This design comes from an exercise in tuning for small area on the open sky130 flow, not from production work.
RTL that was checked went through simulation tests only; none was proved equivalent to the original.
The series may have gaps, and a smaller design here may also do less where the tests do not look.
Only the layout flow was run in run 3; the RTL was not checked for function there.

$ cat design/flow/design.v
module calc_cur_blk(
    input wire [2-1:0] piece,
    input wire [2-1:0] rot,
    output reg [15:0] mask,
    output reg [2:0] width,
    output reg [2:0] height
    );
    always @(*) begin
        case (piece)
            2'd1: begin
                if (rot[0]) begin mask = 16'h000F; width = 4; height = 1; end
                else        begin mask = 16'h1111; width = 1; height = 4; end
            end
            2'd2: begin mask = 16'h0033; width = 2; height = 2; end
            2'd3: begin
                case (rot)
                    2'd0: begin mask = 16'h0072; width = 3; height = 2; end
                    2'd1: begin mask = 16'h0131; width = 2; height = 3; end
                    2'd2: begin mask = 16'h0027; width = 3; height = 2; end
                    default: begin mask = 16'h0232; width = 2; height = 3; end
                endcase
            end
            default: begin mask = 16'h0000; width = 0; height = 0; end
        endcase
    end
endmodule
module complete_row(
    input wire                                   clk,
    input wire                                   rst,
    input wire                                   pause,
    input wire [(10*20)-1:0] placed_tetrominos,
    output reg [5-1:0]              row,
    output wire                                  enabled
    );
    wire [19:0] full;
    genvar i;
    generate
        for (i = 0; i < 20; i = i + 1) begin : g_full
            assign full[i] = &placed_tetrominos[i*10 +: 10];
        end
    endgenerate
    assign enabled = full[row];
    always @ (posedge clk) begin
        if (rst) begin
            row <= 0;
        end else if (!pause) begin
            if (row == 20 - 1)
                row <= 0;
            else
                row <= row + 1'b1;
        end
    end
endmodule
module debouncer(
    input  wire       clk,
    input  wire       rst,
    input  wire [6:0] raw,
    output wire [6:0] enabled,
    output wire [6:0] disabled
    );
    reg [6:0] debounced;
    reg [6:0] debounced_prev;
    always @ (posedge clk) begin
        if (rst) begin
            debounced <= 7'd0;
            debounced_prev <= 7'd0;
        end else begin
            debounced <= raw;
            debounced_prev <= debounced;
        end
    end
    assign enabled  = debounced & ~debounced_prev;
    assign disabled = ~debounced & debounced_prev;
endmodule
module game_clock(
    input wire clk,
    input wire sys_rst,
    input wire rst,
    input wire pause,
    output wire game_clk
    );
    localparam [15:0] S_TICK = 16'heea1;
    reg [15:0] s;
    assign game_clk = (s == S_TICK);
    wire [15:0] step = {s[14:0], ~(s[15] ^ s[12])};
    always @ (posedge clk) begin
        if (sys_rst)
            s <= 16'd0;
        else if (!pause) begin
            if (rst)
                s <= 16'd0;
            else if (game_clk)
                s <= 16'd1;
            else
                s <= step;
        end
    end
endmodule
module drop_timer(
    input wire clk,
    input wire rst,
    input wire clr,
    output wire done
    );
    reg [13:0] t;
    assign done = (t == 14'h184b);
    always @ (posedge clk) begin
        if (rst || clr)
            t <= 14'd0;
        else if (!done)
            t <= {t[12:0], ~(t[13] ^ t[12])};
    end
endmodule
module randomizer(
    input wire       clk,
    input wire       rst,
    output reg [2-1:0] random
    );
    always @ (posedge clk) begin
        if (rst || random == 3)
            random <= 1;
        else
            random <= random + 1;
    end
endmodule
module score_display(
    input wire       clk,
    input wire       rst,
    input wire [3:0] score_1,  
    input wire [3:0] score_2,
    input wire [3:0] score_3,
    input wire [3:0] score_4,  
    output reg [7:0] seg,
    output reg [3:0] an
    );
    reg [15:0] counter;
    wire seg_clk = (counter == 16'h8e2e);
    always @ (posedge clk) begin
        if (rst)
            counter <= 16'd0;
        else if (seg_clk)
            counter <= 16'd1;
        else
            counter <= {counter[14:0], ~(counter[15] ^ counter[12])};
    end
    reg [1:0] digit;
    reg [3:0] val;
    always @ (posedge clk) begin
        if (rst) begin
            digit <= 0;
            val <= 4'd15;
        end else if (seg_clk) begin
            digit <= digit + 1'b1;
            case (digit)
                2'd0: val <= score_4;
                2'd1: val <= score_3;
                2'd2: val <= score_2;
                default: val <= score_1;
            endcase
        end
    end
    always @(*) begin
        if (val == 4'd15) an = 4'b1111;
        else case (digit)
            2'd1: an = 4'b0111;
            2'd2: an = 4'b1011;
            2'd3: an = 4'b1101;
            default: an = 4'b1110;
        endcase
        case (val)
            0: seg = 8'b11000000;
            1: seg = 8'b11111001;
            2: seg = 8'b10100100;
            3: seg = 8'b10110000;
            4: seg = 8'b10011001;
            5: seg = 8'b10010010;
            6: seg = 8'b10000010;
            7: seg = 8'b11111000;
            8: seg = 8'b10000000;
            9: seg = 8'b10010000;
            default: seg = 8'b11111111;
        endcase
    end
endmodule
module test_pos_rot(
    input wire                   play,
    input wire                   dropm,
    input wire                   game_clk_rst,
    input wire                   game_clk,
    input wire                   btn_left_en,
    input wire                   btn_right_en,
    input wire                   btn_rotate_en,
    input wire                   btn_down_en,
    input wire [4-1:0] curr_x,
    input wire [2-1:0]   cur_rot,
    output reg [4-1:0] test_pos_x,
    output reg                   test_dy,
    output reg [2-1:0]   test_rot
    );
    always @ (*) begin
        test_pos_x = curr_x;
        test_dy = 1'b0;
        test_rot = cur_rot;
        if (play) begin
            if (game_clk)
                test_dy = 1'b1;
            else if (btn_left_en)
                test_pos_x = curr_x - 1'b1;
            else if (btn_right_en)
                test_pos_x = curr_x + 1'b1;
            else if (btn_rotate_en)
                test_rot = cur_rot + 1'b1;
            else if (btn_down_en)
                test_dy = 1'b1;
        end else if (dropm) begin
            if (!game_clk_rst)
                test_dy = 1'b1;
        end
    end
endmodule
module vga640x480(
    input wire dclk,
    input wire clr,
    output wire hsync,
    output wire vsync,
    output reg [7:0] rgb,
    input wire [1:0]   piece,
    input wire [3:0]   px,
    input wire [4:0]   py,
    input wire [15:0]  shape,
    input wire [(10*20)-1:0] placed_tetrominos
    );
    reg [5:0] hq;    
    reg [4:0] hr;    
    reg [4:0] vq;    
    reg [4:0] vr;    
    wire eol = (hq == 6'd32) && (hr == 5'd15);    
    always @(posedge dclk) begin
        if (clr) begin
            hq <= 6'd32; hr <= 5'd16;    
            vq <= 5'd24; vr <= 5'd10;    
        end else begin
            if (hr == 5'd19) begin
                hr <= 5'd0;
                hq <= (hq == 6'd39) ? 6'd0 : hq + 1'b1;
            end else begin
                hr <= hr + 1'b1;
            end
            if (eol) begin
                if (vq == 5'd26) begin
                    vq <= 5'd0; vr <= 5'd0;
                end else if (vr == 5'd19) begin
                    vr <= 5'd0; vq <= vq + 1'b1;
                end else begin
                    vr <= vr + 1'b1;
                end
            end
        end
    end
    assign hsync = !((hq == 6'd32 && hr >= 5'd16) || (hq >= 6'd33 && hq <= 6'd36) ||
                     (hq == 6'd37 && hr <= 5'd11));
    assign vsync = !(vq == 5'd24 && (vr == 5'd10 || vr == 5'd11));
    wire [4:0] drow = vq - py;
    wire [3:0] dcol = hq[3:0] - px;
    wire in_piece = (drow < 5'd4) && (dcol < 4'd4) && shape[{drow[1:0], dcol[1:0]}];
    wire [199:0] B = placed_tetrominos;
    function [9:0] m4;
        input [9:0] a0, a1, a2, a3;
        input [1:0] s;
        m4 = s[1] ? (s[0] ? a3 : a2) : (s[0] ? a1 : a0);
    endfunction
    wire [9:0] g0 = m4(B[  0 +: 10], B[ 10 +: 10], B[ 20 +: 10], B[ 30 +: 10], vq[1:0]);
    wire [9:0] g1 = m4(B[ 40 +: 10], B[ 50 +: 10], B[ 60 +: 10], B[ 70 +: 10], vq[1:0]);
    wire [9:0] g2 = m4(B[ 80 +: 10], B[ 90 +: 10], B[100 +: 10], B[110 +: 10], vq[1:0]);
    wire [9:0] g3 = m4(B[120 +: 10], B[130 +: 10], B[140 +: 10], B[150 +: 10], vq[1:0]);
    wire [9:0] g4 = m4(B[160 +: 10], B[170 +: 10], B[180 +: 10], B[190 +: 10], vq[1:0]);
    wire [9:0] brow = vq[4] ? g4 : m4(g0, g1, g2, g3, vq[3:2]);
    wire [3:0] hc4 = hq[3:0];
    wire placed = hc4[3] ? (hc4[0] ? brow[9] : brow[8]) :
                  hc4[2] ? (hc4[1] ? (hc4[0] ? brow[7] : brow[6]) : (hc4[0] ? brow[5] : brow[4])) :
                           (hc4[1] ? (hc4[0] ? brow[3] : brow[2]) : (hc4[0] ? brow[1] : brow[0]));
    always @(*) begin
        if (vq < 5'd20 && hq < 6'd10) begin
            if (in_piece) begin
                case (piece)
                    3'b001: rgb = 8'b11110000;
                    3'b010: rgb = 8'b00111111;
                    default:  rgb = 8'b11000111;
                endcase
            end else begin
                rgb = placed ? 8'b11111111 : 8'b00011111;
            end
        end else begin
            rgb = 8'b00000000;
        end
    end
endmodule
module tetris(
    input wire        board_clk,
    input wire        rst,
    input wire        btn_rotate,
    input wire        btn_left,
    input wire        btn_right,
    input wire        btn_down,
    input wire        sw_pause,
    input wire        btn_rst,
    input wire        sw_drop,
    output wire [7:0] rgb,
    output wire       hsync,
    output wire       vsync,
    output wire [7:0] seg,
    output wire [3:0] an
    );
    wire clk = board_clk;
    wire [6:0] ev_on, ev_off;
    debouncer deb_ (
        .clk(clk), .rst(rst),
        .raw({sw_drop, sw_pause, btn_rst, btn_down, btn_right, btn_left, btn_rotate}),
        .enabled(ev_on), .disabled(ev_off)
    );
    wire en_rot   = ev_on[0];
    wire en_left  = ev_on[1];
    wire en_right = ev_on[2];
    wire en_down  = ev_on[3];
    wire en_rst   = ev_on[4];
    wire en_pause = ev_on[5];
    wire pause_ev = ev_on[5] | ev_off[5];
    wire en_drop  = ev_on[6];
    wire [1:0] rnd;
    randomizer rnd_ (.clk(clk), .rst(rst), .random(rnd));
    reg [199:0] brd;                  
    reg [2:0]   mode;
    reg [1:0]   piece;
    reg [3:0]   px;
    reg [4:0]   py;
    reg [1:0]   prot;
    reg         gcr;                  
    reg [4:0]   srow;                 
    reg [3:0]   sc1, sc2, sc3, sc4;
    wire play  = mode == 0;
    wire dropm = mode == 1;
    wire pausm = mode == 2;
    wire idle  = mode == 3;
    wire clrm  = mode == 4;
    wire game_clk;
    game_clock gclk_ (.clk(clk), .sys_rst(rst), .rst(gcr), .pause(!play), .game_clk(game_clk));
    wire drop_ok;
    wire new_blk;
    drop_timer dt_ (.clk(clk), .rst(rst), .clr(new_blk), .done(drop_ok));
    wire [4:0] scan_row;
    wire row_full;
    complete_row cr_ (.clk(clk), .rst(rst), .pause(!play), .placed_tetrominos(brd),
                      .row(scan_row), .enabled(row_full));
    wire [3:0] tx;
    wire       tdy;
    wire [1:0] trot;
    test_pos_rot tpr_ (
        .play(play), .dropm(dropm), .game_clk_rst(gcr), .game_clk(game_clk),
        .btn_left_en(en_left), .btn_right_en(en_right), .btn_rotate_en(en_rot),
        .btn_down_en(en_down), .curr_x(px), .cur_rot(prot),
        .test_pos_x(tx), .test_dy(tdy), .test_rot(trot)
    );
    wire [4:0] ty = py + {4'd0, tdy};
    wire [15:0] cur_mask, test_mask;
    wire [2:0]  cur_w, cur_h, test_w, test_h;
    calc_cur_blk cshape_ (.piece(piece), .rot(prot), .mask(cur_mask), .width(cur_w), .height(cur_h));
    calc_cur_blk tshape_ (.piece(piece), .rot(trot), .mask(test_mask), .width(test_w), .height(test_h));
    function [15:0] rot_rows;
        input [15:0] m;
        input [1:0]  y;
        integer k;
        begin
            for (k = 0; k < 4; k = k + 1)
                rot_rows[k*4 +: 4] = m[((k - y) & 3)*4 +: 4];
        end
    endfunction
    function [9:0] place_row;
        input [3:0] m;
        input [3:0] x;
        begin
            place_row = {6'd0, m} << x;
        end
    endfunction
    wire [15:0] test_rm = rot_rows(test_mask, ty[1:0]);
    wire [15:0] cur_rm  = rot_rows(cur_mask, py[1:0]);
    wire [39:0] test_pl, cur_pl;
    genvar b;
    generate
        for (b = 0; b < 4; b = b + 1) begin : g_bank
            assign test_pl[b*10 +: 10] = place_row(test_rm[b*4 +: 4], tx);
            assign cur_pl[b*10 +: 10]  = place_row(cur_rm[b*4 +: 4], px);
        end
    endgenerate
    wire [20:0] tyh;
    wire [23:0] twin, hit;
    genvar r;
    generate
        for (r = 0; r <= 20; r = r + 1) begin : g_ty
            assign tyh[r] = (ty == r);
        end
        for (r = 0; r < 24; r = r + 1) begin : g_test
            if (r >= 3)      assign twin[r] = (r - 3 <= 20 ? tyh[r-3 <= 20 ? r-3 : 0] : 1'b0) |
                                              (r - 2 <= 20 ? tyh[r-2 <= 20 ? r-2 : 0] : 1'b0) |
                                              (r - 1 <= 20 ? tyh[r-1 <= 20 ? r-1 : 0] : 1'b0) |
                                              (r     <= 20 ? tyh[r     <= 20 ? r   : 0] : 1'b0);
            else if (r == 2) assign twin[r] = tyh[2] | tyh[1] | tyh[0];
            else if (r == 1) assign twin[r] = tyh[1] | tyh[0];
            else             assign twin[r] = tyh[0];
            if (r < 20)
                assign hit[r] = twin[r] & |(brd[r*10 +: 10] & test_pl[(r % 4)*10 +: 10]);
            else
                assign hit[r] = twin[r] & |test_rm[(r % 4)*4 +: 4];
        end
    endgenerate
    wire wall = (tx == 4'd15) || ({1'b0, tx} + {2'd0, test_w} > 5'd10);
    wire blocked = |hit || wall;
    wire cur_hit_top = |(brd[39:0] & cur_pl);
    wire game_over = (py == 0) && cur_hit_top;
    wire can_down  = !blocked;
    wire start     = idle && en_rst;
    wire end_game  = !start && (en_rst || game_over);
    wire pause_on  = !start && !end_game && pause_ev && play;
    wire pause_off = !start && !end_game && pause_ev && pausm;
    wire act_play  = !start && !end_game && !pause_ev && play;
    wire act_drop  = !start && !end_game && dropm;
    wire act_clear = !start && !end_game && clrm;
    wire try_down  = act_play && (game_clk || (!en_left && !en_right && !en_rot && en_down));
    wire drop_down = act_drop && !(gcr && !en_pause);
    wire down_req  = try_down || drop_down;
    wire land      = down_req && !can_down;
    wire add       = end_game || land;
    assign new_blk = start || land;
    wire do_left   = act_play && !game_clk && en_left;
    wire do_right  = act_play && !game_clk && !en_left && en_right;
    wire do_rot    = act_play && !game_clk && !en_left && !en_right && en_rot;
    wire no_move   = !game_clk && !en_left && !en_right && !en_rot && !en_down;
    wire go_drop   = act_play && no_move && en_drop && drop_ok;
    wire go_clear  = act_play && no_move && !(en_drop && drop_ok) && row_full;
    wire [19:0] yh, inwin, srow_h;
    generate
        for (r = 0; r < 20; r = r + 1) begin : g_dec
            assign yh[r] = (py == r);
            assign srow_h[r] = (srow == r);
        end
        for (r = 0; r < 20; r = r + 1) begin : g_win
            if (r >= 3)      assign inwin[r] = yh[r] | yh[r-1] | yh[r-2] | yh[r-3];
            else if (r == 2) assign inwin[r] = yh[2] | yh[1] | yh[0];
            else if (r == 1) assign inwin[r] = yh[1] | yh[0];
            else             assign inwin[r] = yh[0];
        end
    endgenerate
    wire clr_all = rst || start;
    generate
        for (r = 0; r < 20; r = r + 1) begin : g_brd
            wire sh   = act_clear && srow_h[r];
            wire keep = !clr_all && !sh;
            wire load = !clr_all && sh;
            wire addr = !clr_all && add && inwin[r];
            wire [9:0] above;
            if (r == 0) assign above = 10'd0;
            else        assign above = brd[(r-1)*10 +: 10];
            always @(posedge clk)
                brd[r*10 +: 10] <= ({10{keep}} & brd[r*10 +: 10]) |
                                   ({10{load}} & above) |
                                   ({10{addr}} & cur_pl[(r % 4)*10 +: 10]);
        end
    endgenerate
    always @(posedge clk) begin
        if (rst) begin
            mode  <= 3;
            piece <= 2'd0;
            px    <= 4'd0;
            py    <= 5'd0;
            prot  <= 2'd0;
            sc1 <= 0; sc2 <= 0; sc3 <= 0; sc4 <= 0;
            gcr   <= 1'b0;
            srow  <= 5'd0;
        end else begin
            gcr <= new_blk;
            if (start) begin
                mode <= 0;
                sc1 <= 0; sc2 <= 0; sc3 <= 0; sc4 <= 0;
            end
            if (end_game) begin
                mode  <= 3;
                piece <= 2'd0;
            end
            if (pause_on)  mode <= 2;
            if (pause_off) mode <= 0;
            if (do_left && !blocked) px <= px - 1'b1;
            if (do_right && !blocked) px <= px + 1'b1;
            if (do_rot && !blocked) prot <= prot + 1'b1;
            if (down_req && can_down) py <= py + 1'b1;
            if (new_blk) begin
                piece <= rnd;
                px    <= 4'd4;
                py    <= 5'd0;
                prot  <= 2'd0;
            end
            if (go_drop) mode <= 1;
            if (act_drop && gcr && !en_pause) mode <= 0;
            if (go_clear) begin
                mode <= 4;
                srow <= scan_row;
                if (sc1 == 9) begin
                    if (sc2 == 9) begin
                        if (sc3 == 9) begin
                            if (sc4 != 9) begin
                                sc4 <= sc4 + 1'b1; sc3 <= 0; sc2 <= 0; sc1 <= 0;
                            end
                        end else begin
                            sc3 <= sc3 + 1'b1; sc2 <= 0; sc1 <= 0;
                        end
                    end else begin
                        sc2 <= sc2 + 1'b1; sc1 <= 0;
                    end
                end else begin
                    sc1 <= sc1 + 1'b1;
                end
            end
            if (act_clear) begin
                if (srow == 0) mode <= 0;
                else srow <= srow - 1'b1;
            end
        end
    end
    vga640x480 vga_ (
        .dclk(clk), .clr(en_rst || rst),
        .piece(piece), .px(px), .py(py), .shape(cur_mask),
        .placed_tetrominos(brd),
        .rgb(rgb), .hsync(hsync), .vsync(vsync)
    );
    score_display sd_ (
        .clk(clk), .rst(rst),
        .score_1(sc1), .score_2(sc2), .score_3(sc3), .score_4(sc4),
        .an(an), .seg(seg)
    );
endmodule
$ cat design/flow/flow/run.sh
#!/bin/bash
# Layout flow: the standard ORFS flow (standard.sh) with two changes:
#  - synthesis maps the logic with the ABC script in flow/abc_area.script
#    (area-oriented mapping) in place of ORFS's abc_area.script; every other
#    ORFS script is used unchanged, through a folder of links to ORFS's
#    scripts folder;
#  - clock tree synthesis runs without dummy loads.
# Each step's full output goes to its own log file in this folder.
set -euo pipefail
here=$(pwd)
mkdir -p "$here/scripts_abc"
for f in "$FLOW_HOME"/scripts/*; do
    ln -sfn "$f" "$here/scripts_abc/$(basename "$f")"
done
rm -f "$here/scripts_abc/abc_area.script"
cp "$here/flow/abc_area.script" "$here/scripts_abc/abc_area.script"
cts="CTS_ARGS=-sink_clustering_enable -repair_clock_nets -dont_use_dummy_load"
bash standard.sh SCRIPTS_DIR="$here/scripts_abc" "$cts" synth > "$here/synth.log" 2>&1
bash standard.sh SCRIPTS_DIR="$here/scripts_abc" "$cts" finish > "$here/layout.log" 2>&1
$ cat design/flow/flow/abc_area.script
&get -n
&st
&deepsyn -T 30
&dch
&nf -R 1000
&put
$ cat design/flow/standard.sh
#!/bin/bash
# synth_recipe.tcl (not shown) runs the flow's synth.tcl, then flattens the netlist and writes it again
# the make line also repeats each setting of config.mk as NAME=value (left out here)
make -C /OpenROAD-flow-scripts/flow DESIGN_CONFIG=/design/flow/config.mk WORK_HOME=/design/flow/orfs CLKGATE_MAP_FILE= SYNTH_SCRIPT=/design/flow/synth_recipe.tcl "${@:-finish}"
$ cat design/flow/config.mk
export PLATFORM = sky130hd
export DESIGN_NAME = tetris
export DESIGN_NICKNAME = tetris
export VERILOG_FILES = /design/flow/design.v
export SDC_FILE = /design/flow/constraint.sdc
export NUM_CORES = 4
export LEC_CHECK = 0
export ABC_AREA = 1
export CAP_MARGIN = 20
export CORE_MARGIN = 2
export CORE_UTILIZATION = 55
export PLACE_DENSITY = 0.65
export SLEW_MARGIN = 20
$ cat design/flow/constraint.sdc
create_clock -name core_clock -period 20.0 [get_ports {board_clk}]
set_input_delay 4.0000 -clock core_clock [delete_from_list [all_inputs] [get_ports {board_clk}]]
set_output_delay 4.0000 -clock core_clock [all_outputs]
set_load 0.01 [all_outputs]
==> flow_metrics.py, run 1 <==
metrics = {
    "sta": {
        "max_freq_mhz": 109,
        "slew_headroom": 0.0536,
    },
    "hold_path": {
        "worstHoldStart": "deb_.debounced[4]$_SDFF_PP0_",
    },
    "grt": {
        "grt_antenna_before_repair": 11,
        "first_global_vias": 20877,
        "grt_overflow": 0,
        "grt_usage": 0.529,
        "grt_max_degree": 52,
    },
    "critical_path": {
        "reg2reg_depth": 26,
        "cp_common_cell": "o21ai_0",
        "rr_startpoint": "piece[0]$_SDFFE_PP0P_",
        "crit_path_max_incr_delay_ns": 0.97,
        "critPathLaunchType": "flop",
    },
    "route": {
        "drt-initial-drc-count": 4623,
    },
    "cts": {
        "clock_path_buffers": 3,
        "cts_tree": "done",
        "hold_buffers": 0,
        "post_cts_buffers": 0,
        "clock_latency_ns": 0.58,
    },
    "synthesis": {
        "syn-num-nets": 2444,
        "synth_area_leader_cell": "dfxtp_1",
        "ys_top_cells_by_area": "dfxtp_1, a22oi_1, o21ai_0",
        "synth_top_area_frac": 0.349,
        "synth_cell_types": 65,
    },
    "placed_design": {
        "numPlacedInstances": 2875,
    },
    "flow_run": {
        "maxCapViolCount": 0,
    },
    "floorplanning": {
        "die_height_um": 192,
    },
    "run_status": {
        "outcome": "no timing/DRC/antenna violations",
    },
}
-- run 1: path summary, 6_finish.rpt --
path | end
setup / recovery | sc3[3]$_SDFF_PP0_
hold / removal | deb_.debounced_prev[4]$_SDFF_PP0_
setup reg to reg | sc3[3]$_SDFF_PP0_
hold reg to reg | deb_.debounced_prev[4]$_SDFF_PP0_
-- run 1: placed cells by master, fill, tap and decap left out, drive strengths merged, types with 31 or more instances in the layout --
cell type	instances
dfxtp	339
o21ai	268
nor2	236
nand2	219
a22oi	215
a21oi	146
clkinv	115
nand3	74
ha	73
a222oi	53
nor2b	53
nand4	50
nor3	44
buf	39
clkbuf	37
and2	36
mux4	35
diode	31
-- run 1: per-stage QoR --
stage	worst slack, ns	instance area, um2	hold slack, ns	utilization
floorplan	10.90	19500	0.422	-
global placement	11.73	20600	0.431	0.593
detailed placement	11.68	20600	0.442	0.593
CTS	11.15	21500	0.452	0.620
global route	10.57	21600	0.474	0.622
finish	10.81	21600	0.453	0.623
-- run 1: kinds of logic (layout without fill, tap and decap cells) --
kind of cell / count (synthesis) / in the layout / share of synthesized area
xor gates and xnor gates: 34 / 34 / 0.0153
and+or+nand+nor: 834 / 834 / 0.206
muxes: 48 / 48 / 0.0474
DFF: 339 / 339 / 0.349
other: 1 / 32 / 0.000193
buffers and inverters: 119 / 219 / 0.0237
AOI/OAI and AO/OA: 908 / 908 / 0.309
adders and majority gates: 76 / 76 / 0.0500
-- run 1: critical path, delay by kind of cell, from the launching register on --
family	cells	cell delay [ns]
flops	1	0.46
buf+inv	3	0.58
compound gates	12	4.47
simple gates	10	3.28
fa+ha+maj	1	0.30
-- run 1: metal layers --
metal	GRT usage	wire length, um	vias up
met2	0.732	38500	2231
met3	0.284	16600	665
met4	0.365	9780	6
met5	0.0467	202	-
met1	0.620	33300	10713
li1	-	-	9359
-- run 1: flip-flops by register name (all words and copies together), names as in the netlist, 5 cells and up --
register	flops
seg	7
vga_.vr	5
deb_.debounced_prev	7
sd_.counter	16
py	5
vga_.vq	5
dt_.t	14
srow	5
vga_.hq	6
gclk_.s	16
deb_.debounced	7
brd	200
vga_.hr	5
cr_.row	5
-- run 1: layout make-up --
class	instances	area (um2)
Timing Repair Buffer	67	578
Multi-Input combinational cell	1901	12300
Clock buffer	37	926
Fill cell	2947	13100
Sequential cell	339	6790
Inverter	115	432
Antenna cell	31	77.6
Tap cell	455	569
Figure 1. Signal wires on met1 (run 1).
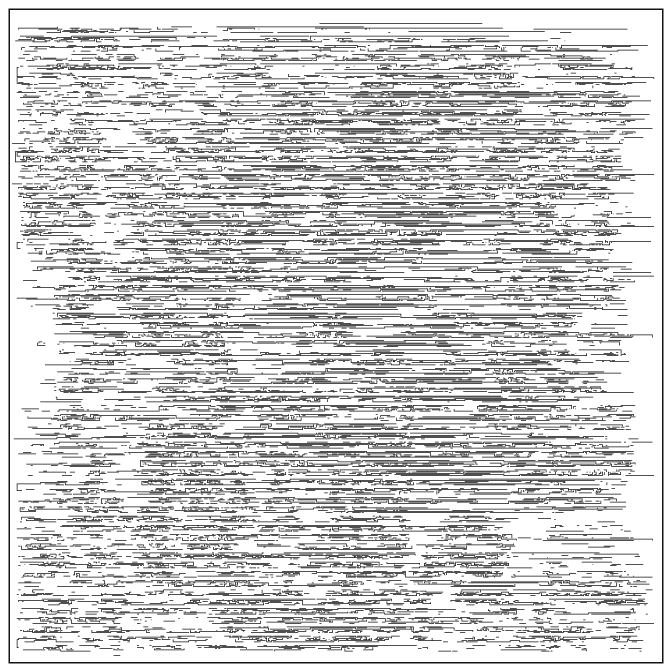
main direction: horizontal
longest straight run: 58.4 um
share of all routed wire: 34%
nets with wire on the layer: 2412
wire length on this layer: 33.3 mm

Figure 2. Wire density map (run 1).
Bar = 50 um. 38 x 38 tiles, from dark purple (low) to yellow (high), scaled to the fullest tile. Values are wire area over tile area, all layers added.
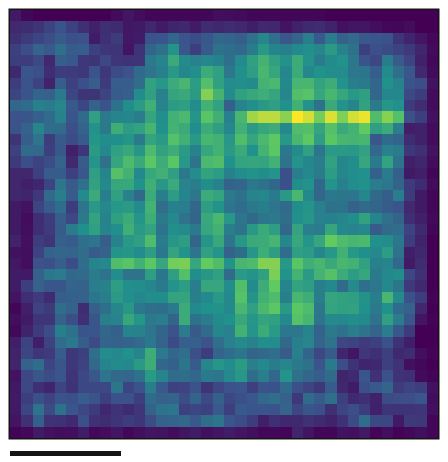
fullest tile: 1.5
tiles over half the peak: 25%
nearly empty tiles: 4.4%
mean over tiles: 0.52
densest ninth of the die: centre

Figure 3. Sequential cells grouped by signal name (run 1).
Other sequential cells in the stronger grey, the rest of the logic in the fainter grey.
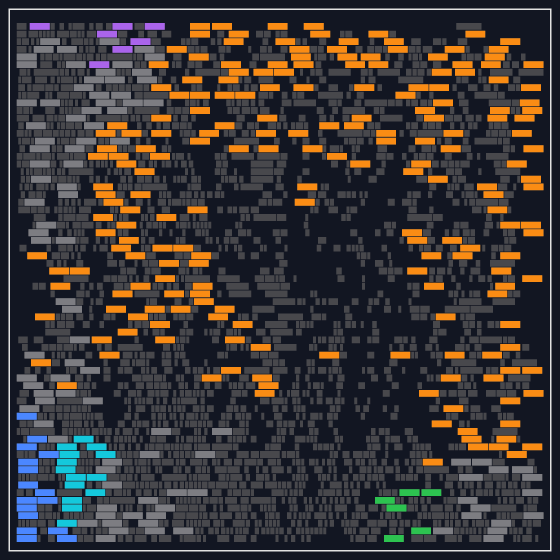
legend:
  brd:
    colour: orange
    flops: 200
  gclk_.s:
    colour: blue
    flops: 16
    where: south-west
  dt_.t:
    colour: cyan
    flops: 14
    where: south-west
  vga_.hq:
    colour: green
    flops: 6
    where: south-east
  seg:
    colour: purple
    flops: 7
    where: north-west
not coloured: 96

==> inputs of run 2 (changes only) <==
==> design/flow/flow/run.sh (replaced) <==
#!/bin/bash
# Layout flow: the standard ORFS flow (standard.sh), with these changes:
#  - synthesis maps the logic with the ABC script in flow/abc_area.script
#    (area-oriented mapping) in place of ORFS's abc_area.script; every other
#    ORFS script is used unchanged, through a folder of links to ORFS's
#    scripts folder;
#  - synthesis leaves adders to ABC (no ADDER_MAP_FILE half/full-adder
#    mapping), so ABC maps all the logic;
#  - clock tree synthesis runs without dummy loads;
#  - the port buffers are buf_1 cells.
# Each step's full output goes to its own log file in this folder.
set -euo pipefail
here=$(pwd)
mkdir -p "$here/scripts_abc"
for f in "$FLOW_HOME"/scripts/*; do
    ln -sfn "$f" "$here/scripts_abc/$(basename "$f")"
done
rm -f "$here/scripts_abc/abc_area.script"
cp "$here/flow/abc_area.script" "$here/scripts_abc/abc_area.script"
cts="CTS_ARGS=-sink_clustering_enable -repair_clock_nets -dont_use_dummy_load"
bufs="BUFFER_PORTS_ARGS=-buffer_cell sky130_fd_sc_hd__buf_1"
adders="ADDER_MAP_FILE="
bash standard.sh SCRIPTS_DIR="$here/scripts_abc" "$cts" "$bufs" "$adders" synth > "$here/synth.log" 2>&1
bash standard.sh SCRIPTS_DIR="$here/scripts_abc" "$cts" "$bufs" "$adders" finish > "$here/layout.log" 2>&1
==> design/flow/flow/abc_area.script (replaced) <==
&get -n
&st
&deepsyn -T 120
&dch -f
&nf -R 1000 -p -C 32 -F 8 -A 4 -E 50
&put
Figure 4. Wire density map (run 2).
Bar = 50 um. 36 x 36 tiles, from dark purple (low) to yellow (high), scaled to the fullest tile. Values are wire area over tile area, all layers added.
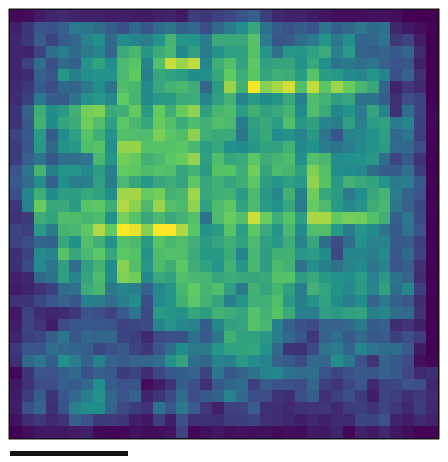
densest ninth of the die: centre
mean over tiles: 0.55
nearly empty tiles: 2.9%

Figure 5. Sequential cells grouped by signal name (run 2).
Other sequential cells in the stronger grey, the rest of the logic in the fainter grey.
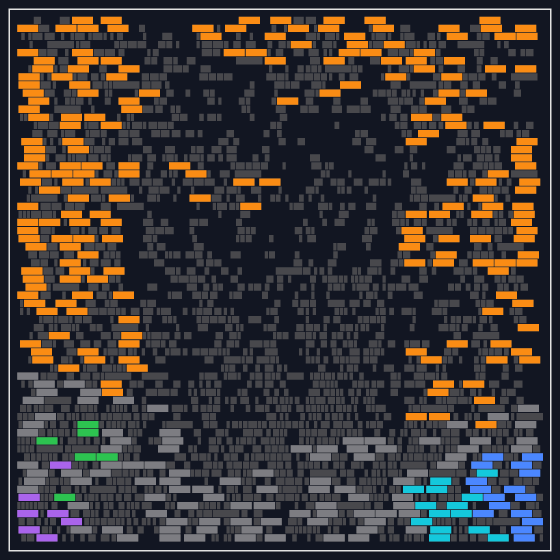
legend:
  brd:
    colour: orange
    flops: 200
  vga_.hq:
    colour: green
    flops: 6
    where: south-west
  seg:
    colour: purple
    flops: 7
    where: south-west
  gclk_.s:
    colour: blue
    flops: 16
    where: south-east
  dt_.t:
    colour: cyan
    flops: 14
    where: south-east
not coloured: 96

==> run 2 against run 1 <==
Compared with the run above: largest cell class unchanged; wire length shrank 5.7%; clock-buffer cell count unchanged; non-clock buffer count is 28 higher; die area shrank 11%; critical path depth decreased by 4; synthesized cell count is 12% lower; setup slack worse by 0.18 ns; critical path type unchanged; first-iteration DRC count grew 25%; final cell count shrank 11%; sequential share of layout area up 3.4 points.
==> flow_metrics.py, run 2 <==
metrics = {
    "critical_path": {
        "critPathLaunchType": "flop",
        "reg2reg_depth": 22,
        "reg2reg_to": "brd[111]$_DFF_P_",
        "rr_startpoint": "piece[0]$_SDFFE_PP0P_",
    },
    "synthesis": {
        "synth_cell_types": 61,
        "synth_area_leader_cell": "dfxtp_1",
        "ys_seq_area_frac": 0.391,
        "syn-num-nets": 2088,
        "ys_top_cells_by_area": "dfxtp_1, a222oi_1, a22oi_1",
        "synth_top_area_frac": 0.391,
    },
    "floorplanning": {
        "rows": 65,
        "die_height_um": 182,
        "die_w_um": 182,
        "initial_core_util": 0.554,
        "design.core.area_um2": 31300,
    },
    "flow_run": {
        "maxCapViolCount": 0,
    },
    "cts": {
        "post_cts_buffers": 0,
        "clock_path_buffers": 3,
        "cts_tree": "done",
        "hold_buffers": 0,
        "clock_latency_ns": 0.55,
    },
    "grt": {
        "grt_antenna_before_repair": 3,
        "grt_overflow": 0,
        "grt_usage": 0.543,
        "grt_max_degree": 47,
        "first_global_vias": 19299,
    },
    "hold_path": {
        "worstHoldStart": "rnd_.random[0]$_SDFF_PP1_",
        "min_to": "rnd_.random[0]$_SDFF_PP1_",
        "worstHoldPathCells": 1,
    },
    "sta": {
        "max_freq_mhz": 107,
        "finalWorstSetupSlack_ns": 10.63,
        "slew_headroom": 0.0898,
        "clock_skew_ns": 0.0294,
    },
    "cells_and_area": {
        "final_util": 0.623,
        "fillers": 2669,
        "mostFrequentLayoutCells": "dfxtp_1, nor2_1, a222oi_1, o21ai_0, clkinv_1",
        "largest_reg_flops": 200,
        "layout_commonest_cell": "dfxtp_1",
        "largestRegisters": "brd x200, gclk_.s x16, sd_.counter x16",
        "regMostFlops": "brd",
    },
    "run_status": {
        "outcome": "no timing/DRC/antenna violations",
    },
    "placed_design": {
        "dp_slack_ns": 11.31,
    },
    "route": {
        "drt-initial-drc-count": 5779,
    },
}
Figure 6. Drive-strength map (run 2).
Bar = 50 um.
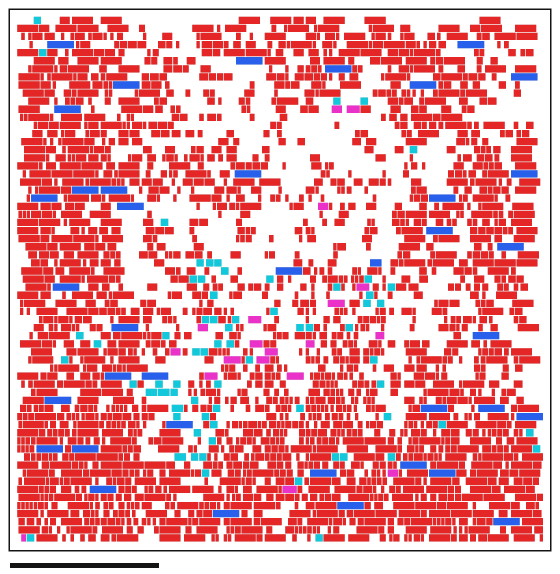
legend:
  _0 and _1 cells:
    colour: red
    cells: 2081
  _3 and _4 cells:
    colour: cyan
    cells: 69
  _6 and larger:
    colour: blue
    cells: 38
  _2 cells:
    colour: magenta
    cells: 19

Figure 7. Signal wires on met1 (run 2).
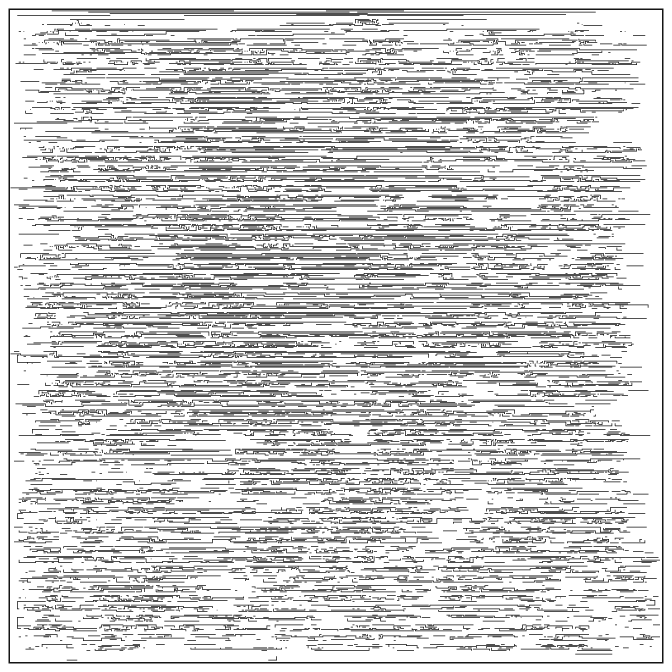
longest straight run: 75.0 um
wire length on this layer: 31.6 mm
main direction: horizontal
share of all routed wire: 34%
nets with wire on the layer: 2133

==> run 2: cell types whose count changed after synthesis, sizes merged, moves of 22 or more <==
cell / delta
a21oi: -36
a222oi: +122
a22o: +26
a22oi: -89
and2: -22
clkinv: +46
ha: -73
mux4: -35
nand2: -81
nor2: -34
o21ai: -97
o22ai: +29
==> run 2: cell type report <==
class,count,area [um2],area share
Tap cell,402,503,0.0258
Sequential cell,339,6790,0.348
Multi-Input combinational cell,1575,10100,0.516
Timing Repair Buffer,95,609,0.0313
Inverter,161,604,0.0310
Clock buffer,37,926,0.0475
Antenna cell,2,5.00,0.000257
==> run 2: cell families (layout without fill, tap and decap cells) <==
group	count (synthesis)	in the layout	synth area share
compound gates	811	811	0.341
xor+xnor	37	37	0.0187
fa+ha+maj	2	2	0.00115
buf+inv	165	293	0.0366
flops	339	339	0.391
mux	11	11	0.00642
other cells	1	3	0.000216
simple gates	713	713	0.205
==> run 2: worst max path at each step <==
stage          cells past startpoint                to                      from  slack (ns)
4_1_cts                           29  brd[189]$_DFF_P_   gclk_.s[7]$_SDFFE_PP0N_       11.30
3_3_place_gp                      30  brd[186]$_DFF_P_   gclk_.s[9]$_SDFFE_PP0N_       11.63
2_1_floorplan                     13            rgb[7]   vga_.vq[0]$_SDFFE_PP0P_       11.97
5_1_grt                           30  brd[167]$_DFF_P_  gclk_.s[15]$_SDFFE_PP0N_       10.36
6_report                          22  brd[111]$_DFF_P_     piece[0]$_SDFFE_PP0P_       10.63
3_5_place_dp                      29  brd[186]$_DFF_P_   gclk_.s[7]$_SDFFE_PP0N_       11.31
==> run 2: metal layers <==
layer	wire, um	track usage	vias up	part of all wire
met5	205	0.0504	-	0.0022
met4	9240	0.356	12	0.10
met3	17600	0.299	669	0.19
met2	34200	0.724	2222	0.37
met1	31600	0.664	9930	0.34
li1	-	-	8559	-
==> run 2: metrics by stage <==
| step | std cells | instance area (um2) | hold WS, ns |
|---|---|---|---|
| after floorplan | 2079 | 17400 | 0.383 |
| after detailed placement | 2571 | 18500 | 0.407 |
| after global placement | 2571 | 18500 | 0.403 |
| after CTS | 2608 | 19500 | 0.419 |
| final | 2611 | 19500 | 0.417 |
| after global routing | 2609 | 19500 | 0.429 |
==> run 2: worst max-delay path, stage by stage, from the launching register on <==
cell and delay (ns):
dfxtp_1 0.64, nand2_1 0.17, nor2_1 0.30, a31oi_1 0.07, o21ai_0 0.59, or3_1 0.38
nand2_1 0.09, o21ai_0 0.35, o22ai_2 0.55, a222oi_1 0.63, nand4_1 0.17, a2111oi_0 1.02
nor2_1 0.19, a21oi_1 0.58, nand2_1 0.15, nor3_1 0.44, nand2_1 0.10, nor2_1 0.24
nand3_1 0.79, nor2_1 0.87, nor2_1 0.33, a222oi_1 0.45, clkinv_1 0.11
--- run 3 (changed files replaced; the others as in run 2) ---
removed: design/flow/flow/run.sh
removed: design/flow/flow/abc_area.script
removed: design/flow/standard.sh
==> design/flow/design.v <==
module calc_cur_blk(
    input wire [2-1:0] piece,
    input wire [4-1:0] pos_x,
    input wire [5-1:0] pos_y,
    input wire [2-1:0] rot,
    output reg [8-1:0] blk_1,
    output reg [8-1:0] blk_2,
    output reg [8-1:0] blk_3,
    output reg [8-1:0] blk_4,
    output reg [2:0] width,
    output reg [2:0] height
    );
	always @(*)begin
		case(piece)
			3'b000:begin
				blk_1 = 8'b11111111;
				blk_2 = 8'b11111111;
				blk_3 = 8'b11111111;
				blk_4 = 8'b11111111;
				width = 0;
                height = 0;
			end
			3'b001:begin	 
			    case(rot)
                    0: begin	 
						blk_1 = (pos_y *10)+ pos_x;
						blk_2 = ((pos_y + 1) *10)+ pos_x;
						blk_3 = ((pos_y+2) *10)+ pos_x;
						blk_4 = ((pos_y+3) *10)+ pos_x;
						width=1;
						height=4;
                    end
                    1: begin
						blk_1 = (pos_y *10)+ pos_x;
						blk_2 = (pos_y *10)+ pos_x+1;
						blk_3 = (pos_y *10)+ pos_x+2;
						blk_4 = (pos_y *10)+ pos_x+3;
						width=4;
						height=1;
                    end
                    2: begin
						blk_1 = (pos_y *10)+ pos_x;
						blk_2 = ((pos_y+1) *10)+ pos_x;
						blk_3 = ((pos_y+2)*10)+ pos_x;
						blk_4 = ((pos_y+3) *10)+ pos_x;
						width=1;
						height=4;
                    end
                    3: begin
						blk_1 = (pos_y *10)+ pos_x;
						blk_2 = (pos_y *10)+ pos_x+1;
						blk_3 = (pos_y *10)+ pos_x+2;
						blk_4 = (pos_y *10)+ pos_x+3;
						width=4;
						height=1;	
                    end
                endcase 
			end
			3'b010: begin
                blk_1=(pos_y * 10) + pos_x;
                blk_2=(pos_y * 10) + pos_x + 1;
                blk_3=((pos_y + 1) * 10) + pos_x;
                blk_4=((pos_y + 1) * 10) + pos_x + 1;
                width=2;
                height=2;
            end
            3'b011: begin
                case (rot)
                    0: begin	 
                        blk_1=(pos_y * 10) + pos_x + 1;
                        blk_2=((pos_y + 1) * 10) + pos_x;
                        blk_3=((pos_y + 1) * 10) + pos_x + 1;
                        blk_4=((pos_y + 1) * 10) + pos_x + 2;
                        width=3;
                        height=2;
                    end
                    1: begin
                        blk_1=(pos_y * 10) + pos_x;
                        blk_2=((pos_y + 1) * 10) + pos_x;
                        blk_3=((pos_y + 2) * 10) + pos_x;
                        blk_4=((pos_y + 1) * 10) + pos_x + 1;
                        width=2;
                        height=3;
                    end
                    2: begin
                        blk_1=(pos_y * 10) + pos_x;
                        blk_2=(pos_y * 10) + pos_x + 1;
                        blk_3=(pos_y * 10) + pos_x + 2;
                        blk_4=((pos_y + 1) * 10) + pos_x + 1;
                        width=3;
                        height=2;
                    end
                    3: begin
                        blk_1=(pos_y * 10) + pos_x + 1;
                        blk_2=((pos_y + 1) * 10) + pos_x + 1;
                        blk_3=((pos_y + 2) * 10) + pos_x + 1;
                        blk_4=((pos_y + 1) * 10) + pos_x;
                        width=2;
                        height=3;
                    end
                endcase       	
			end
		endcase
	end
endmodule
module complete_row(
    input wire                                   clk,
    input wire                                   rst,
    input wire                                   pause,
    input wire [(10*20)-1:0] placed_tetrominos,
    output reg [5-1:0]                 row,
    output wire                                  enabled
    );
     assign enabled = &placed_tetrominos[row*10 +: 10];
     always @ (posedge clk) begin
         if (rst) begin
             row <= 0;
         end else if (!pause) begin
             if (row == 20 - 1) begin
                 row <= 0;
             end else begin
                 row <= row + 1;
             end
         end
     end
endmodule
module debouncer(
    input wire  raw,
    input wire  clk,
    input wire  rst,
    output wire enabled,
    output wire disabled
    );
    reg debounced;
    reg debounced_prev;
    reg [15:0] counter;
	wire limit = 12500;  
    always @ (posedge clk) begin
        if (rst) begin
            debounced <= 0;
            debounced_prev <= 0;
            counter <= 0;
        end else begin
            if (counter == limit) begin
                counter <= 0;
                debounced <= raw;
            end else begin
                counter <= counter + 1;
            end
            debounced_prev <= debounced;
        end
    end
    assign enabled = debounced && !debounced_prev;
    assign disabled = !debounced && debounced_prev;
endmodule
module game_clock(
    input wire clk,
    input wire sys_rst,
    input wire rst,
    input wire pause,
    output reg game_clk
    );
    reg [31:0] counter;
    always @ (posedge clk) begin
        if (sys_rst) begin
            counter <= 0;
            game_clk <= 0;
        end else if (!pause) begin
            if (rst) begin
                counter <= 0;
                game_clk <= 0;
            end else begin
                if (counter == 40000) begin
                    counter <= 0;
                    game_clk <= 1;
                end else begin
                    counter <= counter + 1;
                    game_clk <= 0;
                end
            end
        end
    end
endmodule
module randomizer(
    input wire       clk,
    input wire       rst,
    output reg [2-1:0] random
    );
    always @ (posedge clk) begin
        if (rst) begin
            random <= 1;
        end else if (random == 3) begin
            random <= 1;
        end else begin
            random <= random + 1;
        end
    end
endmodule
module score_display(
    input wire       clk,
    input wire       rst,
    input wire [3:0] score_1,  
    input wire [3:0] score_2, 
    input wire [3:0] score_3, 
    input wire [3:0] score_4,  
    output reg [7:0] seg,
    output reg [3:0] an
    );
    reg [17:0] counter;
    reg seg_clk;
    always @ (posedge clk) begin
        if (rst) begin
            counter <= 0;
            seg_clk <= 0;
        end else if (counter == 50000) begin
            counter <= 0;
            seg_clk <= 1;
        end else begin
            counter <= counter + 1;
            seg_clk <= 0;
        end
    end
    reg [1:0] digit;
    always @ (posedge clk) begin
        if (rst) begin
            digit <= 0;
            an <= 4'b1111;
            seg <= 8'b11111111;
        end else if (seg_clk) begin
        digit <= digit + 1;
        if (digit == 2'b00) begin
            an <= 4'b0111;
            display_digit(score_4);
        end else if (digit == 1) begin
            an <= 4'b1011;
            display_digit(score_3);
        end else if (digit == 2) begin
            an <= 4'b1101;
            display_digit(score_2);
        end else begin
            an <= 4'b1110;
            display_digit(score_1);
        end
        end
    end
    task display_digit;
        input [3:0] in;
        begin
            case (in)
                0: seg <= 8'b11000000;
                1: seg <= 8'b11111001;
                2: seg <= 8'b10100100;
                3: seg <= 8'b10110000;
                4: seg <= 8'b10011001;
                5: seg <= 8'b10010010;
                6: seg <= 8'b10000010;
                7: seg <= 8'b11111000;
                8: seg <= 8'b10000000;
				9: seg <= 8'b10010000;          
            default: seg <=  8'b11111111 ;
            endcase
        end
    endtask
endmodule
module test_pos_rot(
    input wire [3-1:0]  mode,
    input wire                   game_clk_rst,
    input wire                   game_clk,
    input wire                   btn_left_en,
    input wire                   btn_right_en,
    input wire                   btn_rotate_en,
    input wire                   btn_down_en,
    input wire                   sw_drop_en,
    input wire [4-1:0] curr_x,
    input wire [5-1:0] curr_y,
    input wire [2-1:0]   cur_rot,
    output reg [4-1:0] test_pos_x,
    output reg [5-1:0] test_pos_y,
    output reg [2-1:0]   test_rot
    );
    always @ (*) begin
        if (mode == 0) begin
            if (game_clk) begin
                test_pos_x = curr_x;
                test_pos_y = curr_y + 1;  
                test_rot = cur_rot;
            end else if (btn_left_en) begin
                test_pos_x = curr_x - 1;  
                test_pos_y = curr_y;
                test_rot = cur_rot;
            end else if (btn_right_en) begin
                test_pos_x = curr_x + 1;  
                test_pos_y = curr_y;
                test_rot = cur_rot;
            end else if (btn_rotate_en) begin
                test_pos_x = curr_x;
                test_pos_y = curr_y;
                test_rot = cur_rot + 1;  
            end else if (btn_down_en) begin
                test_pos_x = curr_x;
                test_pos_y = curr_y + 1;  
                test_rot = cur_rot;
            end else if (sw_drop_en) begin
                test_pos_x = curr_x;
                test_pos_y = curr_y;
                test_rot = cur_rot;
            end else begin
                test_pos_x = curr_x;
                test_pos_y = curr_y;
                test_rot = cur_rot;
            end
        end else if (mode == 1) begin
            if (game_clk_rst) begin
                test_pos_x = curr_x;
                test_pos_y = curr_y;
                test_rot = cur_rot;
            end else begin
                test_pos_x = curr_x;
                test_pos_y = curr_y + 1;  
                test_rot = cur_rot;
            end
        end else begin
            test_pos_x = curr_x;
            test_pos_y = curr_y;
            test_rot = cur_rot;
        end
    end
endmodule
`timescale 1ns / 1ps
module vga640x480(
	input wire dclk,			 
	input wire clr,			 
	output wire hsync,		 
	output wire vsync,		 
	output reg [7:0] rgb,	 
    input wire [2-1:0]        cur_tetromino,
    input wire [8-1:0]               cur_blk_1,
    input wire [8-1:0]               cur_blk_2,
    input wire [8-1:0]               cur_blk_3,
    input wire [8-1:0]               cur_blk_4,
    input wire [(10*20)-1:0] placed_tetrominos
	);
parameter hpixels = 800; 
parameter vlines = 521;  
parameter hpulse = 96; 	 
parameter vpulse = 2; 	 
parameter hbp = 144; 	 
parameter hfp = 784; 	 
parameter vbp = 31; 		 
parameter vfp = 511; 	 
reg [9:0] hc;
reg [9:0] vc;
always @(posedge dclk)
begin
	if (clr == 1)
	begin
		hc <= 0;
		vc <= 0;
	end
	else
	begin
		if (hc < hpixels - 1)
			hc <= hc + 1;
		else
		begin
			hc <= 0;
			if (vc < vlines - 1)
				vc <= vc + 1;
			else
				vc <= 0;
		end
	end
end
assign hsync = (hc < hpulse) ? 0:1;
assign vsync = (vc < vpulse) ? 0:1;
wire [9:0] cur_blk_index = ((hc-hbp)/20) + (((vc-vbp)/20)*10);
always @(*)
begin
	if (vc >= vbp && vc < vbp + (20 * 20) )
    begin
                if (hc >= (hbp) && hc < (hbp+(10 * 20)))
                begin
                    if (cur_blk_index == cur_blk_1 ||
                        cur_blk_index == cur_blk_2 ||
                        cur_blk_index == cur_blk_3 ||
                        cur_blk_index == cur_blk_4                        
                        ) 
                        begin
                                case (cur_tetromino)
                                    3'b000: rgb = 8'b00000000;
                                    3'b001: rgb = 8'b11110000;
                                    3'b010: rgb = 8'b00111111;
                                    3'b011: rgb = 8'b11000111;
                                endcase
                        end 
						else 
                        begin
                            rgb = placed_tetrominos[cur_blk_index] ? 8'b11111111 : 8'b00011111;
                        end
                end 
				else
                begin
                    rgb = 8'b00000000;
                end
    end 
    else
    begin
        rgb = 8'b00000000;
    end
end
endmodule
module tetris(
    input wire        board_clk,
    input wire        rst,
    input wire        btn_rotate,
    input wire        btn_left,
    input wire        btn_right,
    input wire        btn_down,
    input wire        sw_pause,
    input wire        btn_rst,
	 input wire        sw_drop,
    output wire [7:0] rgb,
    output wire       hsync,
    output wire       vsync,
    output wire [7:0] seg,
    output wire [3:0] an
    );
    wire clk = board_clk;
	wire [2-1:0] random_tetromino; 
    randomizer randomizer_ (
        .clk(clk),
        .rst(rst),
        .random(random_tetromino)
    );
    wire sw_pause_en;
    wire sw_pause_dis;
    wire sw_drop_en;
    wire sw_drop_dis;
    wire btn_rotate_en;
    wire btn_left_en;
    wire btn_right_en;
    wire btn_down_en;
    wire btn_rst_en;
	debouncer debouncer_pause_ (
        .raw(sw_pause),
        .clk(clk),
        .rst(rst),
        .enabled(sw_pause_en),
		.disabled(sw_pause_dis)
    );
	debouncer debouncer_drop_ (
        .raw(sw_drop),
        .clk(clk),
        .rst(rst),
        .enabled(sw_drop_en),
		.disabled(sw_drop_dis)		
    );
    debouncer debouncer_rotate_ (
        .raw(btn_rotate),
        .clk(clk),
        .rst(rst),
        .enabled(btn_rotate_en),
		  .disabled()
    );
    debouncer debouncer_left_ (
        .raw(btn_left),
        .clk(clk),
        .rst(rst),
        .enabled(btn_left_en),
		  .disabled()
    );
    debouncer debouncer_right_ (
        .raw(btn_right),
        .clk(clk),
        .rst(rst),
        .enabled(btn_right_en),
		  .disabled()
    );
    debouncer debouncer_down_ (
        .raw(btn_down),
        .clk(clk),
        .rst(rst),
        .enabled(btn_down_en),
		  .disabled()
    );
	debouncer debouncer_rst_ (
        .raw(btn_rst),
        .clk(clk),
        .rst(rst),
        .enabled(btn_rst_en),
		  .disabled()
    );
    reg [(10*20)-1:0] placed_tetrominos;
    reg [(10*20)-1:0] O_tetrominos;
    reg [(10*20)-1:0] I_tetrominos;
    reg [(10*20)-1:0] T_tetrominos;
    reg [2-1:0] cur_tetromino;
    reg [4-1:0] curr_x;
    reg [5-1:0] curr_y;
    reg [2-1:0] cur_rot;
    wire [8-1:0] cur_blk_1;
    wire [8-1:0] cur_blk_2;
    wire [8-1:0] cur_blk_3;
    wire [8-1:0] cur_blk_4;
    wire [3-1:0] cur_width;
    wire [3-1:0] cur_height;
    reg [31:0] drop_timer;  
    calc_cur_blk calc_cur_blk_(
        .piece(cur_tetromino),
        .pos_x(curr_x),
        .pos_y(curr_y),
        .rot(cur_rot),
        .blk_1(cur_blk_1),
        .blk_2(cur_blk_2),
        .blk_3(cur_blk_3),
        .blk_4(cur_blk_4),
        .width(cur_width),
        .height(cur_height)
    );
	vga640x480 vga_(
        .dclk(clk),
        .clr(btn_rst_en || rst),
        .cur_tetromino(cur_tetromino),
        .cur_blk_1(cur_blk_1),
        .cur_blk_2(cur_blk_2),
        .cur_blk_3(cur_blk_3),
        .cur_blk_4(cur_blk_4),
        .placed_tetrominos(placed_tetrominos),
        .rgb(rgb),
        .hsync(hsync),
        .vsync(vsync)
    );
	reg [3-1:0] mode;
    reg [3-1:0] old_mode;
    wire game_clk;
    reg game_clk_rst;
    game_clock game_clock_ (
        .clk(clk),
        .sys_rst(rst),
        .rst(game_clk_rst),
        .pause(mode != 0),
        .game_clk(game_clk)
    );
    wire [4-1:0] test_pos_x;
    wire [5-1:0] test_pos_y;
    wire [2-1:0] test_rot;
    test_pos_rot test_pos_rot_ (
        .mode(mode),
        .game_clk_rst(game_clk_rst),
        .game_clk(game_clk),
        .btn_left_en(btn_left_en),
        .btn_right_en(btn_right_en),
        .btn_rotate_en(btn_rotate_en),
        .btn_down_en(btn_down_en),
        .sw_drop_en(sw_drop),
        .curr_x(curr_x),
        .curr_y(curr_y),
        .cur_rot(cur_rot),
        .test_pos_x(test_pos_x),
        .test_pos_y(test_pos_y),
        .test_rot(test_rot)
    );
	wire [8-1:0] test_blk_1;
    wire [8-1:0] test_blk_2;
    wire [8-1:0] test_blk_3;
    wire [8-1:0] test_blk_4;
    wire [2:0] test_width;
    wire [2:0] test_height;
    calc_cur_blk calc_test_block_ (
        .piece(cur_tetromino),
        .pos_x(test_pos_x),
        .pos_y(test_pos_y),
        .rot(test_rot),
        .blk_1(test_blk_1),
        .blk_2(test_blk_2),
        .blk_3(test_blk_3),
        .blk_4(test_blk_4),
        .width(test_width),
        .height(test_height)
    );
    function intersects_placed_tetrominos;
        input [7:0] blk1;
        input [7:0] blk2;
        input [7:0] blk3;
        input [7:0] blk4;
        begin
            intersects_placed_tetrominos = placed_tetrominos[blk1] ||
                                       placed_tetrominos[blk2] ||
                                       placed_tetrominos[blk3] ||
                                       placed_tetrominos[blk4];
        end
    endfunction
	wire intersection = intersects_placed_tetrominos(test_blk_1, test_blk_2, test_blk_3, test_blk_4);
	task move_left;
        begin
            if (curr_x > 0 && !intersection) begin
                curr_x <= curr_x - 1;
            end
        end
    endtask
    task move_right;
        begin
            if (curr_x + cur_width < 10 && !intersection) begin
                curr_x <= curr_x + 1;
            end
        end
    endtask
    task rotate;
        begin
            if (curr_x + test_width <= 10 &&
                curr_y + test_height <= 20 &&
                !intersection) begin
                cur_rot <= cur_rot + 1;
            end
        end
    endtask
	task add_to_placed_tetrominos;
        begin
            placed_tetrominos[cur_blk_1] <= 1;
            placed_tetrominos[cur_blk_2] <= 1;
            placed_tetrominos[cur_blk_3] <= 1;
            placed_tetrominos[cur_blk_4] <= 1;
			case(cur_tetromino)
				3'b001:begin	 
					I_tetrominos[cur_blk_1] <= 1;
					I_tetrominos[cur_blk_2] <= 1;
					I_tetrominos[cur_blk_3] <= 1;
					I_tetrominos[cur_blk_4] <= 1;
				end
				3'b010: begin
					O_tetrominos[cur_blk_1] <= 1;
					O_tetrominos[cur_blk_2] <= 1;
					O_tetrominos[cur_blk_3] <= 1;
					O_tetrominos[cur_blk_4] <= 1;
				end
				3'b011: begin
					T_tetrominos[cur_blk_1] <= 1;
					T_tetrominos[cur_blk_2] <= 1;
					T_tetrominos[cur_blk_3] <= 1;
					T_tetrominos[cur_blk_4] <= 1;
				end
			endcase
		end
    endtask
    task get_new_block;
        begin
            drop_timer <= 0;
            cur_tetromino <= random_tetromino;
            curr_x <= (10 / 2) - 1;
            curr_y <= 0;
            cur_rot <= 0;
            game_clk_rst <= 1;
        end
    endtask
    task move_down;
        begin
            if (curr_y + cur_height < 20 && !intersection) begin
                curr_y <= curr_y + 1;
            end else begin
                add_to_placed_tetrominos();
                get_new_block();
            end
        end
    endtask
    task drop_to_bottom;
        begin
            mode <= 1;
        end
    endtask
	reg [3:0] score_1;  
    reg [3:0] score_2;  
    reg [3:0] score_3;  
    reg [3:0] score_4;  
    score_display score_display_ (
        .clk(clk),
        .rst(rst),
        .score_1(score_1),
        .score_2(score_2),
        .score_3(score_3),
        .score_4(score_4),
        .an(an),
        .seg(seg)
    );
    wire [5-1:0] remove_row_y;
    wire remove_row_en;
    complete_row complete_row_ (
        .clk(clk),
        .rst(rst),
        .pause(mode != 0),
        .placed_tetrominos(placed_tetrominos),
        .row(remove_row_y),
        .enabled(remove_row_en)
    );
    reg [5-1:0] shifting_row;
    task remove_row;
        begin
            mode <= 4;
            shifting_row <= remove_row_y;
            if (score_1 == 9) begin
                if (score_2 == 9) begin
                    if (score_3 == 9) begin
                        if (score_4 != 9) begin
                            score_4 <= score_4 + 1;
                            score_3 <= 0;
                            score_2 <= 0;
                            score_1 <= 0;
                        end
                    end else begin
                        score_3 <= score_3 + 1;
                        score_2 <= 0;
                        score_1 <= 0;
                    end
                end else begin
                    score_2 <= score_2 + 1;
                    score_1 <= 0;
                end
            end else begin
                score_1 <= score_1 + 1;
            end
        end
    endtask
	task reset_state;
        begin
        mode <= 3;
        placed_tetrominos <= 0;
		O_tetrominos <= 0;
		I_tetrominos <= 0;
		T_tetrominos <= 0;
        cur_tetromino <= 3'b000;
        curr_x <= 0;
        curr_y <= 0;
        cur_rot <= 0;
        score_1 <= 0;
        score_2 <= 0;
        score_3 <= 0;
        score_4 <= 0;
        drop_timer <= 0;
        game_clk_rst <= 0;
        shifting_row <= 0;
        end
    endtask
	task start_game;
        begin
            mode <= 0;
            placed_tetrominos <= 0;
			O_tetrominos <= 0;
			I_tetrominos <= 0;
			T_tetrominos <= 0;
            score_1 <= 0;
            score_2 <= 0;
            score_3 <= 0;
            score_4 <= 0;
            get_new_block();
        end
    endtask
    wire game_over = curr_y == 0 && intersects_placed_tetrominos(cur_blk_1, cur_blk_2, cur_blk_3, cur_blk_4);
	always @ (posedge clk) begin
      if (rst) begin
        reset_state();
      end else begin
        if (drop_timer < 10000) begin
            drop_timer <= drop_timer + 1;
        end
        game_clk_rst <= 0;
        if (mode == 3 && (btn_rst_en)) begin
            start_game();
        end else if (btn_rst_en || game_over) begin
            mode <= 3;
            add_to_placed_tetrominos();
            cur_tetromino <= 3'b000;
        end else if ((sw_pause_en || sw_pause_dis) && mode == 0) begin
            mode <= 2;
        end else if ((sw_pause_en || sw_pause_dis) && mode == 2) begin
            mode <= 0;
        end else if (mode == 0) begin
            if (game_clk) begin
                move_down();
            end else if (btn_left_en) begin
                move_left();
            end else if (btn_right_en) begin
                move_right();
            end else if (btn_rotate_en) begin
                rotate();
            end else if (btn_down_en) begin
                move_down();
            end else if (sw_drop_en && drop_timer == 10000) begin
                drop_to_bottom();
            end else if (remove_row_en) begin
                remove_row();
            end
        end else if (mode == 1) begin
            if (game_clk_rst && !sw_pause_en) begin
                mode <= 0;
            end else begin
                move_down();
            end
        end else if (mode == 4) begin
            if (shifting_row == 0) begin
                placed_tetrominos[0 +: 10] <= 0;
                mode <= 0;
            end else begin
                placed_tetrominos[shifting_row*10 +: 10] <= placed_tetrominos[(shifting_row - 1)*10 +: 10];
                shifting_row <= shifting_row - 1;
            end
        end
      end
    end
endmodule	
==> design/flow/run.sh <==
#!/bin/bash
# synth_recipe.tcl (not shown) runs the flow's synth.tcl, then flattens the netlist and writes it again
# the make line also repeats each setting of config.mk as NAME=value (left out here)
make -C /OpenROAD-flow-scripts/flow DESIGN_CONFIG=/design/flow/config.mk WORK_HOME=/design/flow/orfs CLKGATE_MAP_FILE= SYNTH_SCRIPT=/design/flow/synth_recipe.tcl finish
==> design/flow/config.mk <==
export PLATFORM = sky130hd
export DESIGN_NAME = tetris
export DESIGN_NICKNAME = tetris
export VERILOG_FILES = /design/flow/design.v
export SDC_FILE = /design/flow/constraint.sdc
export NUM_CORES = 4
export LEC_CHECK = 0
export CAP_MARGIN = 20
export CORE_MARGIN = 2
export CORE_UTILIZATION = 25
export PLACE_DENSITY = 0.32
export SLEW_MARGIN = 20
Figure 8. Sequential cells grouped by signal name (run 3).
Other sequential cells in the stronger grey, the rest of the logic in the fainter grey.
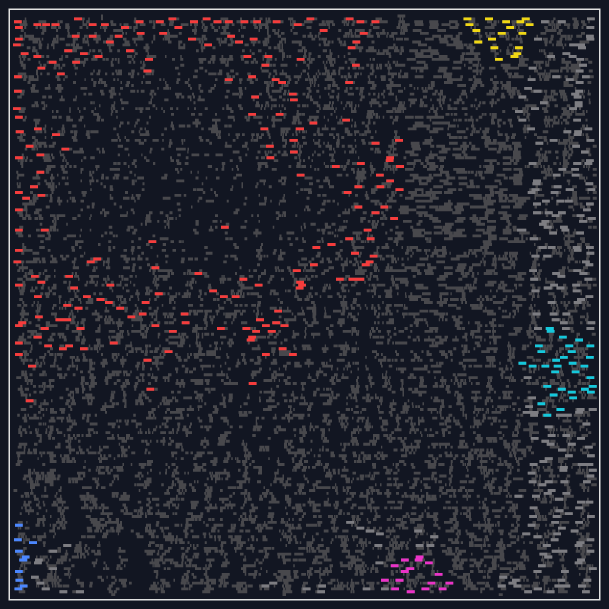
legend:
  debouncer_rst_.counter:
    colour: magenta
    flops: 16
  vga_.hc:
    colour: blue
    flops: 10
    where: south-west
  placed_tetrominos:
    colour: red
    flops: 200
  game_clock_.counter:
    colour: cyan
    flops: 32
    where: east
  score_display_.counter:
    colour: yellow
    flops: 18
    where: north-east
not coloured: 240

Figure 9. Wire density map (run 3).
Bar = 200 um. 28 x 28 tiles, from dark purple (low) to yellow (high), scaled to the fullest tile. Values are wire area over tile area, all layers added.
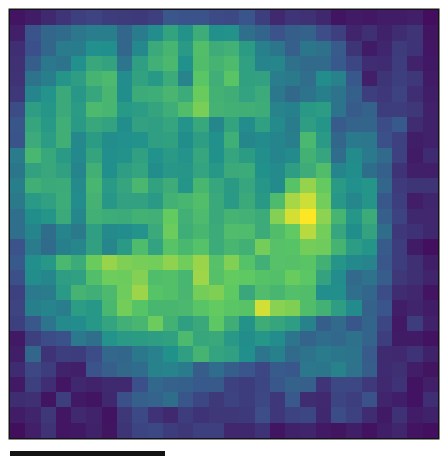
fullest tile: 1.1
mean over tiles: 0.43
tiles over half the peak: 41%
densest ninth of the die: centre

==> run 3 against run 2 <==
Compared with the run above: final cell count grew to 5.5 times the previous value; clock-buffer cell count grew 83; setup slack lost 4.6 ns; clock skew grew 0.061 ns; first-iteration DRC count grew to 3.3 times the previous value; global-route usage shrank 8.9 points; wire length grew to 7.9 times the previous value; cell area grew to 4.4 times the previous value; critical path depth grew 6; critical endpoint is now rgb[7]; largest cell class unchanged; highest routed layer unchanged.
==> flow_metrics.py, run 3 <==
metrics = {
    "cells_and_area": {
        "largest_reg_flops": 200,
        "layout_commonest_cell": "nand2_1",
        "largestRegisters": "placed_tetrominos x200, drop_timer x32, game_clock_.counter x32",
        "regMostFlops": "placed_tetrominos",
        "fin_cells": 14243,
        "mostFrequentLayoutCells": "nand2_1, nor2_1, o21ai_0, buf_4, a21oi_1",
        "fillers": 32781,
    },
    "cts": {
        "hold_buffers": 0,
        "clock_path_buffers": 4,
        "cts_tree": "done",
        "clock_latency_ns": 0.90,
    },
    "floorplanning": {
        "initial_core_util": 0.252,
        "design.core.area_um2": 300000,
        "rows": 201,
        "die_height_um": 554,
        "io_pins": 31,
        "die_w_um": 554,
    },
    "grt": {
        "grt.busiest_layer": "met2",
        "use_met2": 0.616,
        "grt_antenna_before_repair": 185,
        "use_met1": 0.549,
        "grt_util_met3": 0.194,
        "first_global_vias": 89877,
        "grt_overflow": 0,
    },
    "hold_path": {
        "worstHoldStart": "randomizer_.random[0]$_SDFF_PP1_",
        "worstHoldPathCells": 1,
        "min_to": "randomizer_.random[0]$_SDFF_PP1_",
    },
    "run_status": {
        "outcome": "no timing/DRC/antenna violations",
    },
    "sta": {
        "tightest_slew_ns": 1.34,
        "max_freq_mhz": 71.8,
        "slew_headroom": 0.0992,
        "finalWorstSetupSlack_ns": 6.07,
        "clock_skew_ns": 0.0908,
    },
    "critical_path": {
        "crit_path_max_incr_delay_ns": 0.72,
        "reg2reg_depth": 28,
        "slowest_stage": "a21oi_1",
        "critPathLaunchType": "flop",
        "rr_startpoint": "curr_y[0]$_SDFFE_PP0P_",
    },
    "route": {
        "drt-initial-drc-count": 19227,
    },
    "synthesis": {
        "ys_seq_area_frac": 0.137,
        "synth_area_leader_cell": "dfxtp_1",
        "synth_cell_types": 117,
        "syn-num-nets": 10704,
        "ys_top_cells_by_area": "dfxtp_1, mux4_2, nand2_1",
    },
    "placed_design": {
        "numPlacedInstances": 13932,
        "dp_slack_ns": 6.25,
    },
    "flow_run": {
        "maxCapViolCount": 0,
    },
}
Figure 10. Signal wires on met1 (run 3).
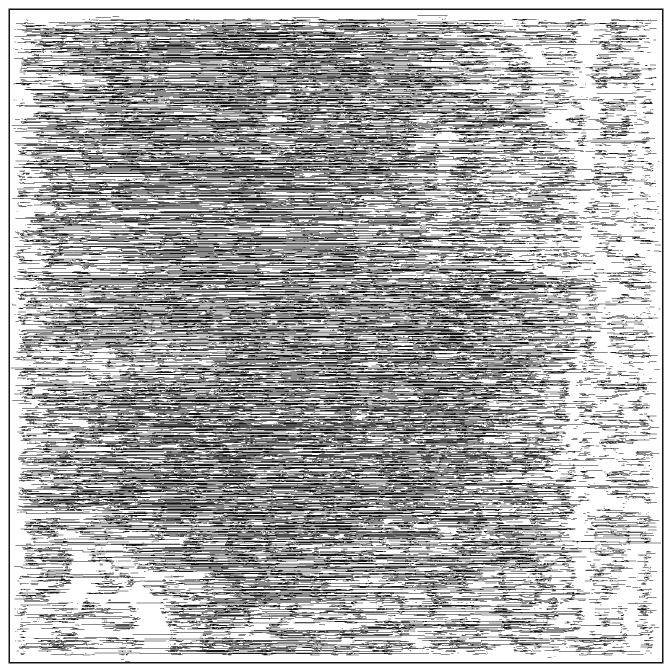
main direction: horizontal
wire length on this layer: 281 mm
nets with wire on the layer: 9781
share of all routed wire: 38%
longest straight run: 195 um

-- run 3: changes by cell type after synthesis, sizes merged, moves of 228 or more --
| cell | change |
|---|---|
| o21ai | +607 |
| mux4 | +317 |
| ha | +228 |
| a21oi | +542 |
| buf | +269 |
| nand2 | +1153 |
| nor2 | +615 |
| nand3 | +399 |
| mux2i | +408 |
| clkbuf | +906 |
| inv | +251 |
-- run 3: logic make-up after synthesis --
logic type / Yosys count / share of synthesized area
and+or+nand+nor: 3563 / 0.218
buffers and inverters: 1437 / 0.0746
adders and majority gates: 252 / 0.0440
DFF: 516 / 0.137
muxes: 814 / 0.162
other: 2 / 0.0000994
xor gates and xnor gates: 398 / 0.0474
AOI/OAI and AO/OA: 3462 / 0.318
-- run 3: critical path, delay by kind of cell, from the launching register on --
kind / cells / cell delay, ns
AO/OA/AOI/OAI: 9 / 3.00
XOR/XNOR: 2 / 0.46
adder cells (fa/ha/maj): 2 / 0.61
buffers and inverters: 5 / 1.45
flip-flops: 1 / 0.50
AND/OR/NAND/NOR: 10 / 3.03
-- run 3: worst max path at each step --
stage                            start     end  cells past startpoint
2_1_floorplan  vga_.vc[3]$_SDFFE_PP0P_  rgb[7]                     31
5_1_grt        vga_.vc[5]$_SDFFE_PP0P_  rgb[7]                     31
4_1_cts        vga_.vc[3]$_SDFFE_PP0P_  rgb[7]                     27
6_report       vga_.vc[3]$_SDFFE_PP0P_  rgb[7]                     28
3_3_place_gp   vga_.vc[3]$_SDFFE_PP0P_  rgb[6]                     27
3_5_place_dp   vga_.vc[3]$_SDFFE_PP0P_  rgb[7]                     27
-- run 3: final cells by class --
| class | instances | area, um2 | area share |
|---|---|---|---|
| inverter | 258 | 968 | 0.0113 |
| sequential | 516 | 10300 | 0.121 |
| tap | 3958 | 4950 | 0.0579 |
| antenna | 161 | 403 | 0.00471 |
| clock inverter | 27 | 409 | 0.00478 |
| clock buffer | 120 | 2410 | 0.0282 |
| multi-input combinational | 8491 | 60500 | 0.708 |
| timing repair buffer | 712 | 5510 | 0.0644 |
-- run 3: layer usage --
layer | wire length, um | part of all wire | vias to the layer above
met5 | 1050 | 0.0014 | -
met4 | 67900 | 0.093 | 60
met3 | 94000 | 0.13 | 2601
met2 | 287000 | 0.39 | 9272
met1 | 281000 | 0.38 | 51467
li1 | - | - | 39053
-- run 3: through the flow --
step | cell area, um2 | util | hold WS [ns]
2_1_floorplan | 75500 | - | 0.376
5_1_grt | 85200 | 0.284 | 0.419
3_5_place_dp | 82200 | 0.274 | 0.392
3_3_place_gp | 82200 | 0.274 | 0.397
4_1_cts | 85100 | 0.283 | 0.405
6_report | 85500 | 0.285 | 0.407

[port drivers added, routing unchanged]
The results above use ideal ports. As a check the final layouts listed here were re-extracted and re-timed, cells and wires unchanged. Step 1 (the two cells are an assumption about what drives the block):
set clk [get_ports {board_clk}]
set_driving_cell -lib_cell sky130_fd_sc_hd__clkbuf_16 $clk
set_driving_cell -lib_cell sky130_fd_sc_hd__buf_2 [delete_from_list [all_inputs] $clk]
Step 2 adds t to the input delays and takes it off the output delays; t is the mean of the earliest and latest rising clock arrival at the registers after step 1. Input paths then give back, and output paths get back, about the clock's delay inside the block. Three values: ideal ports, drivers, drivers and shift; two values: the first two.
run	shift t [ns]	setup slack, ns	clock arrival spread, ns
run 1	0.610	10.812 / 10.812 / 10.812	0.067 / 0.068
run 2	0.586	10.632 / 10.632 / 10.632	0.030 / 0.030
run 3	0.971	6.066 / 5.947 / 6.918	0.090 / 0.091
After both steps setup and hold are still met in every run listed.
